Source: an optimization exercise on an open RTL-to-GDS flow (aim: small area). Production flows keep margins and buffers that such runs may drop.
In this exercise RTL edits were held to simulation tests only and were not proved equivalent to the original.
Some runs may be left out. An edit can pass the tests and still lose a function that they never use.
No driver is modelled on the clock port, so clocking that relies on it looks cheaper here than on a real chip.
Power is estimated from default activity; no workload was simulated.

==> flow/design.v <==
module cache #(
    localparam ByteOffsetBits = 4,
    localparam IndexBits = 6,
    localparam TagBits = 22,
    localparam NrWordsPerLine = 4,
    localparam NrLines = 64,
    localparam LineSize = 32 * NrWordsPerLine
) (
    input logic clk_i,
    input logic rstn_i,
    input logic [31:0] addr_i,
    input logic read_en_i,
    output logic read_valid_o,
    output logic [31:0] read_word_o,
    output logic [31:0] mem_addr_o,
    output logic mem_read_en_o,
    input logic mem_read_valid_i,
    input logic [LineSize-1:0] mem_read_data_i
);
    logic [TagBits-1:0] tag_mem [0:NrLines-1];       
    logic [LineSize-1:0] data_mem [0:NrLines-1];     
    logic valid_mem [0:NrLines-1];                   
    logic [TagBits-1:0] tag;                         
    logic [IndexBits-1:0] index;                     
    logic [ByteOffsetBits-1:0] offset;               
    assign tag = addr_i[31:10];
    assign index = addr_i[9:4];
    assign offset = addr_i[3:2];
    logic hit;
    assign hit = (valid_mem[index] && (tag_mem[index] == tag) && read_en_i);
    always_comb begin
        if (hit) 
            read_word_o = data_mem[index][offset * 32 +: 32];
	else read_word_o = 32'b0;
    end
    assign read_valid_o = hit;
    assign mem_addr_o = {tag, index, 4'b0};  
    assign mem_read_en_o = !hit;
    always_ff @(posedge clk_i or negedge rstn_i) begin
        if (!rstn_i) begin
            integer i;
            for (i = 0; i < NrLines; i = i + 1) begin
                valid_mem[i] <= 1'b0;
                tag_mem[i] <= {TagBits{1'b0}};
                data_mem[i] <= {LineSize{1'b0}};
            end
        end else if (mem_read_valid_i) begin
            data_mem[index] <= mem_read_data_i;  
            tag_mem[index] <= tag;              
            valid_mem[index] <= 1'b1;           
        end
    end
endmodule
==> flow/run.sh <==
#!/bin/bash
# synth_recipe.tcl (not shown) runs the flow's synth.tcl, then flattens the netlist and writes it again
# the make line also repeats each setting of config.mk as NAME=value (left out here)
make -C /OpenROAD-flow-scripts/flow DESIGN_CONFIG=/design/flow/config.mk WORK_HOME=/design/flow/orfs CLKGATE_MAP_FILE= SYNTH_SCRIPT=/design/flow/synth_recipe.tcl finish
==> flow/config.mk <==
export PLATFORM = sky130hd
export DESIGN_NAME = cache
export DESIGN_NICKNAME = cache
export VERILOG_FILES = /design/flow/design.v
export SDC_FILE = /design/flow/constraint.sdc
export NUM_CORES = 8
export LEC_CHECK = 0
export CAP_MARGIN = 20
export CORE_MARGIN = 2
export CORE_UTILIZATION = 40
export SLEW_MARGIN = 40
==> flow/constraint.sdc <==
create_clock -name core_clock -period 12.0 [get_ports {clk_i}]
set_input_delay 2.4000 -clock core_clock [delete_from_list [all_inputs] [get_ports {clk_i}]]
set_output_delay 2.4000 -clock core_clock [all_outputs]
set_load 0.01 [all_outputs]
==> impl_metrics.tcl, run 1 <==
set metrics [dict create \
    status "timing/DRC/antenna clean" \
    min_from "valid_mem[23]" \
    die_area_mm2 1.05 \
    antenna_found_initial 236 \
    fin_nets 30000 \
    finalCriticalPeriod_ns 11.71 \
    dieWidth_um 1020 \
    wl_met1_um 713000 \
    fin_crit_sh_pct 97.6 \
    drt-wirelength-per-cell_um 43.9 \
    power_leakage_uw 0.221 \
    setup_viol 0 \
    first_iter_violations 49200 \
    holdBufCountCts 0 \
    clock_path_buffers 5 \
    grt_pass1_wl_um 2610000 \
    p_sw_share_pct 25.1 \
    root_buffer "clkbuf_16" \
    hpwlAfterDp_um 1060000 \
    ys_seq_elements 9664 \
    final_common_cell "dfrtp_1" \
    grt_use_total_pct 36.1 \
    num_rows 374 \
    synth_top_family_by_area "multiplexers" \
    cts_buffers 960 \
    drtPass1Iterations 9 \
    avgViaCountPerCell 6.96 \
    rsz0062_at_grt "false" \
    r2r-start "data_mem[0][20]" \
    synthMuxAreaShare_pct 25.0 \
    setup.worst_path.class "input port to output pin" \
    cts.sinks 9664 \
    h-tree-depth 6 \
    path_clk_slew_ns 0.06 \
    postRouteAntennaNets 0 \
    avgSynthCellArea_um2 13.5 \
    cp_max_fo 41 \
    grt_pass1_vias 296000 \
    postCtsSetupBuffers 0 \
    total_power_uw 77600 \
    switchingPower_uw 19500 \
    synth_cell_types 88 \
    grt_max_degree 166 \
]
[run 1: how the worst max path moves through the flow]
stage	endpoint	cells after the start	slack (ns)	from
CTS	read_word_o[5]	15	0.70	addr_i[6]
floorplan	read_valid_o	13	4.00	addr_i[7]
global placement	read_word_o[17]	13	0.28	addr_i[8]
finish	read_word_o[20]	15	0.29	addr_i[6]
global route	read_word_o[14]	14	0.53	addr_i[6]
detailed placement	read_word_o[5]	15	0.74	addr_i[6]
[run 1: layer usage]
layer,global-route usage (%),up-vias
met3,10.8,6927
met1,46.8,165000
met4,24.0,90
met2,52.4,24600
met5,0,-
li1,-,113000
[run 1: flip-flops by register name, indices dropped and copies added, names as in the netlist]
name and cells:
tag_mem 1408, data_mem 8192, valid_mem 64
[run 1: power by group through the flow]
stage / Sequential, uW / Combinational (uW) / Clock (uW)
floorplan: 38900 / 4710 / 0
global placement: 39300 / 6730 / 0
detailed placement: 39600 / 7120 / 0
CTS: 39000 / 7140 / 31200
global route: 39600 / 7720 / 32500
finish: 39100 / 7280 / 31200
[run 1: cell type report]
type	instances	area (um2)
fill	91600	565000
sequential	9664	242000
multi-input combinational	17700	162000
clock buffer	1484	28800
timing repair buffer	1442	17500
tap	13700	17200
clock inverter	266	3200
antenna	125	313
inverter	18	70.1
[run 1: critical path, stage by stage]
cell and delay (ns):
buf_4 0.53, buf_4 0.43, nand4bb_2 0.58, nor2_4 0.99
buf_4 0.62, buf_4 0.69, a22oi_1 0.26, nand4_1 0.17
nor2_1 0.06, nand4_1 0.31, nand3_1 0.47, a31o_2 0.58
nor4_2 0.68, buf_4 0.25, buf_12 0.10
[run 1: metrics by stage]
stage               util, %  hold WS, ns  area [um2]  instances
finish                 45.5        0.469      471000      44500
global route           45.4        0.479      471000      44400
CTS                    45.3        0.470      470000      44300
detailed placement     42.3        0.453      438000      42500
global placement       41.9        0.449      434000      42400
floorplan                 -        0.434      416000      30800
[run 1: synthesized netlist by cell type (all sizes together), types with 33 or more instances]
cell,number,area (um2)
buf,1150,4960
nand4,849,5320
a221o,33,330
a2111oi,77,681
a221oi,496,4340
nor4,223,1410
clkbuf,2214,8310
nand3,675,3380
o21ai,497,2490
nor3,139,696
a22oi,3188,23900
dfrtp,9664,242000
a21oi,84,420
or4,46,345
a22o,491,4300
mux2i,43,430
mux2,9140,103000
nor2,118,445
nand2b,66,413
nand2,967,3630
and3,265,1660
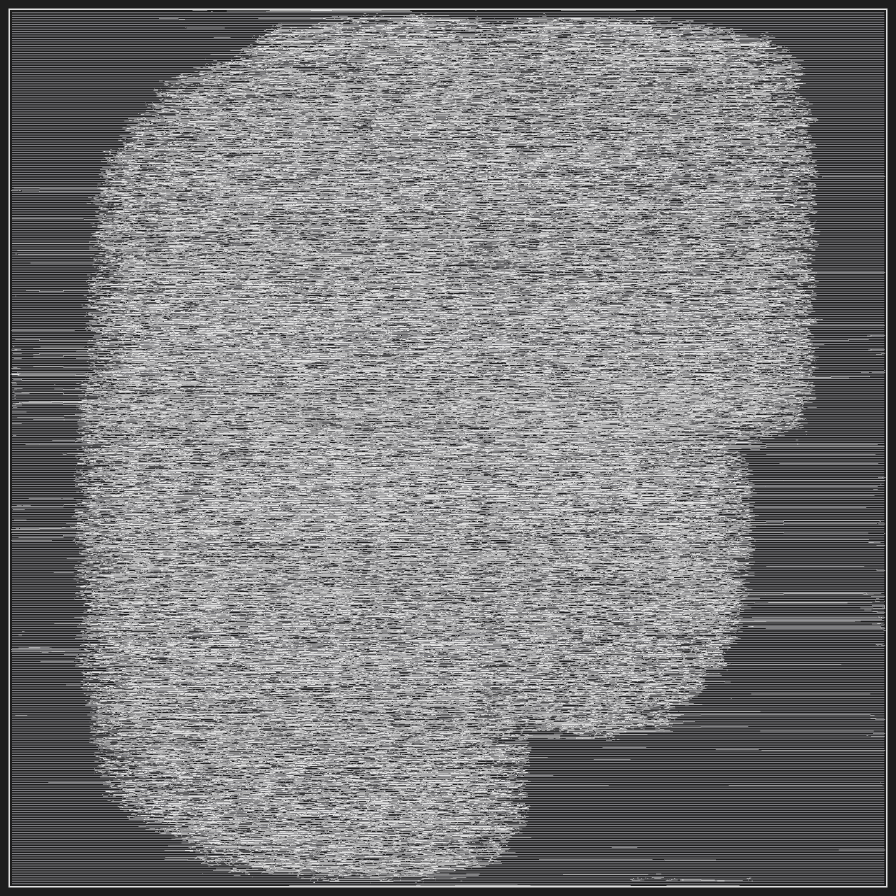
(run_1/layer_met1.png)
Supply wires on this layer in gray.
longest straight run	206 um
nets with wire on the layer	28650
main direction	horizontal
Detailed Route WL: 1950000 um
met1 Usage GRT: 46.8%

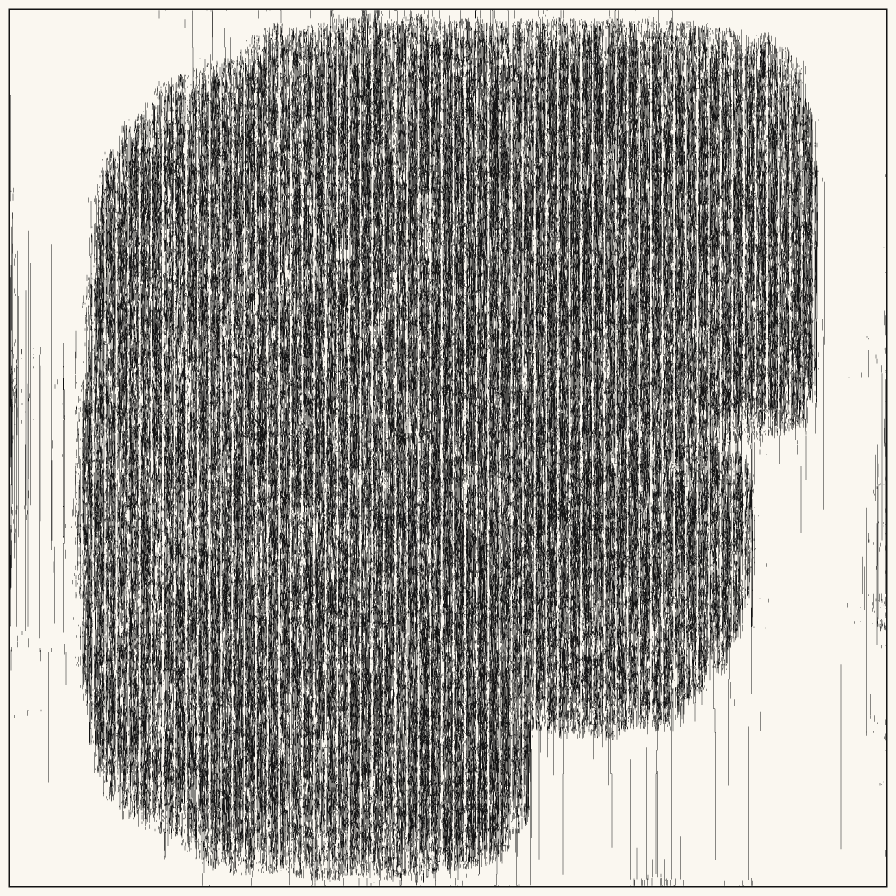
(run_1/layer_met2.png)
share of all routed wire	42%
main direction	vertical
nets with wire on the layer	27763
wire length on this layer	825 mm

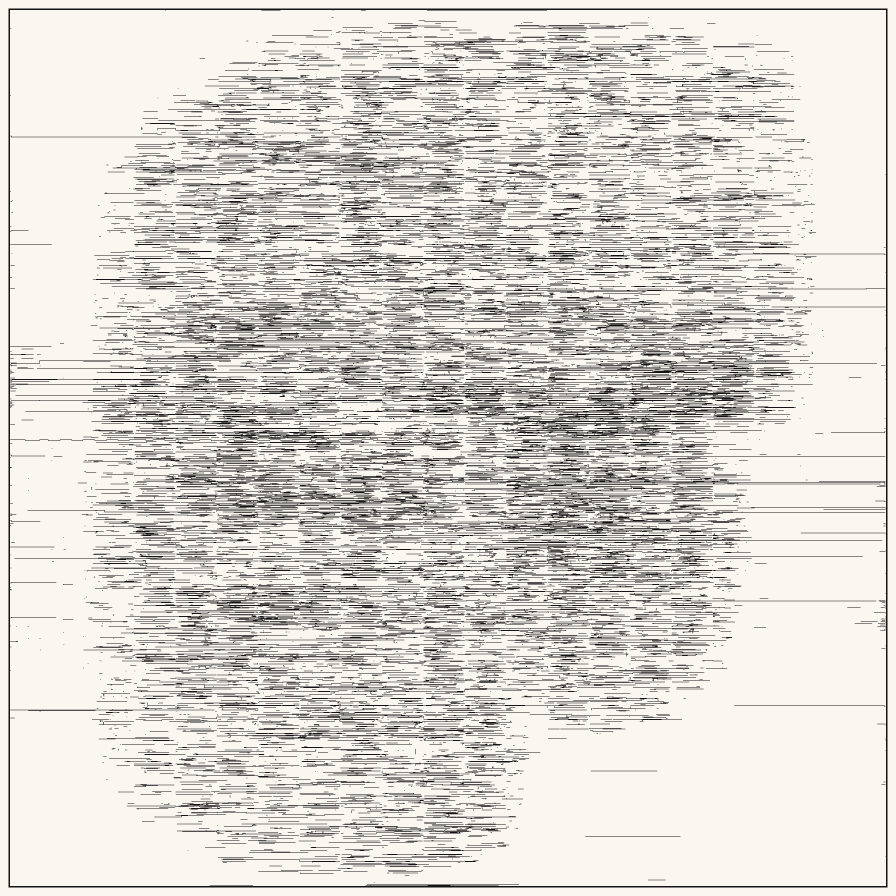
(run_1/layer_met3.png)
nets with wire on the layer	3120
longest straight run	428 um
share of all routed wire	13%
wire length on this layer	257 mm
main direction	horizontal

==> inputs of run 2 (changes only) <==
==> flow/design.v (replaced) <==
module cache_o22ai (input logic a1, a2, b1, b2, output logic y);
    assign y = ~((a1 | a2) & (b1 | b2));
endmodule
module cache_a222oi (input logic a1, a2, b1, b2, c1, c2, output logic y);
    assign y = ~((a1 & a2) | (b1 & b2) | (c1 & c2));
endmodule
module cache_nand2 (input logic a, b, output logic y);
    assign y = ~(a & b);
endmodule
module cache_nand4 (input logic a, b, c, d, output logic y);
    assign y = ~(a & b & c & d);
endmodule
module cache_nor2 (input logic a, b, output logic y);
    assign y = ~(a | b);
endmodule
module cache_nand3 (input logic a, b, c, output logic y);
    assign y = ~(a & b & c);
endmodule
module cache_mux64 (input logic [63:0] s, input logic [63:0] d, output logic y);
    logic [21:0] n1;
    logic [5:0] p2;
    logic [2:0] q3;
    for (genvar g = 0; g < 21; g++) begin : g_l1
        cache_a222oi u (.a1(s[3*g]), .a2(d[3*g]), .b1(s[3*g+1]), .b2(d[3*g+1]),
                        .c1(s[3*g+2]), .c2(d[3*g+2]), .y(n1[g]));
    end
    cache_nand2 u_l1_last (.a(s[63]), .b(d[63]), .y(n1[21]));
    for (genvar g = 0; g < 5; g++) begin : g_l2
        cache_nand4 u (.a(n1[4*g]), .b(n1[4*g+1]), .c(n1[4*g+2]), .d(n1[4*g+3]), .y(p2[g]));
    end
    cache_nand2 u_l2_last (.a(n1[20]), .b(n1[21]), .y(p2[5]));
    for (genvar g = 0; g < 3; g++) begin : g_l3
        cache_nor2 u (.a(p2[2*g]), .b(p2[2*g+1]), .y(q3[g]));
    end
    cache_nand3 u_l4 (.a(q3[0]), .b(q3[1]), .c(q3[2]), .y(y));
endmodule
module cache #(
    localparam ByteOffsetBits = 4,
    localparam IndexBits = 6,
    localparam TagBits = 22,
    localparam NrWordsPerLine = 4,
    localparam NrLines = 64,
    localparam LineSize = 32 * NrWordsPerLine
) (
    input logic clk_i,
    input logic rstn_i,
    input logic [31:0] addr_i,
    input logic read_en_i,
    output logic read_valid_o,
    output logic [31:0] read_word_o,
    output logic [31:0] mem_addr_o,
    output logic mem_read_en_o,
    input logic mem_read_valid_i,
    input logic [LineSize-1:0] mem_read_data_i
);
    localparam EntryBits = LineSize + TagBits;    
    logic [TagBits-1:0] tag;
    logic [IndexBits-1:0] index;
    logic [1:0] offset;
    assign tag = addr_i[31:10];
    assign index = addr_i[9:4];
    assign offset = addr_i[3:2];
    logic [NrLines-1:0] sel, we, nwe;
    always_comb begin
        for (int l = 0; l < NrLines; l++) begin
            sel[l] = (index == l[IndexBits-1:0]);
            we[l] = mem_read_valid_i & sel[l];
            nwe[l] = ~we[l];
        end
    end
    logic [EntryBits-1:0] din;
    assign din = {tag, mem_read_data_i};
    logic [NrLines-1:0] valid_q;
    always_ff @(posedge clk_i or negedge rstn_i) begin
        if (!rstn_i) valid_q <= '0;
        else valid_q <= valid_q | we;
    end
    logic [EntryBits-1:0] entry_q [NrLines];
    logic [EntryBits-1:0] entry_d [NrLines];
    logic [NrLines-1:0] pol_q, pol_d;
    for (genvar l = 0; l < NrLines; l++) begin : g_line
        for (genvar b = 0; b < EntryBits; b++) begin : g_bit
            cache_o22ai u_next (.a1(entry_q[l][b]), .a2(we[l]), .b1(din[b]), .b2(nwe[l]),
                                .y(entry_d[l][b]));
        end
        cache_nand2 u_pol (.a(pol_q[l]), .b(nwe[l]), .y(pol_d[l]));
        always_ff @(posedge clk_i) begin
            entry_q[l] <= entry_d[l];
            pol_q[l] <= pol_d[l];
        end
    end
    logic [EntryBits-1:0] col;
    for (genvar b = 0; b < EntryBits; b++) begin : g_col
        logic [NrLines-1:0] d;
        for (genvar l = 0; l < NrLines; l++) begin : g_d
            assign d[l] = entry_q[l][b];
        end
        cache_mux64 u_mux (.s(sel), .d(d), .y(col[b]));
    end
    logic valid_sel, pol_sel;
    cache_mux64 u_vmux (.s(sel), .d(valid_q), .y(valid_sel));
    cache_mux64 u_pmux (.s(sel), .d(pol_q), .y(pol_sel));
    logic [LineSize-1:0] line_raw;
    logic [TagBits-1:0] tag_raw;
    assign {tag_raw, line_raw} = col;
    logic tag_eq0, tag_eq1, hit;
    assign tag_eq0 = (tag_raw == tag);
    assign tag_eq1 = (tag_raw == ~tag);
    assign hit = valid_sel && (pol_sel ? tag_eq1 : tag_eq0) && read_en_i;
    logic [31:0] word_raw;
    assign word_raw = line_raw[offset * 32 +: 32];
    assign read_word_o = word_raw ^ {32{pol_sel}};
    assign read_valid_o = hit;
    assign mem_addr_o = {tag, index, 4'b0};
    assign mem_read_en_o = !hit;
endmodule
--- a/flow/config.mk
+++ b/flow/config.mk
@@ -7,5 +7,9 @@
 export LEC_CHECK = 0
 export CAP_MARGIN = 20
 export CORE_MARGIN = 2
-export CORE_UTILIZATION = 40
-export SLEW_MARGIN = 40
+export CORE_UTILIZATION = 45
+export CTS_CLUSTER_DIAMETER = 80
+export CTS_CLUSTER_SIZE = 25
+export SLEW_MARGIN = 20
+export SYNTH_HIERARCHICAL = 1
+export SYNTH_MINIMUM_KEEP_SIZE = 0
==> impl_metrics.tcl, run 2 <==
set metrics [dict create \
    hpwlAfterDp_um 838000 \
    postRouteAntennaNets 0 \
    cp_max_fo 42 \
    dieWidth_um 819 \
    ys_seq_elements 9728 \
    switchingPower_uw 17200 \
    violations "max-slew violations" \
    first_iter_violations 60300 \
    avgViaCountPerCell 8.12 \
    p_sw_share_pct 26.1 \
    slew_violations 67 \
    max_flop_register "entry_q" \
    fin_nets 26500 \
    fin_crit_sh_pct 97.5 \
    synth.area.top_cells "dfxtp_1, o22ai_1, a222oi_1" \
    postPlaceCellArea_mm2 0.322 \
    die_area_mm2 0.671 \
    cts_buffers 453 \
    status "failed layout checks" \
    tightest_slew_ns 1.64 \
    whs_ns 0.398 \
    root_buffer "clkbuf_16" \
    largest_reg_flops 9600 \
    setup.worst_path.class "input port to output pin" \
    num_rows 299 \
    grt_pass1_wl_um 2060000 \
    finalCriticalPeriod_ns 11.70 \
    grt-ovfl-total 0 \
    path_clk_slew_ns 0.09 \
    final_common_cell "dfxtp_1" \
    h-tree-depth 5 \
    fin_area_mm2 0.336 \
    reg.largest.list "entry_q (9600), pol_q (64), valid_q (64)" \
    power_leakage_uw 0.119 \
    setup_viol 0 \
    stdcell_count 35600 \
    total_power_uw 66100 \
    yosysTopAreaCellShare_pct 64.7 \
    rsz0062_at_grt "false" \
    synth.largest_area_cell "dfxtp_1" \
    holdBufCountCts 0 \
    synth_most_common_cell "dfxtp_1" \
    place_inst 34800 \
    grt_use_total_pct 41.9 \
    avgSynthCellArea_um2 12.1 \
    antenna_found_initial 137 \
    grt_max_degree 129 \
    peakVddDrop_uv 151 \
    synth_cell_types 44 \
    synth_area_mm2 0.299 \
    synthCells 24800 \
    grt_pass1_vias 269000 \
]
-- run 2: cell types whose count changed after synthesis, moves of 490 or more --
| cell | delta |
|---|---|
| o21ai_0 | -491 |
| a22oi_1 | -3188 |
| nand2_1 | -521 |
| a221oi_1 | -495 |
| buf_1 | -757 |
| mux2_2 | -9140 |
| clkbuf_1 | -2199 |
| dfxtp_1 | +9664 |
| a22o_1 | -490 |
| dfrtp_1 | -9600 |
| o22ai_1 | +9595 |
| a222oi_1 | +3190 |
| nand3_1 | -513 |
-- run 2: cells by family (layout without fill, tap and decap cells) --
kind of cell | count (synthesis) | in the layout | synth area share [%]
simple gates | 2005 | 2005 | 3.30
mux | 32 | 32 | 0.241
xor+xnor | 43 | 43 | 0.126
flops | 9728 | 9728 | 65.3
buf+inv | 134 | 1929 | 0.211
compound gates | 12800 | 12800 | 30.9
other cells | 1 | 141 | 0.00125
-- run 2: power groups by stage --
stage / Sequential (uW) / Combinational [uW] / Clock (uW)
6_report: 41000 / 6480 / 18600
5_1_grt: 41600 / 6830 / 19600
4_1_cts: 40900 / 6210 / 18500
3_5_place_dp: 41600 / 6220 / 0
3_3_place_gp: 41400 / 5910 / 0
2_1_floorplan: 40900 / 3920 / 0
-- run 2: worst max-delay path, cell delays in order --
cell	delay [ns]
clkdlybuf4s50_1	0.86
nor2_1	0.42
nand3_1	0.37
nor2_4	0.92
buf_4	0.39
buf_4	0.68
a222oi_1	0.24
nand4_1	0.44
nor2_1	0.18
nand3_1	0.78
nand3_1	0.25
a211oi_2	0.29
nand3_1	0.36
clkdlybuf4s50_1	0.63
-- run 2: final timing paths --
kind / cells past startpoint / start / end
worst max register to register: 1 / entry_q[43][142] / entry_q[43][142]
worst min-delay path: 1 / pol_q[27] / pol_q[27]
min in group asynchronous: 1 / rstn_i / valid_q[3]
worst max-delay path: 14 / addr_i[6] / mem_read_en_o
max in group asynchronous: 2 / rstn_i / valid_q[35]
worst min register to register: 1 / pol_q[27] / pol_q[27]
-- run 2: area by class of cell --
cell class                 count  area, um2
sequential                  9728     195000
multi-input combinational  14900     104000
timing repair buffer        1193      10900
clock inverter               118       1680
antenna                      137        343
clock buffer                 542      12100
inverter                      76        771
fill                       58500     326000
tap                         8879      11100
-- run 2: layer usage --
layer,up-vias,wire [um],global-route usage [%]
li1,113000,-,-
met1,144000,525000,51.7
met2,25600,604000,59.4
met3,6173,233000,16.6
met4,87,131000,30.3
met5,-,795,0.261
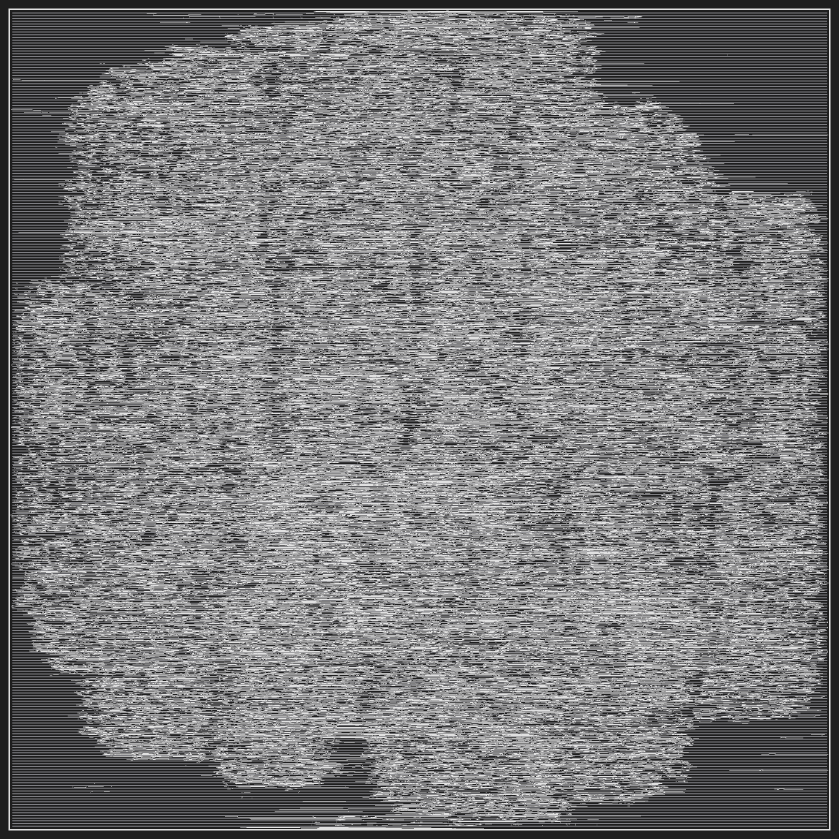
(run_2/layer_met1.png)
(1 px per um) Supply wires on this layer in gray.
nets with wire on the layer	25982
wire length on this layer	525 mm
share of all routed wire	35%
main direction	horizontal
longest straight run	185 um
Detailed Route WL: 1490000 um
Via Count: 289000
met1 Usage GRT: 51.7%

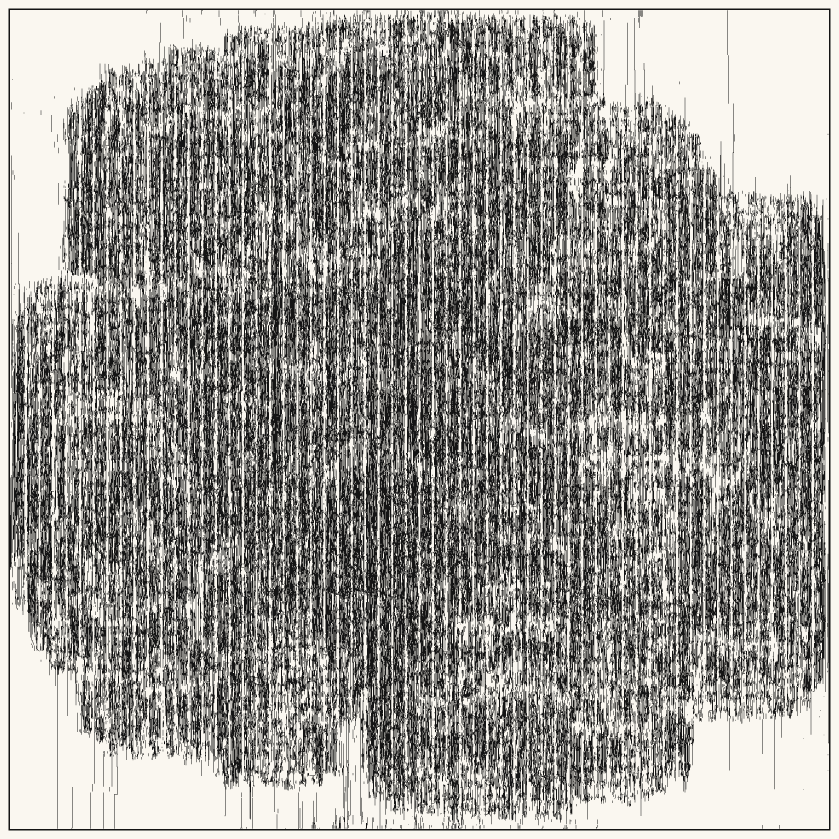
(run_2/layer_met2.png)
(1 px per um)
nets with wire on the layer	24321
wire length on this layer	604 mm
main direction	vertical
longest straight run	200 um
share of all routed wire	40%
routing usage on met2: 59.4%

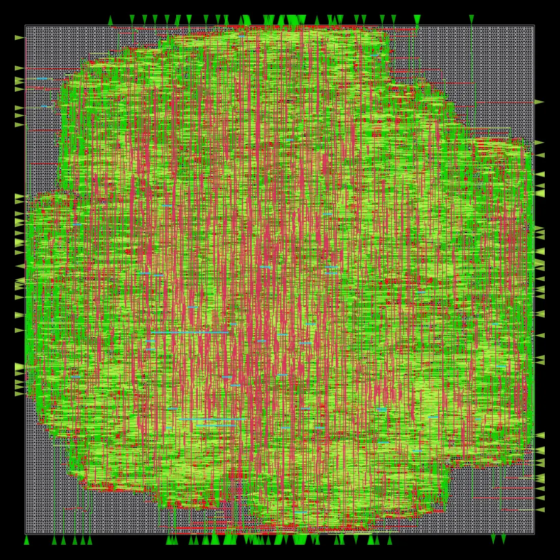
(run_2/routing.png)
routed len/inst: 42.0 um
WL met1: 525000 um

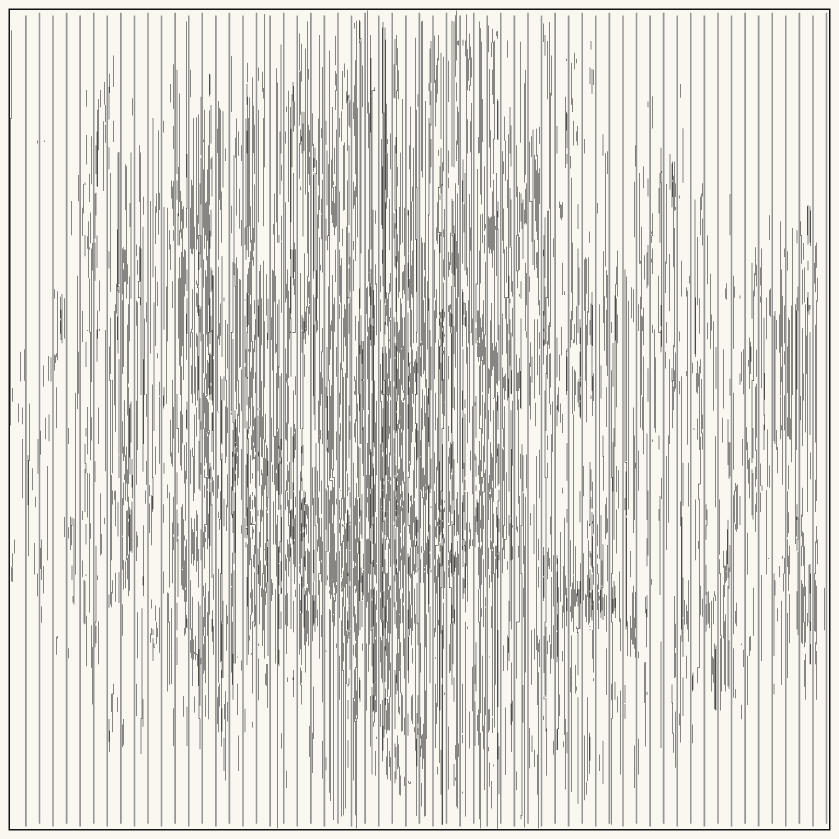
(run_2/layer_met4.png)
(1 px per um) Supply wires on this layer in gray.
wire length on this layer	131 mm
longest straight run	314 um
share of all routed wire	8.8%
main direction	vertical

==> inputs of run 3 (changes only) <==
==> flow/flow/run.sh (new file) <==
#!/bin/bash
# Own layout flow: the standard flow (standard.sh), step by step, with
#  - the standard synthesis, unchanged;
#  - port buffers of buf_2;
#  - clock tree synthesis without dummy loads and with larger sink clusters.
# Each step's full output goes to a log file of its own in this folder.
set -euo pipefail
P=sky130_fd_sc_hd__

bash standard.sh synth > log_1_synth.txt 2>&1

export BUFFER_PORTS_ARGS="-buffer_cell ${P}buf_2"
bash standard.sh floorplan > log_2_floorplan.txt 2>&1
bash standard.sh place > log_3_place.txt 2>&1

export CTS_ARGS="-sink_clustering_enable -repair_clock_nets -dont_use_dummy_load \
-sink_clustering_size 25 -sink_clustering_max_diameter 80 -buf_list ${P}clkbuf_16"
bash standard.sh cts > log_4_cts.txt 2>&1
unset CTS_ARGS

bash standard.sh route > log_5_route.txt 2>&1
bash standard.sh finish > log_6_finish.txt 2>&1
==> flow/standard.sh (new file) <==
#!/bin/bash
# synth_recipe.tcl (not shown) runs the flow's synth.tcl, then flattens the netlist and writes it again
# the make line also repeats each setting of config.mk as NAME=value (left out here)
make -C /OpenROAD-flow-scripts/flow DESIGN_CONFIG=/design/flow/config.mk WORK_HOME=/design/flow/orfs CLKGATE_MAP_FILE= SYNTH_SCRIPT=/design/flow/synth_recipe.tcl "${@:-finish}"
--- a/flow/config.mk
+++ b/flow/config.mk
@@ -8,8 +8,6 @@
 export CAP_MARGIN = 20
 export CORE_MARGIN = 2
 export CORE_UTILIZATION = 45
-export CTS_CLUSTER_DIAMETER = 80
-export CTS_CLUSTER_SIZE = 25
-export SLEW_MARGIN = 20
+export SLEW_MARGIN = 30
 export SYNTH_HIERARCHICAL = 1
 export SYNTH_MINIMUM_KEEP_SIZE = 0
removed: flow/run.sh
==> impl_metrics.tcl, run 3 <==
set metrics [dict create \
    status "timing/DRC/antenna clean" \
    final-nonclk-buf-share_pct 2.91 \
    seq_share_pct 58.6 \
    multi_input_cells 14900 \
    nClkBuffers 457 \
    inv_count 76 \
    stdcell_count 35400 \
    grt_max_degree 110 \
    crit_slowest_cell "nand3_1" \
    synth_area_mm2 0.299 \
    n_tap_cell 8879 \
    hold_path_end "pol_q[61]" \
    power_leakage_uw 0.118 \
    avgSynthCellArea_um2 12.1 \
    fin_crit_sh_pct 91.9 \
    setup_viol 0 \
    wl_met3_um 242000 \
    synthCells 24800 \
    grt_use_total_pct 42.8 \
    postRouteAntennaNets 0 \
    place_inst 34700 \
    crit_chain "buf_2 -> nand2b_2 -> nor2_4 -> buf_12 -> a222oi_1 -> nand4_1 -> nor2_1 -> nand3_1 -> xnor2_2 -> nand3_1 -> or4_1 -> a211oi_2 -> and3_1 -> buf_2" \
    n_all_buffers 1132 \
    postPlaceCellArea_mm2 0.321 \
    seqCellArea_mm2 0.195 \
    avgViaCountPerCell 8.26 \
    r2r-start "entry_q[23][39]" \
    first_iter_violations 65000 \
    r2r_end "entry_q[23][39]" \
    reg.largest.list "entry_q (9600), pol_q (64), valid_q (64)" \
    critPathMaxStageDelay_ns 0.98 \
    tightest_slew_ns 1.27 \
    dominant_cells "flip-flops and latches" \
    root_buffer "clkbuf_16" \
    synth_cell_types 44 \
    reg2regPathDepth 1 \
    grt_pass1_wl_um 2090000 \
    final_common_cell "dfxtp_1" \
    largest_reg_flops 9600 \
    path_clk_slew_ns 0.08 \
    fill_cells 58900 \
    antennaDiodeCount 177 \
]
## run 3: cell counts after synthesis
Identical to the previous run, type by type.
## run 3: report_power, final
group | leakage, uW | total [uW] | switching (uW) | internal, uW
clock network | 0.00563 | 17100 | 10300 | 6770
registers | 0.0854 | 41100 | 2970 | 38100
logic | 0.0265 | 6380 | 3410 | 2970
total | 0.118 | 64500 | 16700 | 47800
## run 3: per-stage QoR
| stage | worst slack (ns) | hold slack (ns) |
|---|---|---|
| global route | 1.27 | 0.406 |
| global placement | 1.48 | 0.373 |
| floorplan | 0.0110 | 0.366 |
| CTS | 1.50 | 0.397 |
| detailed placement | 1.52 | 0.376 |
| finish | 0.976 | 0.398 |
## run 3: worst max-delay path by stage
stage	startpoint	endpoint	slack [ns]	cells after the start
3_3_place_gp	addr_i[9]	read_valid_o	1.48	15
4_1_cts	addr_i[9]	read_valid_o	1.50	15
2_1_floorplan	addr_i[7]	read_valid_o	0.01	13
3_5_place_dp	addr_i[9]	read_valid_o	1.52	15
6_report	addr_i[8]	read_valid_o	0.98	14
5_1_grt	addr_i[8]	read_word_o[10]	1.27	13
## run 3: critical path, delay by kind of cell
family	cells	cell delay, ns
buffers and inverters	3	0.79
AND/OR/NAND/NOR	8	3.80
AO/OA/AOI/OAI	2	0.67
XOR/XNOR	1	0.86
## run 3: routing by layer
metal	up-vias	global-route usage, %
met4	88	33.0
met1	145000	52.2
met5	-	1.06
li1	113000	-
met2	27200	60.3
met3	7012	16.7
## run 3: cell families (layout without fill, tap and decap cells)
group                  Yosys count  in the layout  synth area share, %
buffers and inverters          134           1665                0.211
flip-flops                    9728           9728                 65.3
multiplexers                    32             32                0.241
XOR/XNOR                        43             43                0.126
AND/OR/NAND/NOR               2005           2005                 3.30
other                            1            181              0.00125
AO/OA/AOI/OAI                12800          12800                 30.9
## run 3: modules after synthesis, one instance, submodules excluded, a selection
module / area, um2 / flops+latches / copies in the design
cache: 198000 / 9728 / 1
cache_a222oi: 10.0 / 0 / 3192
cache_nand4: 6.26 / 0 / 760
cache_o22ai: 6.26 / 0 / 9600
cache_nand3: 5.00 / 0 / 152
cache_nand2: 3.75 / 0 / 368
cache_nor2: 3.75 / 0 / 456
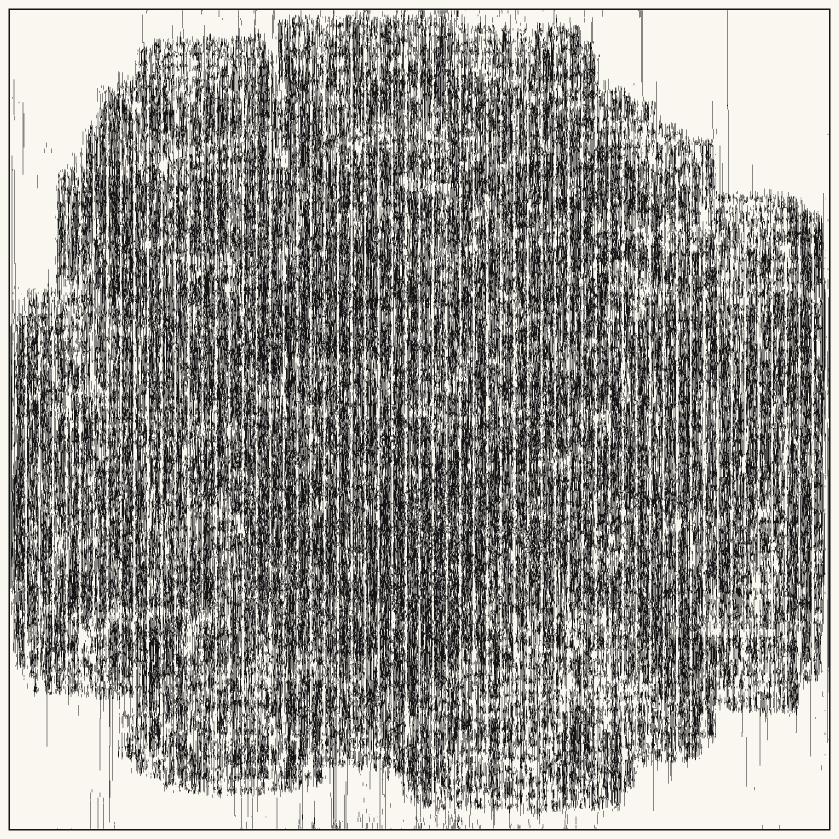
(run_3/layer_met2.png)
(1 px per um)
share of all routed wire	40%
wire length on this layer	609 mm
main direction	vertical
longest straight run	294 um

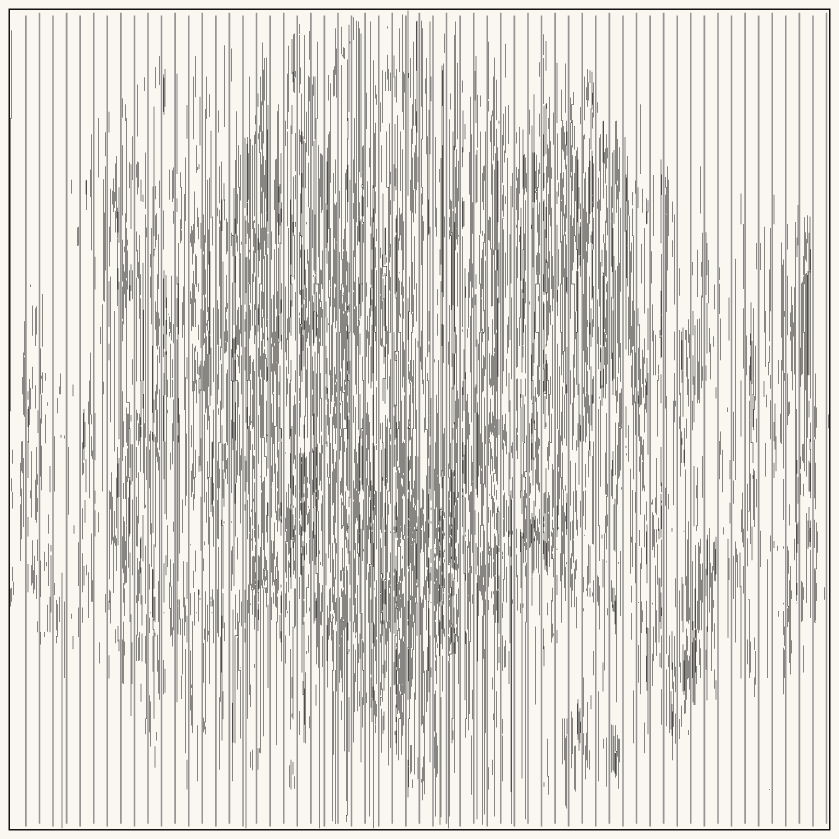
(run_3/layer_met4.png)
(1 px per um) Supply wires on this layer in gray.
main direction	vertical
longest straight run	367 um
share of all routed wire	9.4%

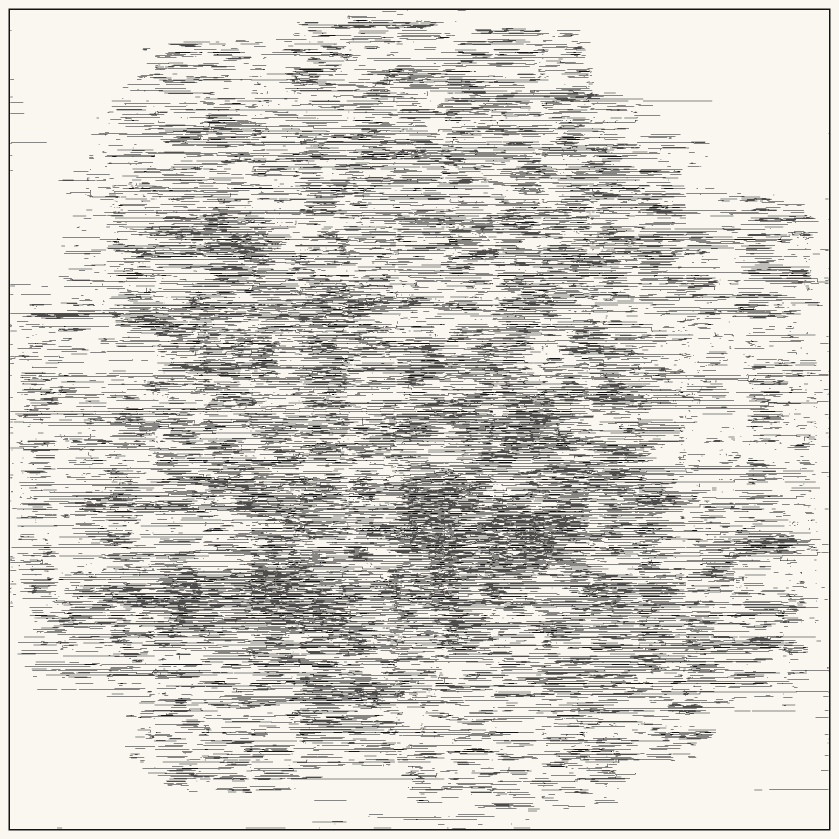
(run_3/layer_met3.png)
(1 px per um)
share of all routed wire	16%
longest straight run	403 um
main direction	horizontal

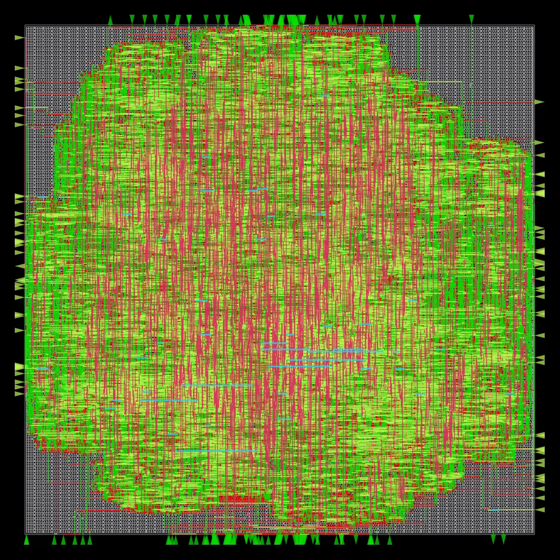
(run_3/routing.png)
routed len/inst: 43.0 um
met2 routed WL: 609000 um
Via Count: 292000
Highest Signal Layer: met5

## Run 4: files that changed since run 3, shown whole
==> flow/design.v <==
module cache_o22ai (input logic a1, a2, b1, b2, output logic y);
    assign y = ~((a1 | a2) & (b1 | b2));
endmodule
module cache_a222oi (input logic a1, a2, b1, b2, c1, c2, output logic y);
    assign y = ~((a1 & a2) | (b1 & b2) | (c1 & c2));
endmodule
module cache_nand2 (input logic a, b, output logic y);
    assign y = ~(a & b);
endmodule
module cache_nand4 (input logic a, b, c, d, output logic y);
    assign y = ~(a & b & c & d);
endmodule
module cache_nor2 (input logic a, b, output logic y);
    assign y = ~(a | b);
endmodule
module cache_nand3 (input logic a, b, c, output logic y);
    assign y = ~(a & b & c);
endmodule
module cache_mux64 (input logic [63:0] s, input logic [63:0] d, output logic y);
    logic [21:0] n1;
    logic [5:0] p2;
    logic [2:0] q3;
    for (genvar g = 0; g < 21; g++) begin : g_l1
        cache_a222oi u (.a1(s[3*g]), .a2(d[3*g]), .b1(s[3*g+1]), .b2(d[3*g+1]),
                        .c1(s[3*g+2]), .c2(d[3*g+2]), .y(n1[g]));
    end
    cache_nand2 u_l1_last (.a(s[63]), .b(d[63]), .y(n1[21]));
    for (genvar g = 0; g < 5; g++) begin : g_l2
        cache_nand4 u (.a(n1[4*g]), .b(n1[4*g+1]), .c(n1[4*g+2]), .d(n1[4*g+3]), .y(p2[g]));
    end
    cache_nand2 u_l2_last (.a(n1[20]), .b(n1[21]), .y(p2[5]));
    for (genvar g = 0; g < 3; g++) begin : g_l3
        cache_nor2 u (.a(p2[2*g]), .b(p2[2*g+1]), .y(q3[g]));
    end
    cache_nand3 u_l4 (.a(q3[0]), .b(q3[1]), .c(q3[2]), .y(y));
endmodule
module cache #(
    localparam ByteOffsetBits = 4,
    localparam IndexBits = 6,
    localparam TagBits = 22,
    localparam NrWordsPerLine = 4,
    localparam NrLines = 64,
    localparam LineSize = 32 * NrWordsPerLine
) (
    input logic clk_i,
    input logic rstn_i,
    input logic [31:0] addr_i,
    input logic read_en_i,
    output logic read_valid_o,
    output logic [31:0] read_word_o,
    output logic [31:0] mem_addr_o,
    output logic mem_read_en_o,
    input logic mem_read_valid_i,
    input logic [LineSize-1:0] mem_read_data_i
);
    localparam EntryBits = LineSize + TagBits;    
    logic [TagBits-1:0] tag;
    logic [IndexBits-1:0] index;
    logic [1:0] offset;
    assign tag = addr_i[31:10];
    assign index = addr_i[9:4];
    assign offset = addr_i[3:2];
    logic phase_q;
    always_ff @(posedge clk_i or negedge rstn_i) begin
        if (!rstn_i) phase_q <= 1'b0;
        else phase_q <= ~phase_q;
    end
    logic [NrLines-1:0] sel, we, nwe;
    always_comb begin
        for (int l = 0; l < NrLines; l++) begin
            sel[l] = (index == l[IndexBits-1:0]);
            we[l] = mem_read_valid_i & sel[l];
            nwe[l] = ~we[l];
        end
    end
    logic [EntryBits-1:0] din;
    assign din = {tag, mem_read_data_i} ^ {EntryBits{phase_q}};
    logic [NrLines-1:0] valid_q;
    always_ff @(posedge clk_i or negedge rstn_i) begin
        if (!rstn_i) valid_q <= '0;
        else valid_q <= valid_q | we;
    end
    logic [EntryBits-1:0] entry_q [NrLines];
    logic [EntryBits-1:0] entry_d [NrLines];
    for (genvar l = 0; l < NrLines; l++) begin : g_line
        for (genvar b = 0; b < EntryBits; b++) begin : g_bit
            cache_o22ai u_next (.a1(entry_q[l][b]), .a2(we[l]), .b1(din[b]), .b2(nwe[l]),
                                .y(entry_d[l][b]));
        end
        always_ff @(posedge clk_i) entry_q[l] <= entry_d[l];
    end
    logic [EntryBits-1:0] col;
    for (genvar b = 0; b < EntryBits; b++) begin : g_col
        logic [NrLines-1:0] d;
        for (genvar l = 0; l < NrLines; l++) begin : g_d
            assign d[l] = entry_q[l][b];
        end
        cache_mux64 u_mux (.s(sel), .d(d), .y(col[b]));
    end
    logic valid_sel;
    cache_mux64 u_vmux (.s(sel), .d(valid_q), .y(valid_sel));
    logic [LineSize-1:0] line;
    logic [TagBits-1:0] line_tag;
    assign {line_tag, line} = col ^ {EntryBits{phase_q}};
    logic hit;
    assign hit = valid_sel && (line_tag == tag) && read_en_i;
    assign read_word_o = line[offset * 32 +: 32];
    assign read_valid_o = hit;
    assign mem_addr_o = {tag, index, 4'b0};
    assign mem_read_en_o = !hit;
endmodule
==> flow/flow/run.sh <==
#!/bin/bash
# Own layout flow: the standard flow (standard.sh) step by step, with
#  - the standard synthesis, unchanged;
#  - small cells only for buffering and sizing in placement and routing, so
#    that repair_design fixes slew and capacitance with buf_1/buf_2 trees;
#  - clock tree synthesis without dummy loads, with larger sink clusters;
#  - port buffers of buf_2.
# Each step's full output goes to a log file of its own in this folder.
set -euo pipefail

P=sky130_fd_sc_hd__
BIG="${P}buf_4 ${P}buf_6 ${P}buf_8 ${P}buf_12 ${P}buf_16 ${P}bufbuf_8 ${P}bufbuf_16 \
${P}clkbuf_4 ${P}clkbuf_8 ${P}clkbuf_16 ${P}clkdlybuf4s15_1 ${P}clkdlybuf4s15_2 \
${P}clkdlybuf4s18_1 ${P}clkdlybuf4s18_2 ${P}clkdlybuf4s25_1 ${P}clkdlybuf4s25_2 \
${P}clkdlybuf4s50_1 ${P}clkdlybuf4s50_2 ${P}dlymetal6s2s_1 ${P}dlymetal6s4s_1 ${P}dlymetal6s6s_1 \
${P}*_8 ${P}*_12 ${P}*_16"

bash standard.sh synth > log_1_synth.txt 2>&1

export BUFFER_PORTS_ARGS="-buffer_cell ${P}buf_2"
export DONT_USE_CELLS="$BIG"
bash standard.sh floorplan > log_2_floorplan.txt 2>&1
bash standard.sh place > log_3_place.txt 2>&1

# CTS may use the clock buffers; its timing repair afterwards sees the same list
export DONT_USE_CELLS="${P}buf_6 ${P}buf_8 ${P}buf_12 ${P}buf_16 ${P}bufbuf_8 ${P}bufbuf_16"
export CTS_ARGS="-sink_clustering_enable -repair_clock_nets -dont_use_dummy_load \
-sink_clustering_size 25 -sink_clustering_max_diameter 80 -buf_list ${P}clkbuf_16"
bash standard.sh cts > log_4_cts.txt 2>&1

export DONT_USE_CELLS="$BIG"
unset CTS_ARGS
bash standard.sh route > log_5_route.txt 2>&1
bash standard.sh finish > log_6_finish.txt 2>&1
==> flow/config.mk <==
export PLATFORM = sky130hd
export DESIGN_NAME = cache
export DESIGN_NICKNAME = cache
export VERILOG_FILES = /design/flow/design.v
export SDC_FILE = /design/flow/constraint.sdc
export NUM_CORES = 8
export LEC_CHECK = 0
export CAP_MARGIN = 10
export CORE_MARGIN = 2
export CORE_UTILIZATION = 45
export SLEW_MARGIN = 10
export SYNTH_HIERARCHICAL = 1
export SYNTH_MINIMUM_KEEP_SIZE = 0
==> impl_metrics.tcl, run 4 <==
set metrics [dict create \
    globalplace.congestion 0.914 \
    stdcell_count 35100 \
    final_common_cell "o22ai_1" \
    reg.largest.list "entry_q (9600), valid_q (64), phase_q (1)" \
    tightest_slew_ns 1.51 \
    largest_reg_flops 9600 \
    yosys.area_share.simple_pct 3.20 \
    yosysTopAreaCellShare_pct 64.4 \
    synth.largest_area_cell "dfxtp_1" \
    slew_violations 9 \
    worstSetupStartpointType "input port" \
    endpoint "read_word_o[26]" \
    slew_headroom_pct -0.672 \
    critPathCaptureType "output pin" \
    arrival_ns 9.11 \
    postRouteAntennaNets 0 \
    grt_max_degree 107 \
    io_pins 230 \
    avgSynthCellArea_um2 12.1 \
    peakVddDrop_uv 153 \
    postCtsSetupBuffers 0 \
    drv_cap 0 \
    dieWidth_um 818 \
    synth-xor-area-share_pct 0.578 \
    status "failed layout checks" \
    cts_resized 0 \
    synth.area.top_cells "dfxtp_1, o22ai_1, a222oi_1" \
    r2r-start "phase_q" \
    synthCells 24800 \
    synth_edf_count 0 \
    synth_cell_types 36 \
    grt_use_total_pct 44.1 \
    hold_viol 0 \
    hp-class "flop to flop" \
    root_buffer "clkbuf_16" \
    synthMuxAreaShare_pct 0.245 \
    crit_slowest_cell "a222oi_1" \
    synth_compound_area_share_pct 30.8 \
    utilization_pct 50.5 \
    postPlaceCellArea_mm2 0.323 \
    async_flop_share_pct 0.673 \
    first_iter_violations 67500 \
    synth_top_family_by_area "compound AO/OA/AOI/OAI gates" \
    grt_pass1_wl_um 2140000 \
    setup_viol 0 \
    drtPass1Iterations 14 \
    holdBufCountCts 0 \
    synth_area_mm2 0.298 \
    crit_chain "buf_2 -> nand2_1 -> nor2_4 -> buf_4 -> buf_4 -> a222oi_1 -> nand4_1 -> nor2_1 -> nand3_1 -> mux4_2 -> xnor2_1 -> buf_2" \
    crit_buf_inv 4 \
    fin_crit_sh_pct 95.9 \
    cp_max_fo 17 \
    avgViaCountPerCell 8.44 \
    r2r_end "entry_q[11][29]" \
    drt-wirelength-per-cell_um 44.6 \
    crit_start "addr_i[8]" \
    path_clk_slew_ns 0.03 \
    fin_area_mm2 0.334 \
    cp.depth 12 \
    highest_layer "met5" \
    power_leakage_uw 0.117 \
    grt_pass1_vias 273000 \
    critPathMaxStageDelay_ns 1.26 \
    synth_ff_type "dfxtp_1" \
    place_inst 34600 \
    violations "max-slew violations" \
    synthAdderAreaFrac_pct 0 \
    reg2regPathDepth 7 \
    cpLargestDelayFamily "simple AND/OR/NAND/NOR gates" \
]
==> run 4: changes by cell type after synthesis, sizes merged, moves of 4 or more <==
cell / before / now
a222oi: 3195 / 3171
buf: 43 / 60
dfxtp: 9664 / 9600
nand2: 446 / 385
nand3: 162 / 157
nor2: 540 / 535
o21ai: 6 / 2
xnor2: 42 / 35
xor2: 1 / 162
==> run 4: per-layer routing <==
metal  GRT usage [%]  vias up
li1                -   112000
met2            61.2    29600
met3            19.5     8234
met1            53.0   146000
met4            34.2       88
met5           0.591        -
==> run 4: cell type report <==
type / instances / area (um2)
antenna: 126 / 315
multi-input combinational: 15000 / 108000
sequential: 9665 / 194000
clock buffer: 456 / 11400
fill: 58400 / 327000
tap: 8729 / 10900
inverter: 73 / 759
timing repair buffer: 1148 / 9350
==> run 4: report_power, final <==
group          internal [uW]  leakage (uW)  switching [uW]
logic                   2940        0.0270            3300
clock network           6760       0.00562           10300
registers              37800        0.0849            2980
==> run 4: how the worst min path moves through the flow <==
stage	startpoint	to	slack, ns	depth (start not counted)
finish	entry_q[5][57]	entry_q[5][57]	0.44	1
global route	entry_q[58][92]	entry_q[58][92]	0.45	1
CTS	entry_q[21][107]	entry_q[21][107]	0.44	1
detailed placement	entry_q[12][4]	entry_q[12][4]	0.44	1
global placement	entry_q[21][91]	entry_q[21][91]	0.43	1
floorplan	entry_q[0][0]	entry_q[0][0]	0.42	1
==> run 4: Yosys stat by module (local to each module, per instance), excerpt <==
module / copies in the design / cell area [um2] / flip-flops and latches / cells
cache_nor2: 453 / 3.75 / 0 / 1
cache: 1 / 198000 / 9665 / 10300
cache_nand3: 151 / 5.00 / 0 / 1
cache_o22ai: 9600 / 6.26 / 0 / 1
cache_nand4: 755 / 6.26 / 0 / 1
cache_a222oi: 3171 / 10.0 / 0 / 1
cache_nand2: 302 / 3.75 / 0 / 1
==> run 4: cell families (layout without fill, tap and decap cells) <==
group,Yosys count,in the layout
AOI/OAI and AO/OA,12800,12800
DFF,9665,9665
and+or+nand+nor,1928,1928
xor gates and xnor gates,197,197
buffers and inverters,148,1677
muxes,33,33
other,1,130
==> run 4: per-stage QoR <==
stage               hold slack [ns]  setup WS, ns  total power (uW)
finish                        0.444         0.487             64200
global route                  0.451          1.03             66000
CTS                           0.444          1.40             63500
detailed placement            0.436          1.41             47400
global placement              0.428          1.38             46800
floorplan                     0.421       0.00352             44900
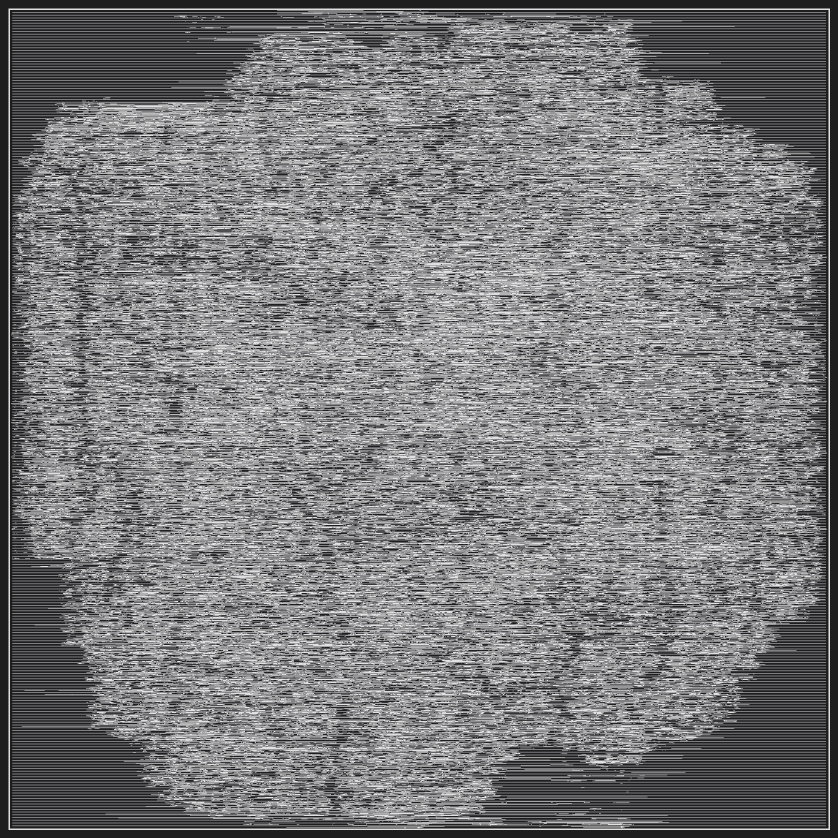
(run_4/layer_met1.png)
(1 px per um) Supply wires on this layer in gray.
longest straight run	240 um
nets with wire on the layer	25897
share of all routed wire	34%
wire length on this layer	534 mm
main direction	horizontal
Via Count: 297000
met1 Usage GRT: 53.0%
Detailed Route WL: 1570000 um

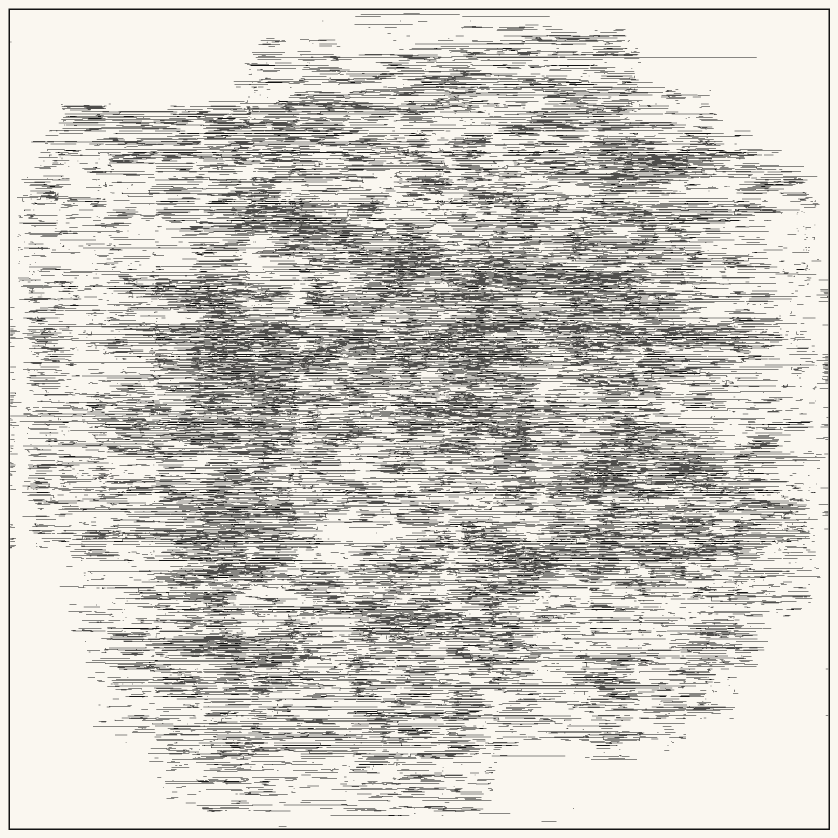
(run_4/layer_met3.png)
(1 px per um)
share of all routed wire	17%
longest straight run	642 um
main direction	horizontal

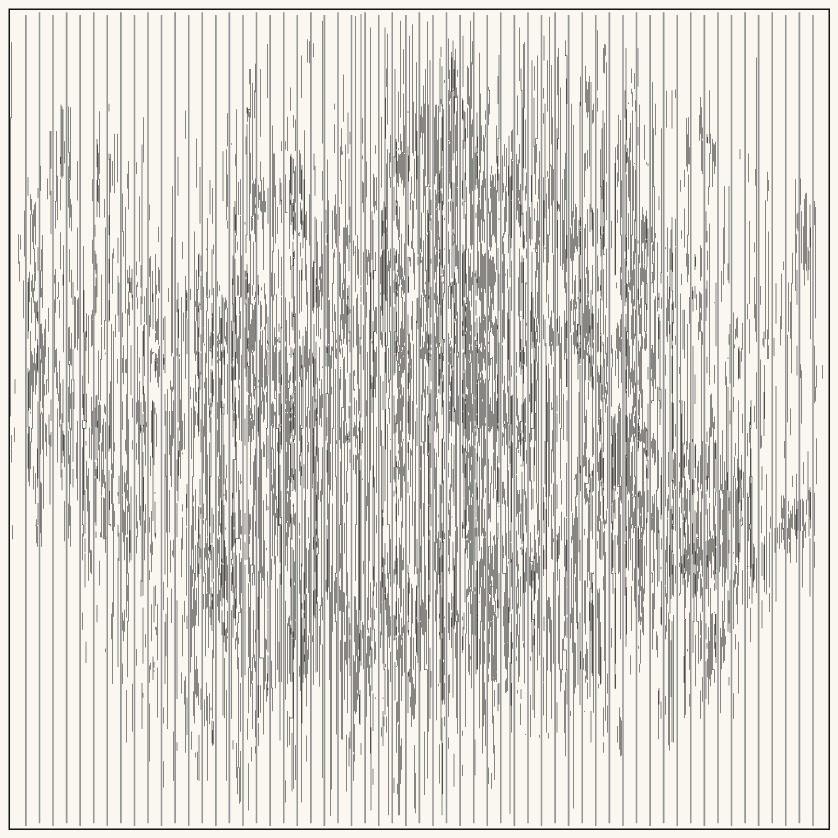
(run_4/layer_met4.png)
(1 px per um) Supply wires on this layer in gray.
longest straight run	443 um
nets with wire on the layer	1267
main direction	vertical

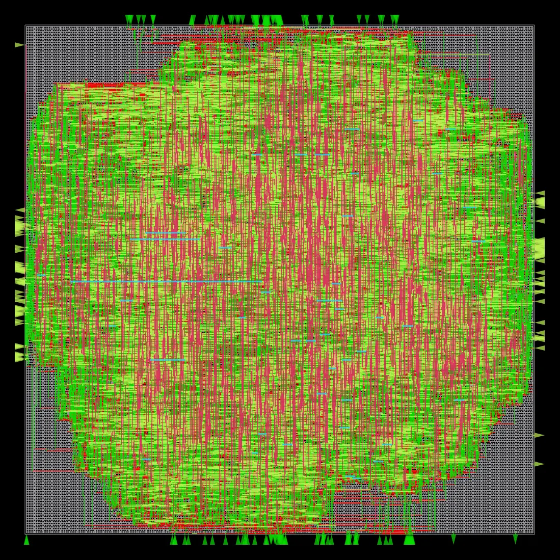
(run_4/routing.png)
met2 routed WL: 619000 um
WL met3: 264000 um
WL met1: 534000 um

--- run 5 (changed files replaced; the others as in run 4) ---
==> flow/design.v <==
module cache_a222oi (input logic a1, a2, b1, b2, c1, c2, output logic y);
    assign y = ~((a1 & a2) | (b1 & b2) | (c1 & c2));
endmodule
module cache_a21oi (input logic a1, a2, b1, output logic y);
    assign y = ~((a1 & a2) | b1);
endmodule
module cache_nand2 (input logic a, b, output logic y);
    assign y = ~(a & b);
endmodule
module cache_nand4 (input logic a, b, c, d, output logic y);
    assign y = ~(a & b & c & d);
endmodule
module cache_nor2 (input logic a, b, output logic y);
    assign y = ~(a | b);
endmodule
module cache_nand3 (input logic a, b, c, output logic y);
    assign y = ~(a & b & c);
endmodule
module cache_mux64 (input logic [63:0] s, input logic [63:0] d, output logic y);
    logic [21:0] n1;
    logic [5:0] p2;
    logic [2:0] q3;
    for (genvar g = 0; g < 21; g++) begin : g_l1
        cache_a222oi u (.a1(s[3*g]), .a2(d[3*g]), .b1(s[3*g+1]), .b2(d[3*g+1]),
                        .c1(s[3*g+2]), .c2(d[3*g+2]), .y(n1[g]));
    end
    cache_nand2 u_l1_last (.a(s[63]), .b(d[63]), .y(n1[21]));
    for (genvar g = 0; g < 5; g++) begin : g_l2
        cache_nand4 u (.a(n1[4*g]), .b(n1[4*g+1]), .c(n1[4*g+2]), .d(n1[4*g+3]), .y(p2[g]));
    end
    cache_nand2 u_l2_last (.a(n1[20]), .b(n1[21]), .y(p2[5]));
    for (genvar g = 0; g < 3; g++) begin : g_l3
        cache_nor2 u (.a(p2[2*g]), .b(p2[2*g+1]), .y(q3[g]));
    end
    cache_nand3 u_l4 (.a(q3[0]), .b(q3[1]), .c(q3[2]), .y(y));
endmodule
module cache #(
    localparam ByteOffsetBits = 4,
    localparam IndexBits = 6,
    localparam TagBits = 22,
    localparam NrWordsPerLine = 4,
    localparam NrLines = 64,
    localparam LineSize = 32 * NrWordsPerLine
) (
    input logic clk_i,
    input logic rstn_i,
    input logic [31:0] addr_i,
    input logic read_en_i,
    output logic read_valid_o,
    output logic [31:0] read_word_o,
    output logic [31:0] mem_addr_o,
    output logic mem_read_en_o,
    input logic mem_read_valid_i,
    input logic [LineSize-1:0] mem_read_data_i
);
    localparam NrPairs = 75;
    localparam TagPairs = TagBits / 2;
    logic [TagBits-1:0] tag;
    logic [IndexBits-1:0] index;
    logic [1:0] offset;
    assign tag = addr_i[31:10];
    assign index = addr_i[9:4];
    assign offset = addr_i[3:2];
    logic [NrPairs-1:0] x_in, y_in, bus1;
    always_comb begin
        for (int h = 0; h < 2; h++) begin
            for (int j = 0; j < 32; j++) begin
                x_in[32*h + j] = mem_read_data_i[64*h + j];
                y_in[32*h + j] = mem_read_data_i[64*h + 32 + j];
            end
        end
        for (int i = 0; i < TagPairs; i++) begin
            x_in[64 + i] = tag[2*i];
            y_in[64 + i] = tag[2*i + 1];
        end
    end
    assign bus1 = y_in & {NrPairs{mem_read_valid_i}};
    logic pend_q;
    logic [IndexBits-1:0] pend_idx_q;
    logic [NrPairs-1:0] wb_q;
    always_ff @(posedge clk_i or negedge rstn_i) begin
        if (!rstn_i) pend_q <= 1'b0;
        else pend_q <= mem_read_valid_i;
    end
    always_ff @(posedge clk_i) begin
        pend_idx_q <= index;
        wb_q <= x_in;
    end
    logic [NrLines-1:0] sel, w1, w2, hold;
    always_comb begin
        for (int l = 0; l < NrLines; l++) begin
            sel[l] = (index == l[IndexBits-1:0]);
            w1[l] = mem_read_valid_i & sel[l];
            w2[l] = pend_q & (pend_idx_q == l[IndexBits-1:0]) & ~w1[l];
            hold[l] = ~(w1[l] | w2[l]);
        end
    end
    logic [NrLines-1:0] valid_q;
    always_ff @(posedge clk_i or negedge rstn_i) begin
        if (!rstn_i) valid_q <= '0;
        else valid_q <= valid_q | w1;
    end
    logic [NrPairs-1:0] a_q [NrLines];
    logic [NrPairs-1:0] b_q [NrLines];
    logic [NrPairs-1:0] a_d [NrLines];
    logic [NrLines-1:0] ra_q, rb_q, ra_d;
    for (genvar l = 0; l < NrLines; l++) begin : g_line
        for (genvar p = 0; p < NrPairs; p++) begin : g_pair
            cache_a222oi u_next (.a1(b_q[l][p]), .a2(hold[l]), .b1(bus1[p]), .b2(sel[l]),
                                 .c1(wb_q[p]), .c2(w2[l]), .y(a_d[l][p]));
        end
        cache_a21oi u_ref (.a1(rb_q[l]), .a2(hold[l]), .b1(w1[l]), .y(ra_d[l]));
        always_ff @(posedge clk_i) begin
            a_q[l] <= a_d[l];
            b_q[l] <= a_q[l];
            ra_q[l] <= ra_d[l];
            rb_q[l] <= ra_q[l];
        end
    end
    logic [NrPairs-1:0] col_a, col_b;
    for (genvar p = 0; p < NrPairs; p++) begin : g_col
        logic [NrLines-1:0] da, db;
        for (genvar l = 0; l < NrLines; l++) begin : g_d
            assign da[l] = a_q[l][p];
            assign db[l] = b_q[l][p];
        end
        cache_mux64 u_mux_a (.s(sel), .d(da), .y(col_a[p]));
        cache_mux64 u_mux_b (.s(sel), .d(db), .y(col_b[p]));
    end
    logic valid_sel, ref_a, ref_b;
    cache_mux64 u_vmux (.s(sel), .d(valid_q), .y(valid_sel));
    cache_mux64 u_ramux (.s(sel), .d(ra_q), .y(ref_a));
    cache_mux64 u_rbmux (.s(sel), .d(rb_q), .y(ref_b));
    logic k0, k1, bypass;
    assign k1 = ref_a;
    assign k0 = ~(ref_a ^ ref_b);
    assign bypass = pend_q & (pend_idx_q == index);
    logic [31:0] u, v, wbw, word_rot, word_byp;
    assign u = offset[1] ? col_a[63:32] : col_a[31:0];
    assign v = offset[1] ? col_b[63:32] : col_b[31:0];
    assign wbw = offset[1] ? wb_q[63:32] : wb_q[31:0];
    logic pick_v, flip;
    assign pick_v = offset[0] ^ k0;
    assign flip = k1 ^ (offset[0] & k0);
    assign word_rot = (pick_v ? v : u) ^ {32{flip}};
    assign word_byp = offset[0] ? ~u : wbw;
    assign read_word_o = bypass ? word_byp : word_rot;
    logic [TagPairs-1:0] ta, tb;
    assign ta = col_a[NrPairs-1:64];
    assign tb = col_b[NrPairs-1:64];
    logic [TagPairs-1:0] tx, ty;
    always_comb begin
        for (int i = 0; i < TagPairs; i++) begin
            tx[i] = tag[2*i];
            ty[i] = tag[2*i + 1];
        end
    end
    logic m0, m1, m2, m3, mb, match;
    assign m0 = (ta == tx) && (tb == ty);        
    assign m1 = (ta == ~ty) && (tb == tx);       
    assign m2 = (ta == ~tx) && (tb == ~ty);      
    assign m3 = (ta == ty) && (tb == ~tx);       
    assign mb = (wb_q[NrPairs-1:64] == tx) && (ta == ~ty);
    always_comb begin
        if (bypass) match = mb;
        else case ({k1, k0})
            2'd0: match = m0;
            2'd1: match = m1;
            2'd2: match = m2;
            default: match = m3;
        endcase
    end
    logic hit;
    assign hit = valid_sel && match && read_en_i;
    assign read_valid_o = hit;
    assign mem_addr_o = {tag, index, 4'b0};
    assign mem_read_en_o = !hit;
endmodule
==> flow/flow/run.sh <==
#!/bin/bash
# Own layout flow: the standard flow (standard.sh), step by step, with
#  - the standard synthesis, unchanged;
#  - port buffers of buf_2;
#  - clock tree synthesis without dummy loads and with larger sink clusters.
# Each step's full output goes to a log file of its own in this folder.
set -euo pipefail
P=sky130_fd_sc_hd__

bash standard.sh synth > log_1_synth.txt 2>&1

export BUFFER_PORTS_ARGS="-buffer_cell ${P}buf_2"
bash standard.sh floorplan > log_2_floorplan.txt 2>&1
bash standard.sh place > log_3_place.txt 2>&1

export CTS_ARGS="-sink_clustering_enable -repair_clock_nets -dont_use_dummy_load \
-sink_clustering_size 25 -sink_clustering_max_diameter 80 -buf_list ${P}clkbuf_16"
bash standard.sh cts > log_4_cts.txt 2>&1
unset CTS_ARGS

bash standard.sh route > log_5_route.txt 2>&1
bash standard.sh finish > log_6_finish.txt 2>&1
==> flow/config.mk <==
export PLATFORM = sky130hd
export DESIGN_NAME = cache
export DESIGN_NICKNAME = cache
export VERILOG_FILES = /design/flow/design.v
export SDC_FILE = /design/flow/constraint.sdc
export NUM_CORES = 8
export LEC_CHECK = 0
export CAP_MARGIN = 20
export CORE_MARGIN = 2
export CORE_UTILIZATION = 45
export SLEW_MARGIN = 30
export SYNTH_HIERARCHICAL = 1
export SYNTH_MINIMUM_KEEP_SIZE = 0
==> impl_metrics.tcl, run 5 <==
set metrics [dict create \
    first_iter_violations 84200 \
    grt_use_total_pct 39.7 \
    cpLargestDelayFamily "simple AND/OR/NAND/NOR gates" \
    globalplace.congestion 0.947 \
    p_sw_share_pct 25.7 \
    grt_pass1_wl_um 1890000 \
    p_seq_share_pct 63.4 \
    grt_busiest_layer "met2" \
    p_int_uw 48600 \
    crit_chain "buf_2 -> nor2b_1 -> nand2_1 -> nor2_4 -> a222oi_1 -> nand4_1 -> nor2_1 -> nand3_1 -> inv_1 -> ha_1 -> xnor2_4 -> buf_12 -> mux4_2 -> xnor2_1 -> nor2_1 -> a21oi_1 -> buf_2" \
    fin_ws_ns 1.21 \
    yosysTopAreaCellShare_pct 66.9 \
    crit_start "addr_i[4]" \
    min_from "a_q[55][28]" \
    r2r-start "pend_idx_q[1]" \
    worstSetupStartpointType "input port" \
    crit_buf_inv 4 \
    drtPass1Iterations 15 \
    setup_viol 0 \
    synth_ff_type "dfxtp_1" \
    slew_headroom_pct 17.0 \
    hp-class "flop to flop" \
    root_buffer "clkbuf_16" \
    peakVddDrop_uv 184 \
    holdBufCountCts 0 \
    fin_crit_sh_pct 89.9 \
    cp_max_fo 35 \
    power_frac_clock_pct 26.4 \
    postRouteAntennaNets 0 \
    power_leakage_uw 0.118 \
    crit_slowest_cell "nor2_4" \
    seqCellArea_mm2 0.198 \
    postCtsSetupBuffers 0 \
    grt_max_degree 107 \
    p_comb_share_pct 10.2 \
    path_clk_slew_ns 0.10 \
    fill_cells 55900 \
    synth.area.top_cells "dfxtp_1, a222oi_1, nand4_1" \
    avgViaCountPerCell 8.41 \
    grt_use_met2_pct 54.4 \
    synth_cell_types 36 \
    synth_area_mm2 0.293 \
    status "timing/DRC/antenna clean" \
    cts_resized 0 \
    synth.largest_area_cell "dfxtp_1" \
    post-place-ws_ns 1.66 \
    final_common_cell "dfxtp_1" \
    hold_viol 0 \
]
run 5: worst reg2reg max path, cell delays in order (launching register included):
cell,delay (ns)
dfxtp_1,0.71
nand2b_1,0.33
nor2_1,0.25
a21oi_4,0.72
buf_4,0.68
buf_4,0.72
buf_4,0.85
a222oi_1,0.39
run 5: worst paths after layout:
kind / depth (start not counted) / end
max reg2reg: 7 / a_q[45][71]
min in group asynchronous: 1 / valid_q[25]
min: 0 / b_q[55][28]
max in group asynchronous: 2 / valid_q[5]
min reg2reg: 0 / b_q[55][28]
max: 17 / read_word_o[9]
run 5: cells by family (layout without fill, tap and decap cells):
group / count (synthesis) / count (layout) / share of synthesized area (%)
xor+xnor: 96 / 96 / 0.293
mux: 64 / 64 / 0.491
compound gates: 8177 / 8177 / 27.7
buf+inv: 166 / 1626 / 0.294
other cells: 1 / 144 / 0.00128
fa+ha+maj: 4 / 4 / 0.0171
simple gates: 2178 / 2178 / 3.72
flops: 9874 / 9874 / 67.5
run 5: cell type report:
cell class,count,area share [%]
clock buffer,465,3.55
timing repair buffer,1095,3.12
inverter,66,0.0756
antenna,140,0.107
sequential,9874,60.5
multi-input combinational,10500,29.4
tap,8642,3.30
run 5: power by group through the flow:
stage               Combinational, uW  Clock, uW  Sequential, uW
floorplan                        4210          0           41300
global placement                 6280          0           42000
detailed placement               6430          0           42100
CTS                              6440      17200           41400
global route                     6890      18300           42100
finish                           6650      17300           41600
run 5: per-layer routing:
layer	vias to the layer above	routed length (um)
met1	129000	487000
met3	4835	234000
met2	25700	553000
li1	99700	-
met5	-	909
met4	50	117000
run 5: stage by stage:
step	total power (uW)	hold slack (ns)	instances	utilization (%)	cell area (um2)
5_1_grt	67300	0.250	30700	50.4	327000
2_1_floorplan	45600	0.330	20600	-	294000
6_report	65500	0.242	30800	50.4	328000
4_1_cts	65100	0.243	30700	50.4	327000
3_3_place_gp	48200	0.330	30200	48.5	315000
3_5_place_dp	48500	0.335	30200	48.6	316000
run 5: per-module statistics from Yosys, one instance, submodules excluded, excerpt:
| module | flip-flops and latches | copies in the design |
|---|---|---|
| cache_nand4 | 0 | 765 |
| cache | 9874 | 1 |
| cache_nand2 | 0 | 306 |
| cache_a21oi | 0 | 64 |
| cache_nor2 | 0 | 459 |
| cache_nand3 | 0 | 153 |
| cache_a222oi | 0 | 8013 |
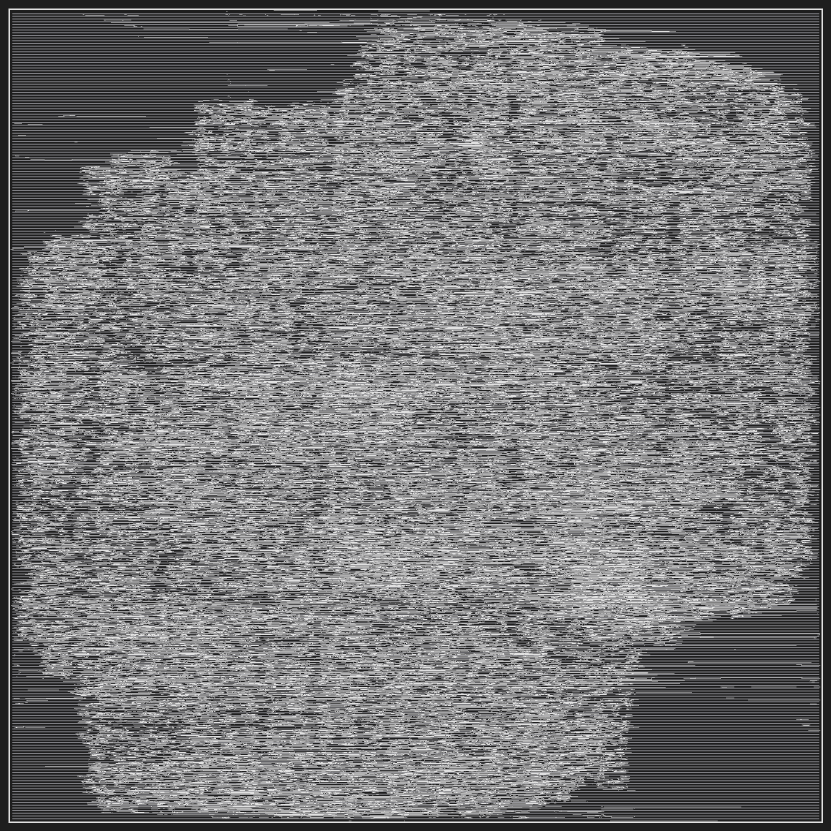
(run_5/layer_met1.png)
(1 px per um) Supply wires on this layer in gray.
share of all routed wire	35%
wire length on this layer	487 mm
main direction	horizontal
longest straight run	219 um
met1 Usage GRT: 50.6%
Detailed Route WL: 1390000 um
Via Count: 259000

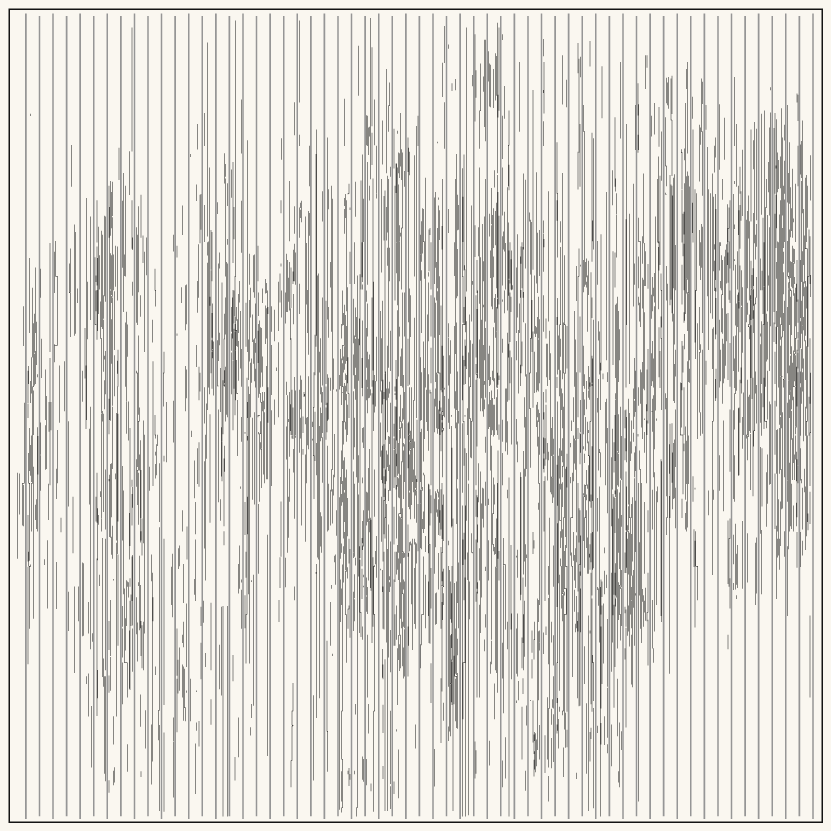
(run_5/layer_met4.png)
(1 px per um) Supply wires on this layer in gray.
share of all routed wire	8.4%
longest straight run	532 um
main direction	vertical
nets with wire on the layer	833
wire length on this layer	117 mm

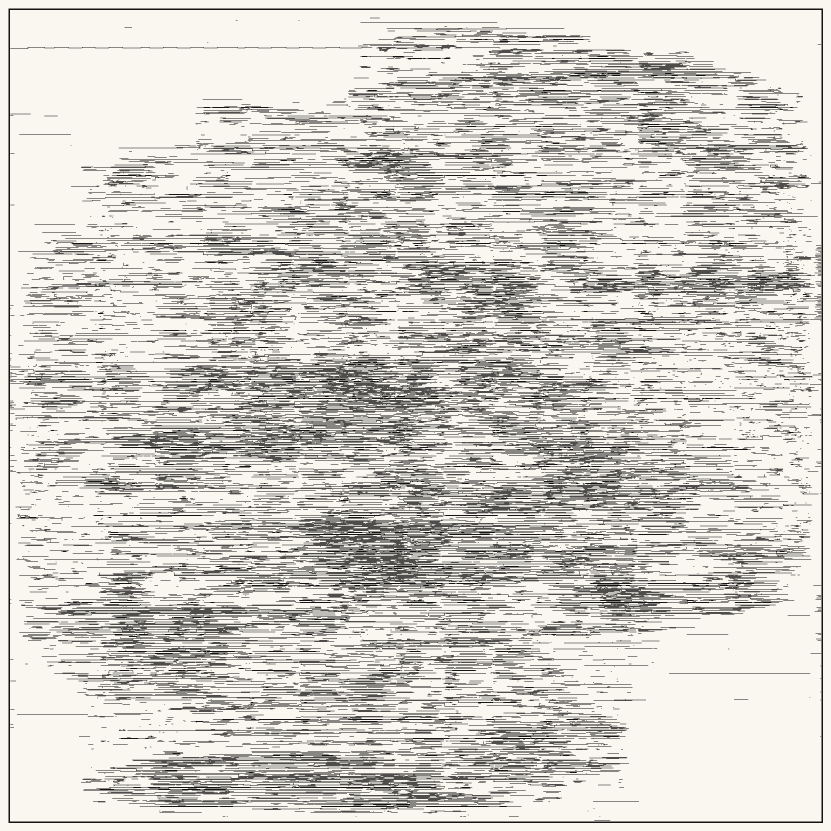
(run_5/layer_met3.png)
(1 px per um)
main direction	horizontal
longest straight run	441 um
met3 usage: 15.0%

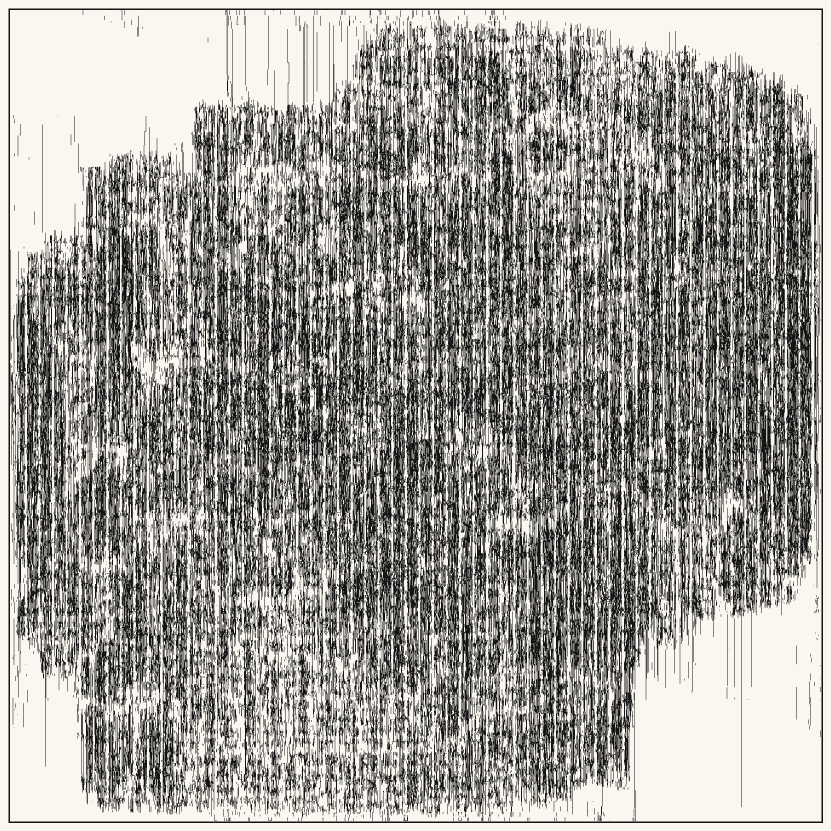
(run_5/layer_met2.png)
(1 px per um)
longest straight run	199 um
main direction	vertical
wire length on this layer	553 mm

==> inputs of run 6 (changes only) <==
==> flow/flow/run.sh (replaced) <==
#!/bin/bash
# Own layout flow: the standard flow (standard.sh), step by step, with
#  - the standard synthesis, unchanged;
#  - port buffers of buf_1;
#  - clock tree synthesis without dummy loads and with larger sink clusters;
#  - after global routing, antenna repair with a ratio margin (post_grt.tcl).
# Each step's full output goes to a log file of its own in this folder.
set -euo pipefail
P=sky130_fd_sc_hd__
HERE=$(pwd)

bash standard.sh synth > log_1_synth.txt 2>&1

export BUFFER_PORTS_ARGS="-buffer_cell ${P}buf_1"
bash standard.sh floorplan > log_2_floorplan.txt 2>&1
bash standard.sh place > log_3_place.txt 2>&1

export CTS_ARGS="-sink_clustering_enable -repair_clock_nets -dont_use_dummy_load \
-sink_clustering_size 25 -sink_clustering_max_diameter 80 -buf_list ${P}clkbuf_16"
bash standard.sh cts > log_4_cts.txt 2>&1
unset CTS_ARGS

bash standard.sh "POST_GLOBAL_ROUTE_TCL=$HERE/flow/post_grt.tcl" route > log_5_route.txt 2>&1
bash standard.sh finish > log_6_finish.txt 2>&1
==> flow/flow/post_grt.tcl (new file) <==
# After global routing: fix antenna ratios with a margin, so that detailed
# routing is less likely to leave antenna violations that need another
# routing round.
puts "Extra antenna repair with a ratio margin..."
repair_antennas -ratio_margin 30 -iterations 5
check_placement -verbose
check_antennas
write_guides $::env(RESULTS_DIR)/route.guide
==> impl_metrics.tcl, run 6 <==
set metrics [dict create \
    final_common_cell "dfxtp_1" \
    p_seq_share_pct 63.4 \
    p_sw_share_pct 25.8 \
    whs_path_depth 0 \
    yosys.area_share.simple_pct 3.72 \
    postRouteAntennaNets 0 \
    synth_area_mm2 0.293 \
    crit_buf_inv 4 \
    peakVddDrop_uv 157 \
    crit_slowest_cell "a21oi_1" \
    cpLargestDelayFamily "simple AND/OR/NAND/NOR gates" \
    p_int_uw 48700 \
    grtUsageMet3_pct 15.8 \
    hp-class "flop to flop" \
    hold_viol 0 \
    yosysTopAreaCellShare_pct 66.9 \
    cp.depth 17 \
    hold_path_end "b_q[55][58]" \
    synthAdderAreaFrac_pct 0.0171 \
    total_power_uw 65600 \
    synth_top_family_by_area "compound AO/OA/AOI/OAI gates" \
    first_iter_violations 90600 \
    status "timing/DRC/antenna clean" \
    avgViaCountPerCell 8.42 \
    synth.largest_area_cell "dfxtp_1" \
    synth_ff_type "dfxtp_1" \
    worstSetupStartpointType "input port" \
    globalplace.congestion 0.936 \
    min_from "a_q[55][58]" \
    grt_use_total_pct 40.1 \
    power_frac_clock_pct 26.5 \
    synthMuxAreaShare_pct 0.491 \
    reg2regPathDepth 7 \
    grt_use_met2_pct 54.9 \
    power_leakage_uw 0.118 \
    setup_viol 0 \
    synth.area.top_cells "dfxtp_1, a222oi_1, nand4_1" \
    p_comb_share_pct 10.1 \
    postCtsSetupBuffers 0 \
    grt_pass1_wl_um 1900000 \
]
## run 6: cell count changes in the layout (fill, tap and decap cells not counted), sizes merged
cell / change
diode: +124
buf: +28
clkbuf: +4
## run 6: logic make-up after synthesis
| group | count (synthesis) |
|---|---|
| AO/OA/AOI/OAI | 8177 |
| XOR/XNOR | 96 |
| adder cells (fa/ha/maj) | 4 |
| buffers and inverters | 166 |
| flip-flops | 9874 |
| multiplexers | 64 |
| other | 1 |
| AND/OR/NAND/NOR | 2178 |
## run 6: cell type report
class	count	area, um2
antenna	264	661
fill	56300	322000
multi-input combinational	10500	96300
timing repair buffer	1124	9990
clock buffer	468	11700
inverter	66	248
tap	8642	10800
sequential	9874	198000
## run 6: worst max-delay path by stage
stage	startpoint	end	slack, ns
6_report	addr_i[5]	read_word_o[14]	0.92
2_1_floorplan	addr_i[8]	read_word_o[23]	0.01
3_5_place_dp	addr_i[5]	read_word_o[31]	1.39
4_1_cts	addr_i[5]	read_word_o[31]	1.38
3_3_place_gp	addr_i[4]	read_word_o[31]	1.39
## run 6: power by group through the flow
stage,Combinational (uW),Sequential (uW),Clock [uW]
final,6650,41600,17400
after CTS,6420,41400,17300
after detailed placement,6420,42100,0
after global placement,6260,41900,0
after floorplan,4210,41300,0
## run 6: per-module statistics from Yosys, one instance, submodules excluded, a selection
module	times used	area [um2]
cache_nand2	306	3.75
cache_nand4	765	6.26
cache_a21oi	64	8.76
cache_nand3	153	5.00
cache_a222oi	8013	10.0
cache_nor2	459	3.75
cache	1	204000
## run 6: through the flow
step	cells	utilization (%)	hold WS, ns	area [um2]	setup slack (ns)
floorplan	20600	-	0.330	294000	0.0132
global placement	30200	48.5	0.331	315000	1.39
detailed placement	30200	48.5	0.335	315000	1.39
CTS	30700	50.3	0.261	327000	1.38
finish	31000	50.5	0.256	328000	0.920
## run 6: metal layers
layer  wire length (um)  up-vias
met4             120000       74
met1             487000   130000
met3             243000     5154
met2             559000    26200
li1                   -    99800
met5               1340        -
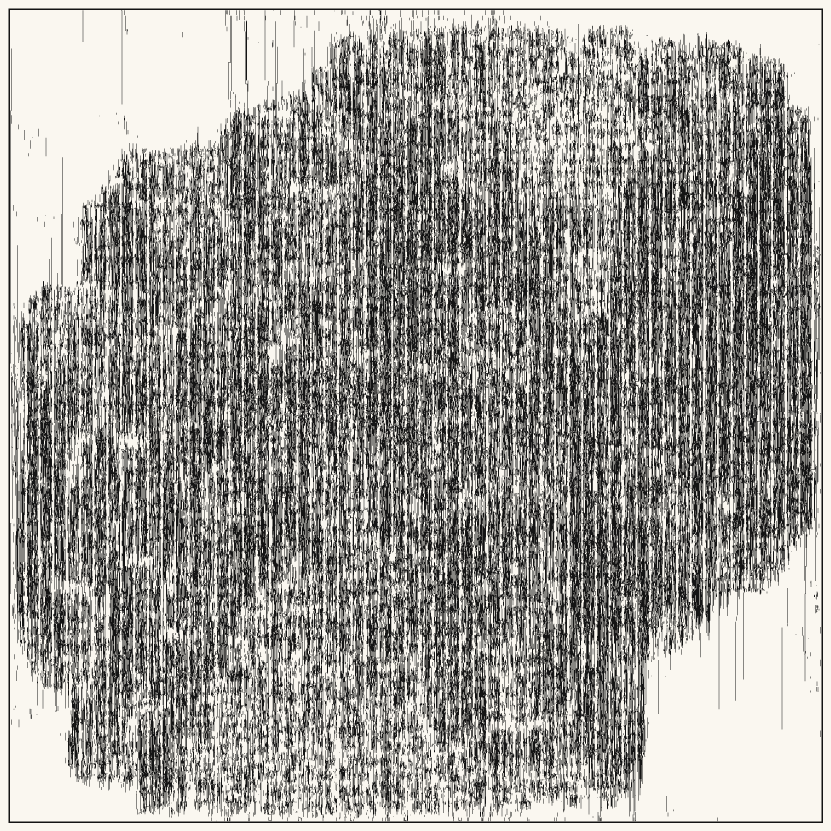
(run_6/layer_met2.png)
(1 px per um)
main direction	vertical
nets with wire on the layer	20637

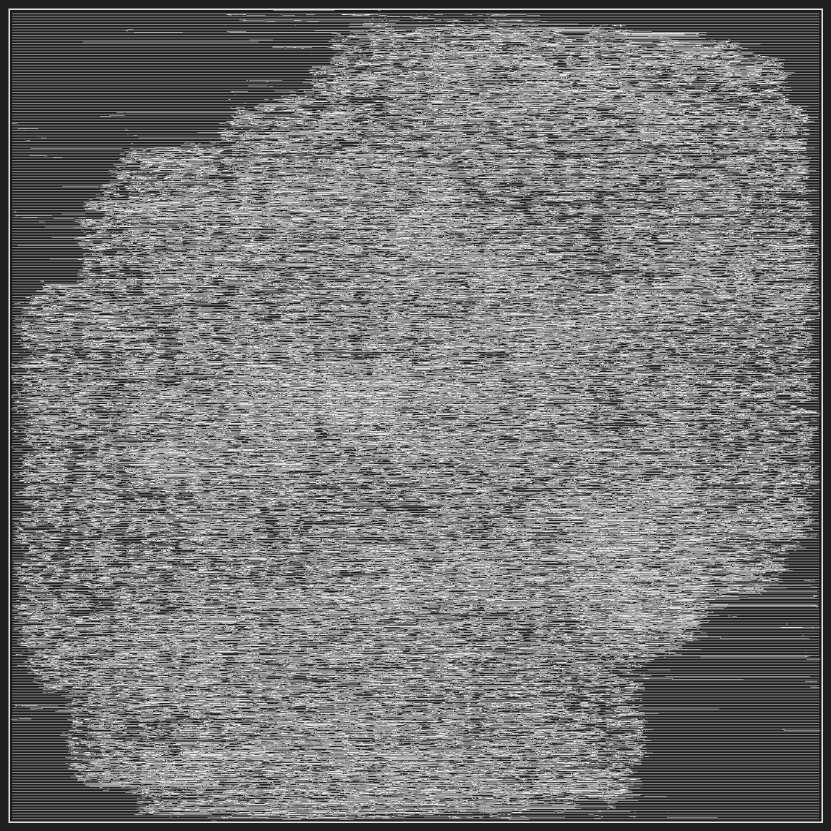
(run_6/layer_met1.png)
(1 px per um) Supply wires on this layer in gray.
main direction	horizontal
share of all routed wire	35%
wire length on this layer	487 mm
nets with wire on the layer	21783
longest straight run	176 um
Detailed Route WL: 1410000 um
met1 Usage GRT: 50.6%

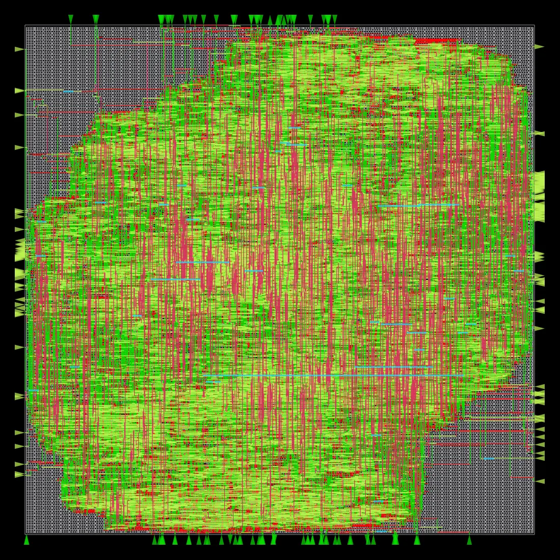
(run_6/routing.png)
WL met3: 243000 um
met2 routed WL: 559000 um
Via Count: 261000

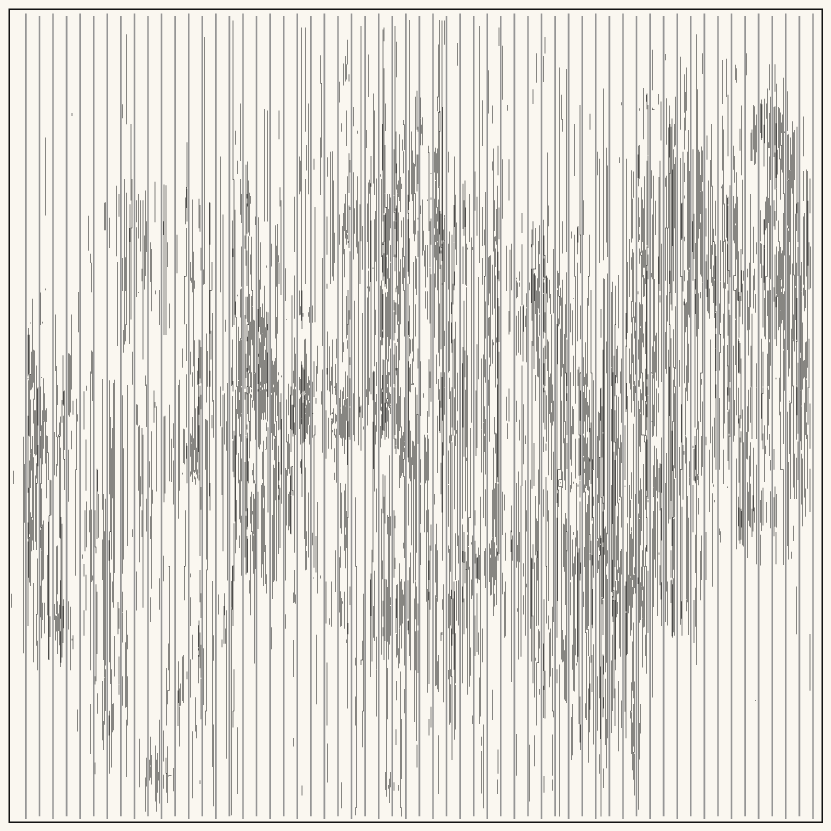
(run_6/layer_met4.png)
(1 px per um) Supply wires on this layer in gray.
longest straight run	340 um
nets with wire on the layer	895

==> inputs of run 7 (changes only) <==
--- a/flow/design.v
+++ b/flow/design.v
@@ -1,8 +1,5 @@
 module cache_a222oi (input logic a1, a2, b1, b2, c1, c2, output logic y);
     assign y = ~((a1 & a2) | (b1 & b2) | (c1 & c2));
-endmodule
-module cache_a21oi (input logic a1, a2, b1, output logic y);
-    assign y = ~((a1 & a2) | b1);
 endmodule
 module cache_nand2 (input logic a, b, output logic y);
     assign y = ~(a & b);
@@ -109,7 +106,7 @@
             cache_a222oi u_next (.a1(b_q[l][p]), .a2(hold[l]), .b1(bus1[p]), .b2(sel[l]),
                                  .c1(wb_q[p]), .c2(w2[l]), .y(a_d[l][p]));
         end
-        cache_a21oi u_ref (.a1(rb_q[l]), .a2(hold[l]), .b1(w1[l]), .y(ra_d[l]));
+        cache_nand2 u_ref (.a(rb_q[l]), .b(hold[l]), .y(ra_d[l]));
         always_ff @(posedge clk_i) begin
             a_q[l] <= a_d[l];
             b_q[l] <= a_q[l];
@@ -132,8 +129,8 @@
     cache_mux64 u_ramux (.s(sel), .d(ra_q), .y(ref_a));
     cache_mux64 u_rbmux (.s(sel), .d(rb_q), .y(ref_b));
     logic k0, k1, bypass;
-    assign k1 = ref_a;
-    assign k0 = ~(ref_a ^ ref_b);
+    assign k1 = ref_b;
+    assign k0 = ref_a ^ ref_b;
     assign bypass = pend_q & (pend_idx_q == index);
     logic [31:0] u, v, wbw, word_rot, word_byp;
     assign u = offset[1] ? col_a[63:32] : col_a[31:0];
--- a/flow/flow/run.sh
+++ b/flow/flow/run.sh
@@ -16,7 +16,7 @@
 bash standard.sh place > log_3_place.txt 2>&1
 
 export CTS_ARGS="-sink_clustering_enable -repair_clock_nets -dont_use_dummy_load \
--sink_clustering_size 25 -sink_clustering_max_diameter 80 -buf_list ${P}clkbuf_16"
+-sink_clustering_size 28 -sink_clustering_max_diameter 90 -buf_list ${P}clkbuf_16"
 bash standard.sh cts > log_4_cts.txt 2>&1
 unset CTS_ARGS
 
==> impl_metrics.tcl, run 7 <==
set metrics [dict create \
    status "timing/DRC/antenna clean" \
    grt_pass1_wl_um 1900000 \
    synth.area.top_cells "dfxtp_1, a222oi_1, nand4_1" \
    tightest_slew_ns 1.30 \
    p_int_uw 47800 \
    drtPass1Iterations 15 \
    crit_buf_inv 4 \
    yosysWarnings 12 \
    port-buffer-count 223 \
    postCtsSetupBuffers 0 \
    switchingPower_uw 16800 \
    clock_path_buffers 4 \
    fin_skew_ns 0.148 \
    hold_viol 0 \
    cts.sinks 9874 \
    place_inst 30100 \
    ys_seq_elements 9874 \
    post-place-ws_ns 1.47 \
    hpwlAfterDp_um 791000 \
    critPathCaptureType "output pin" \
    arrival_ns 8.48 \
    fin_area_mm2 0.325 \
    tns_ns 0 \
    yosysTopAreaCellShare_pct 67.0 \
    postRouteAntennaNets 0 \
    cts_resized 0 \
    path_clk_slew_ns 0.10 \
    hp-class "flop to flop" \
    synth_most_common_cell "dfxtp_1" \
    power_leakage_uw 0.117 \
    cts_tree "built" \
    worstSetupStartpointType "input port" \
    clk_latency_ns 1.17 \
    p_sw_share_pct 26.0 \
    synthCells 20600 \
    stdcell_count 30800 \
    synth.largest_area_cell "dfxtp_1" \
    fin_ws_ns 1.12 \
    postPlaceCellArea_mm2 0.314 \
    peakVddDrop_uv 154 \
    power_frac_clock_pct 25.3 \
    antenna_found_initial 102 \
    globalplace.congestion 0.920 \
    total_power_uw 64600 \
    final_common_cell "dfxtp_1" \
    dieWidth_um 811 \
    crit_slowest_cell "nor2_4" \
    die_area_mm2 0.658 \
    p_seq_share_pct 64.3 \
    avgSynthCellArea_um2 14.3 \
    drv_cap 0 \
    first_iter_violations 88200 \
    slew_violations 0 \
    slew_headroom_pct 13.2 \
    root_buffer "clkbuf_16" \
    coreArea_mm2 0.649 \
    fin_crit_sh_pct 90.6 \
    avgViaCountPerCell 8.45 \
    cpLargestDelayFamily "simple AND/OR/NAND/NOR gates" \
    synth_area_mm2 0.293 \
    setup_viol 0 \
    synth_ff_type "dfxtp_1" \
    p_comb_share_pct 10.4 \
    die_h_um 811 \
]
## run 7: changes by cell type after synthesis, sizes merged, moves of 3 or more
cell / delta
a21oi: -96
buf: -12
clkbuf: +12
nand2: +87
nor2: -31
nor4: +3
o21ai: +32
xnor2: -19
xor2: +17
## run 7: power by group through the flow
| stage | Sequential [uW] | Combinational (uW) | Clock [uW] |
|---|---|---|---|
| 2_1_floorplan | 41300 | 4170 | 0 |
| 3_3_place_gp | 41900 | 6290 | 0 |
| 3_5_place_dp | 42100 | 6460 | 0 |
| 4_1_cts | 41400 | 6470 | 16300 |
| 6_report | 41500 | 6710 | 16400 |
## run 7: metal layers
metal / wire length [um] / global-route usage (%) / up-vias
met2: 571000 / 56.0 / 26000
met4: 115000 / 29.6 / 66
met3: 231000 / 14.6 / 5087
met5: 712 / 0.431 / -
li1: - / - / 99500
met1: 484000 / 50.2 / 130000
## run 7: path summary, 6_finish.rpt
| path | startpoint | endpoint | slack [ns] | cells past startpoint |
|---|---|---|---|---|
| worst max-delay path | addr_i[6] | read_word_o[12] | 1.12 | 17 |
| worst min-delay path | a_q[34][43] | b_q[34][43] | 0.27 | 0 |
| worst max register to register | pend_idx_q[0] | a_q[37][24] | 7.53 | 7 |
| worst min register to register | a_q[34][43] | b_q[34][43] | 0.27 | 0 |
| max in group asynchronous | rstn_i | valid_q[11] | 10.03 | 2 |
| min in group asynchronous | rstn_i | valid_q[13] | 1.36 | 2 |
## run 7: logic make-up (layout without fill, tap and decap cells)
kind of cell             after synthesis  count (layout)  share of synthesized area, %
AND/OR/NAND/NOR                     2238            2238                          3.81
other                                  1             250                       0.00128
flip-flops                          9874            9874                          67.6
AO/OA/AOI/OAI                       8112            8112                          27.5
buffers and inverters                167            1518                         0.266
adder cells (fa/ha/maj)                4               4                        0.0171
XOR/XNOR                              94              94                         0.284
multiplexers                          65              65                         0.495
## run 7: cell type report
type	count	area [um2]
Multi-Input combinational cell	10500	95900
Timing Repair Buffer	1042	9320
Clock buffer	409	10200
Fill cell	56400	324000
Sequential cell	9874	198000
Tap cell	8642	10800
Antenna cell	246	616
Inverter	67	251
## run 7: metrics by stage
stage / utilization [%] / hold slack, ns
floorplan: - / 0.330
detailed placement: 48.4 / 0.335
global placement: 48.4 / 0.330
CTS: 50.0 / 0.268
finish: 50.1 / 0.270
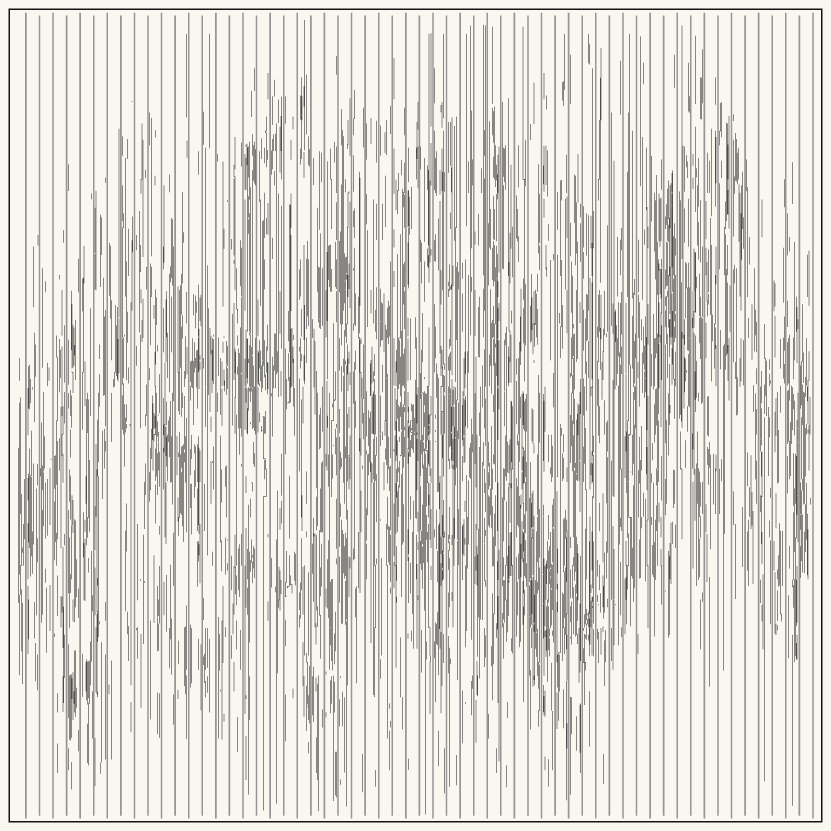
(run_7/layer_met4.png)
(1 px per um) Supply wires on this layer in gray.
share of all routed wire	8.2%
longest straight run	387 um
main direction	vertical
nets with wire on the layer	865
Detailed Route WL: 1400000 um
Via Count: 260000

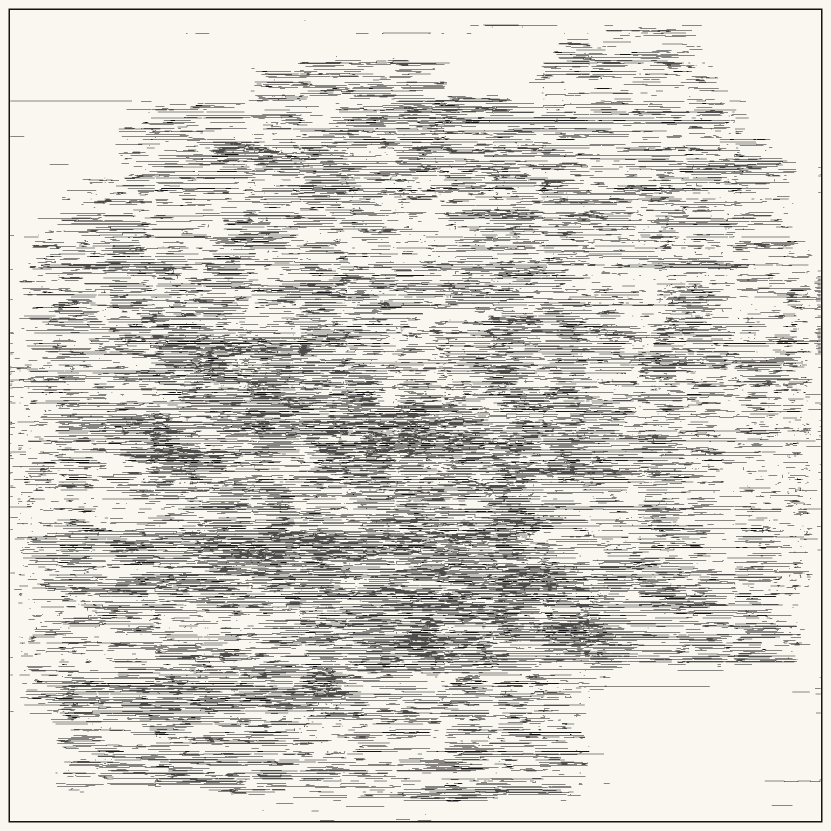
(run_7/layer_met3.png)
(1 px per um)
longest straight run	329 um
main direction	horizontal

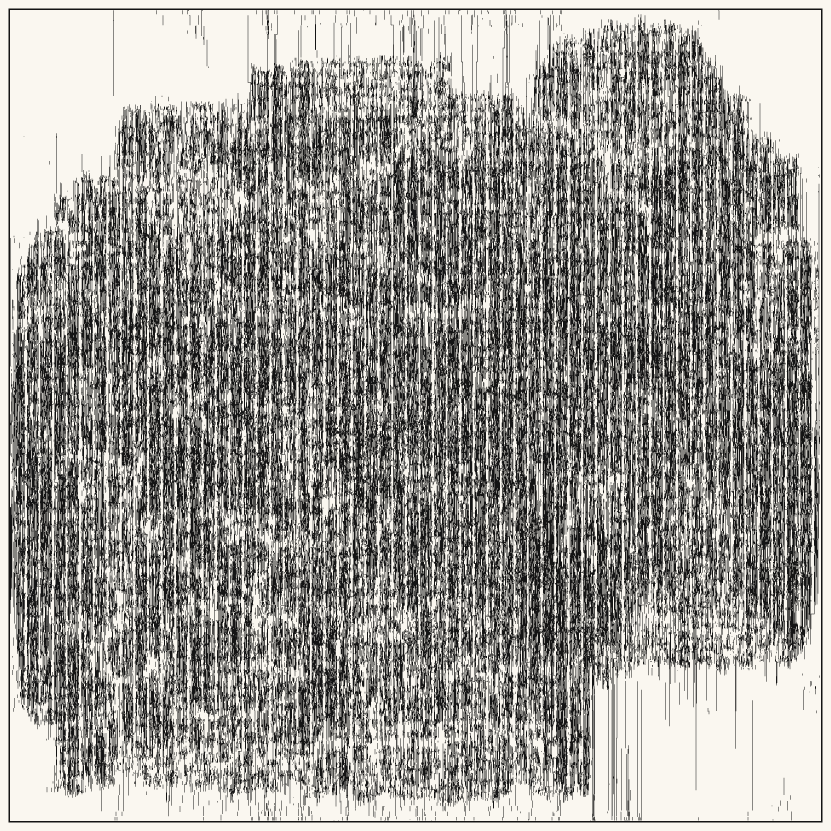
(run_7/layer_met2.png)
(1 px per um)
wire length on this layer	571 mm
longest straight run	271 um

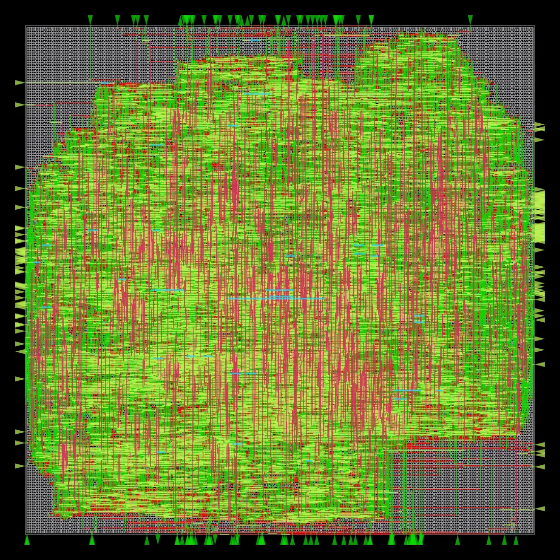
(run_7/routing.png)
WL met1: 484000 um
routed len/inst: 45.5 um
Total GRT Usage: 39.9%
WL met3: 231000 um

==> inputs of run 8 (changes only) <==
--- a/flow/flow/run.sh
+++ b/flow/flow/run.sh
@@ -16,7 +16,7 @@
 bash standard.sh place > log_3_place.txt 2>&1
 
 export CTS_ARGS="-sink_clustering_enable -repair_clock_nets -dont_use_dummy_load \
--sink_clustering_size 28 -sink_clustering_max_diameter 90 -buf_list ${P}clkbuf_16"
+-sink_clustering_size 30 -sink_clustering_max_diameter 90 -buf_list ${P}clkbuf_16"
 bash standard.sh cts > log_4_cts.txt 2>&1
 unset CTS_ARGS
 
--- a/flow/config.mk
+++ b/flow/config.mk
@@ -8,6 +8,6 @@
 export CAP_MARGIN = 20
 export CORE_MARGIN = 2
 export CORE_UTILIZATION = 45
-export SLEW_MARGIN = 30
+export SLEW_MARGIN = 25
 export SYNTH_HIERARCHICAL = 1
 export SYNTH_MINIMUM_KEEP_SIZE = 0
==> impl_metrics.tcl, run 8 <==
set metrics [dict create \
    cts_tree "built" \
    die_h_um 811 \
    r2r_end "a_q[37][25]" \
    setup_viol 0 \
    synth_most_common_cell "dfxtp_1" \
    grt_pass1_wl_um 1900000 \
    postCtsSetupBuffers 0 \
    seqCellArea_mm2 0.198 \
    coreArea_mm2 0.649 \
    drtPass1Iterations 15 \
    first_iter_violations 87600 \
    synthCells 20600 \
    worstSetupStartpointType "input port" \
    num_rows 296 \
    multi_input_area_mm2 0.0959 \
    dieWidth_um 811 \
    rrSetupSlack_ns 7.54 \
    synth.largest_area_cell "dfxtp_1" \
    cts.sinks 9874 \
    fin_skew_ns 0.130 \
    ys_seq_elements 9874 \
    slew_violations 14 \
    violations "max-slew violations" \
    cpLargestDelayFamily "simple AND/OR/NAND/NOR gates" \
    postRouteAntennaNets 0 \
    arrival_ns 8.55 \
    reg2regPathDepth 7 \
    cts_resized 0 \
    total_power_uw 64200 \
    synth_ff_type "dfxtp_1" \
    crit_buf_inv 4 \
    wl_met1_um 483000 \
    tns_ns 0 \
    root_buffer "clkbuf_16" \
    hold_viol 0 \
    cp.required_ns 9.60 \
    power_leakage_uw 0.117 \
    critPathCaptureType "output pin" \
    clock_path_buffers 4 \
    hpwlAfterDp_um 791000 \
    endpoint "read_word_o[7]" \
    status "failed layout checks" \
    hp-class "flop to flop" \
    yosysTopAreaCellShare_pct 67.0 \
    drv_cap 0 \
    r2r-start "pend_idx_q[0]" \
    yosysWarnings 12 \
    synth_area_mm2 0.293 \
    cp.depth 16 \
    crit_slowest_cell "nor2_4" \
    fin_crit_sh_pct 91.2 \
    slew_headroom_pct -1.69 \
    antenna_found_initial 116 \
    peakVddDrop_uv 168 \
    clk_latency_ns 1.14 \
    crit_start "addr_i[9]" \
    avgSynthCellArea_um2 14.3 \
    port-buffer-count 223 \
    fill_cells 56400 \
    min_from "a_q[50][37]" \
    avgViaCountPerCell 8.44 \
    globalplace.congestion 0.920 \
    tightest_slew_ns 1.53 \
    synth.area.top_cells "dfxtp_1, a222oi_1, nand4_1" \
]
-- run 8: cell counts after synthesis --
Identical to the previous run, type by type.
-- run 8: worst min path at each step --
stage / end / slack, ns / depth (start not counted)
after floorplan: b_q[0][0] / 0.33 / 0
after global placement: b_q[6][57] / 0.33 / 0
after detailed placement: b_q[30][46] / 0.33 / 0
after CTS: b_q[50][37] / 0.26 / 0
final: b_q[50][37] / 0.26 / 0
-- run 8: final cells by class --
class | count | area share [%]
Inverter | 67 | 0.0775
Clock buffer | 390 | 3.01
Sequential cell | 9874 | 61.0
Multi-Input combinational cell | 10500 | 29.5
Antenna cell | 208 | 0.160
Tap cell | 8642 | 3.33
Timing Repair Buffer | 1041 | 2.87
-- run 8: stage by stage --
step	cell area [um2]	worst slack (ns)	std cells	util (%)	hold WS, ns
floorplan	293000	0.0297	20600	-	0.330
global placement	314000	1.15	30100	48.4	0.330
detailed placement	314000	1.41	30100	48.4	0.335
CTS	324000	1.38	30500	49.9	0.264
finish	325000	1.05	30700	50.0	0.262
-- run 8: per-module statistics from Yosys, one instance, submodules excluded, a selection --
module        cells inside  cell area (um2)  flops+latches  copies in the design
cache_nand2              1             3.75              0                   370
cache_nor2               1             3.75              0                   459
cache_nand4              1             6.26              0                   765
cache_nand3              1             5.00              0                   153
cache_a222oi             1             10.0              0                  8013
cache                10800           204000           9874                     1
-- run 8: cells by family after synthesis --
| logic type | share of synthesized area (%) |
|---|---|
| compound gates | 27.5 |
| xor+xnor | 0.284 |
| fa+ha+maj | 0.0171 |
| buf+inv | 0.266 |
| flops | 67.6 |
| mux | 0.495 |
| other cells | 0.00128 |
| simple gates | 3.81 |
-- run 8: report_power, final --
part | switching (uW) | internal [uW] | total, uW | leakage, uW
logic | 3550 | 3160 | 6710 | 0.0293
registers | 2990 | 38500 | 41500 | 0.0826
clock network | 10100 | 5850 | 16000 | 0.00481
-- run 8: per-layer routing --
layer  track usage [%]  vias up
met3              14.6     4979
met5             0.628        -
met1              50.2   129000
met4              29.9       54
li1                  -    99400
met2              55.7    25900
-- run 8: worst register-to-register path, cell delays in order (launching register included) --
cell and delay (ns):
dfxtp_1 0.75, nor2b_1 0.38, nand2_1 0.30, nor3_2 0.25, buf_6 0.67, buf_4 0.80
buf_4 0.84, a222oi_1 0.30
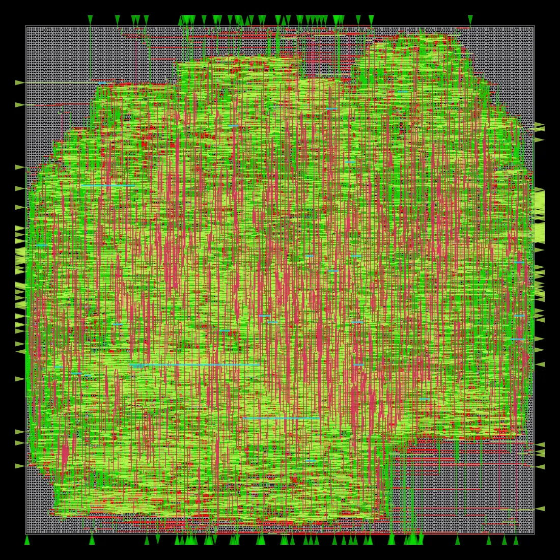
(run_8/routing.png)
Detailed Route WL: 1400000 um
WL met3: 233000 um
Total GRT Usage: 39.9%
met2 routed WL: 565000 um
routed len/inst: 45.6 um

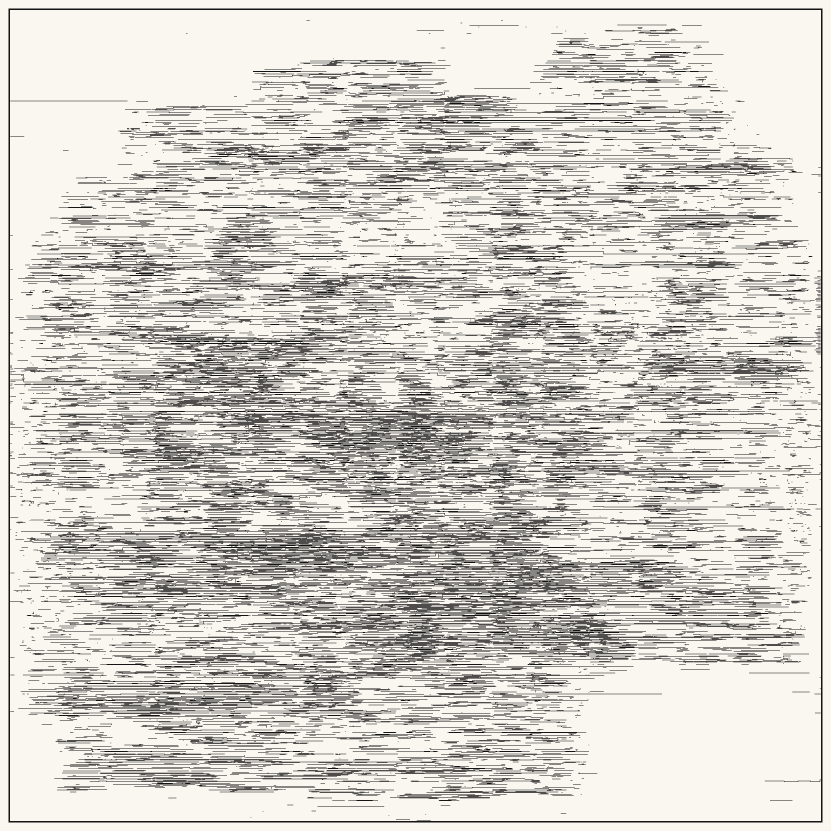
(run_8/layer_met3.png)
(1 px per um)
longest straight run	273 um
nets with wire on the layer	3237
main direction	horizontal

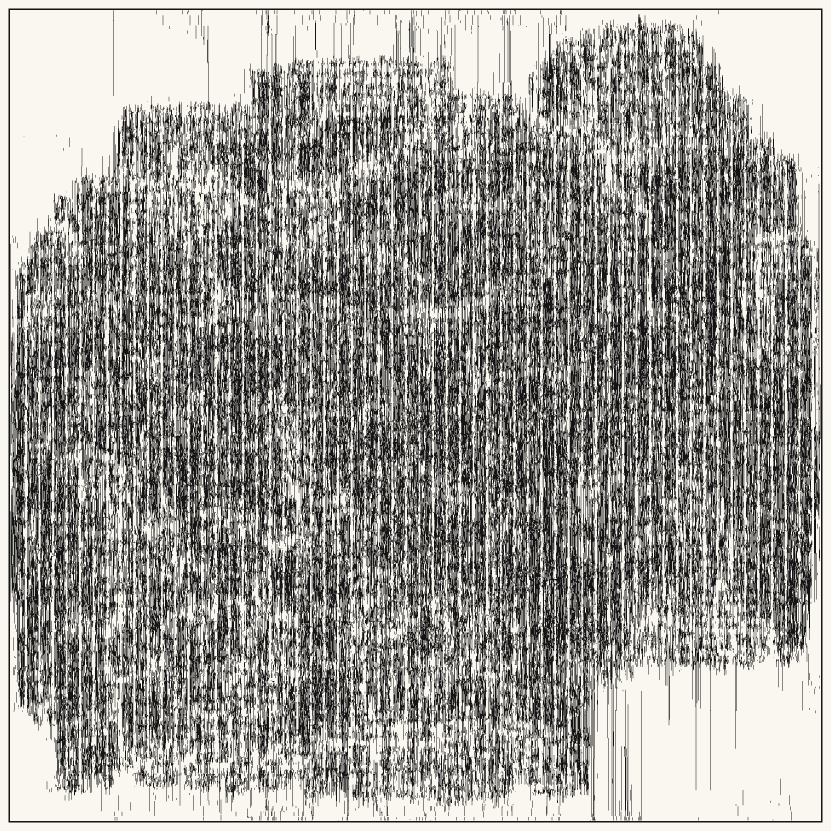
(run_8/layer_met2.png)
(1 px per um)
longest straight run	264 um
main direction	vertical
nets with wire on the layer	20530
share of all routed wire	40%

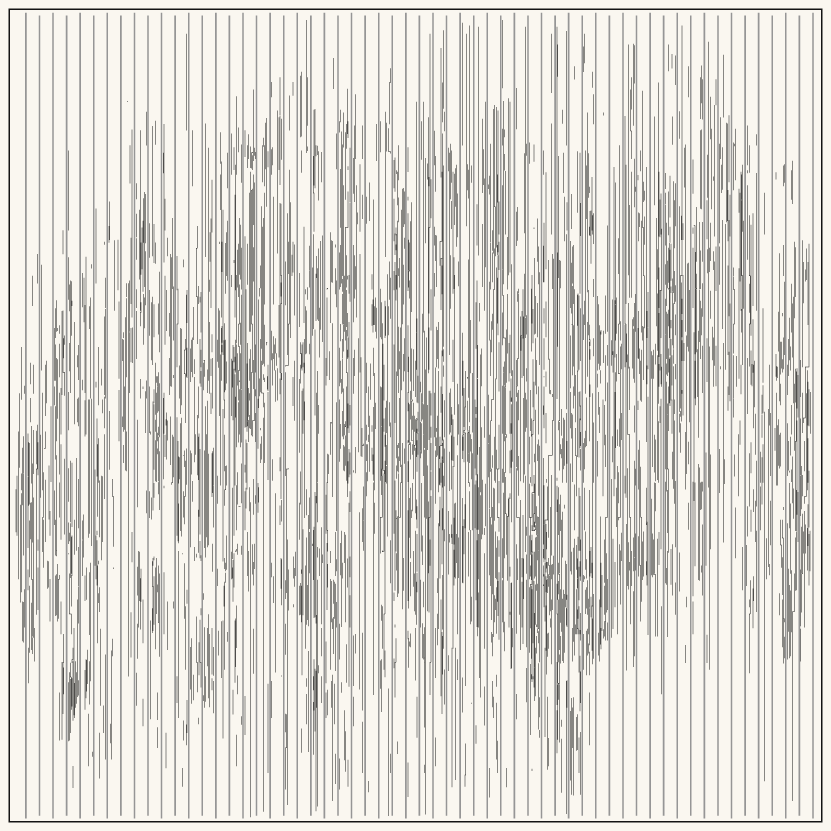
(run_8/layer_met4.png)
(1 px per um) Supply wires on this layer in gray.
share of all routed wire	8.5%
wire length on this layer	118 mm
main direction	vertical
Via Count: 259000


==> notes/layouts.md <==
Pictures saved along the way, in no particular order.

M1 wires.
(1 px per um) Supply wires on this layer in gray.
panel A
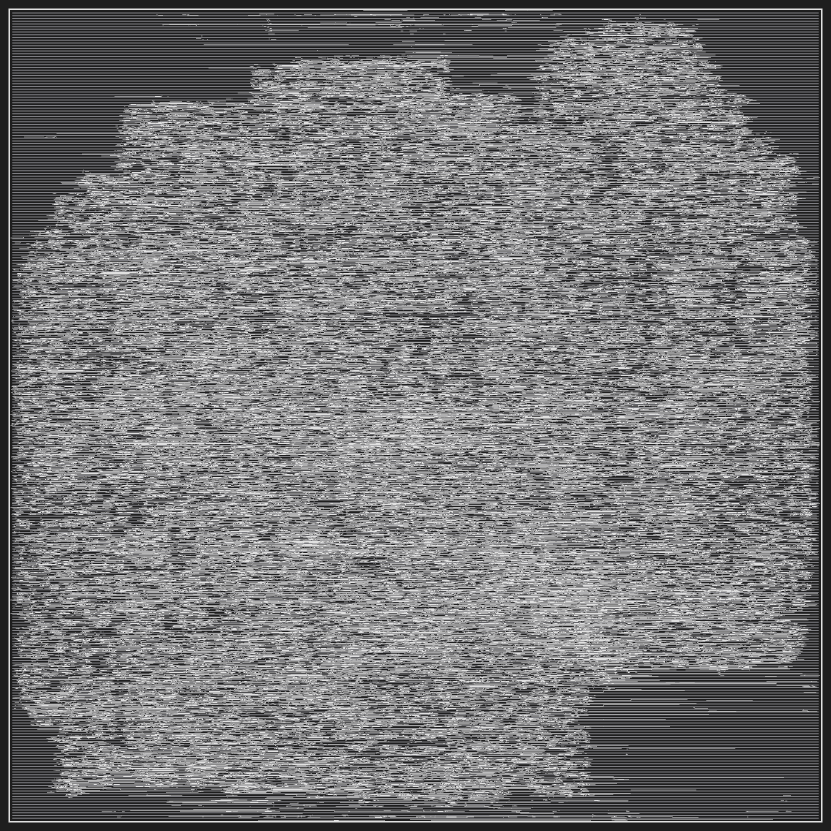
panel B
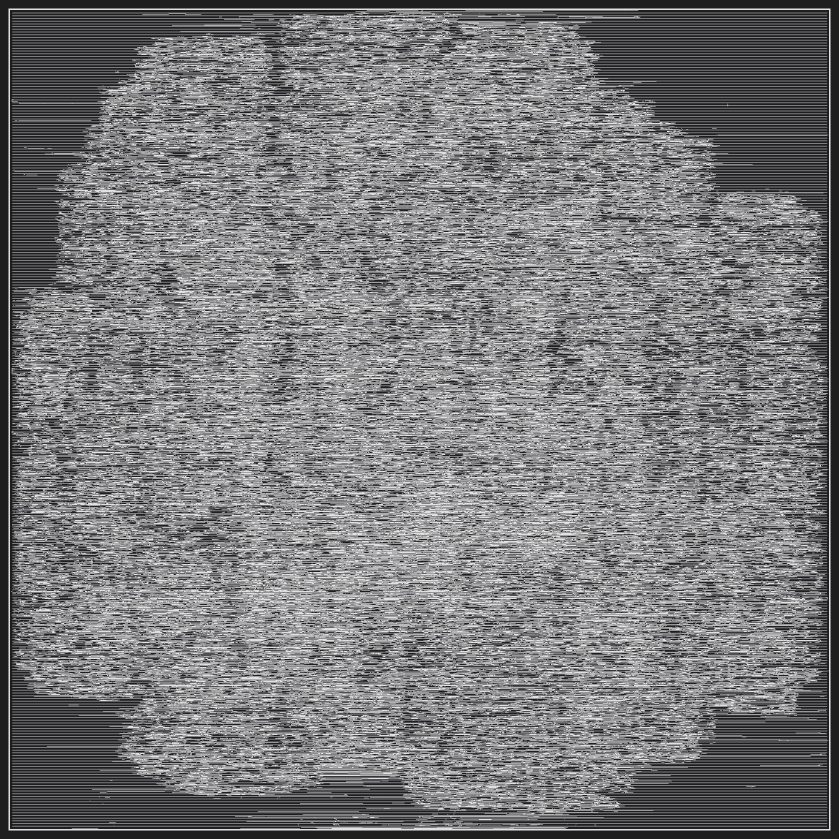
Run 7 is panel A.
Run 3 is panel B.

Key to panel A:
wire length on this layer	484 mm
share of all routed wire	35%

## separate check: timing with driven ports
The results above use ideal ports. As a check the final layouts listed here were re-extracted and re-timed, cells and wires unchanged. Step 1 assumes that a clkbuf_16 drives the clock port and a buf_2 every other input. Step 2, shift: input delay + t, output delay - t, t = (earliest + latest rising clock arrival at the registers) / 2. This alone moves slack from input paths to output paths. a / b / c = ideal ports / drivers / drivers and shift; a / b = the first two.
run	shift t [ns]	setup WS [ns]	worst setup path after step 2	clock arrival spread, ns
run 1	1.308	0.289 / 0.263 / 0.263	input to output	0.146 / 0.146
run 2	1.315	0.296 / 0.273 / 0.273	input to output	0.121 / 0.122
run 3	1.280	0.976 / 0.952 / 0.952	input to output	0.110 / 0.110
run 4	1.292	0.487 / 0.469 / 0.469	input to output	0.129 / 0.129
run 5	1.249	1.207 / 1.182 / 1.182	input to output	0.186 / 0.186
run 6	1.277	0.920 / 0.891 / 0.891	input to output	0.205 / 0.205
run 7	1.255	1.123 / 1.098 / 1.098	input to output	0.154 / 0.154
run 8	1.248	1.055 / 1.027 / 1.027	input to output	0.164 / 0.164
The setup slack of run 6, which loses most, moves by -0.029 ns with the drivers and by -0.029 ns with both steps.
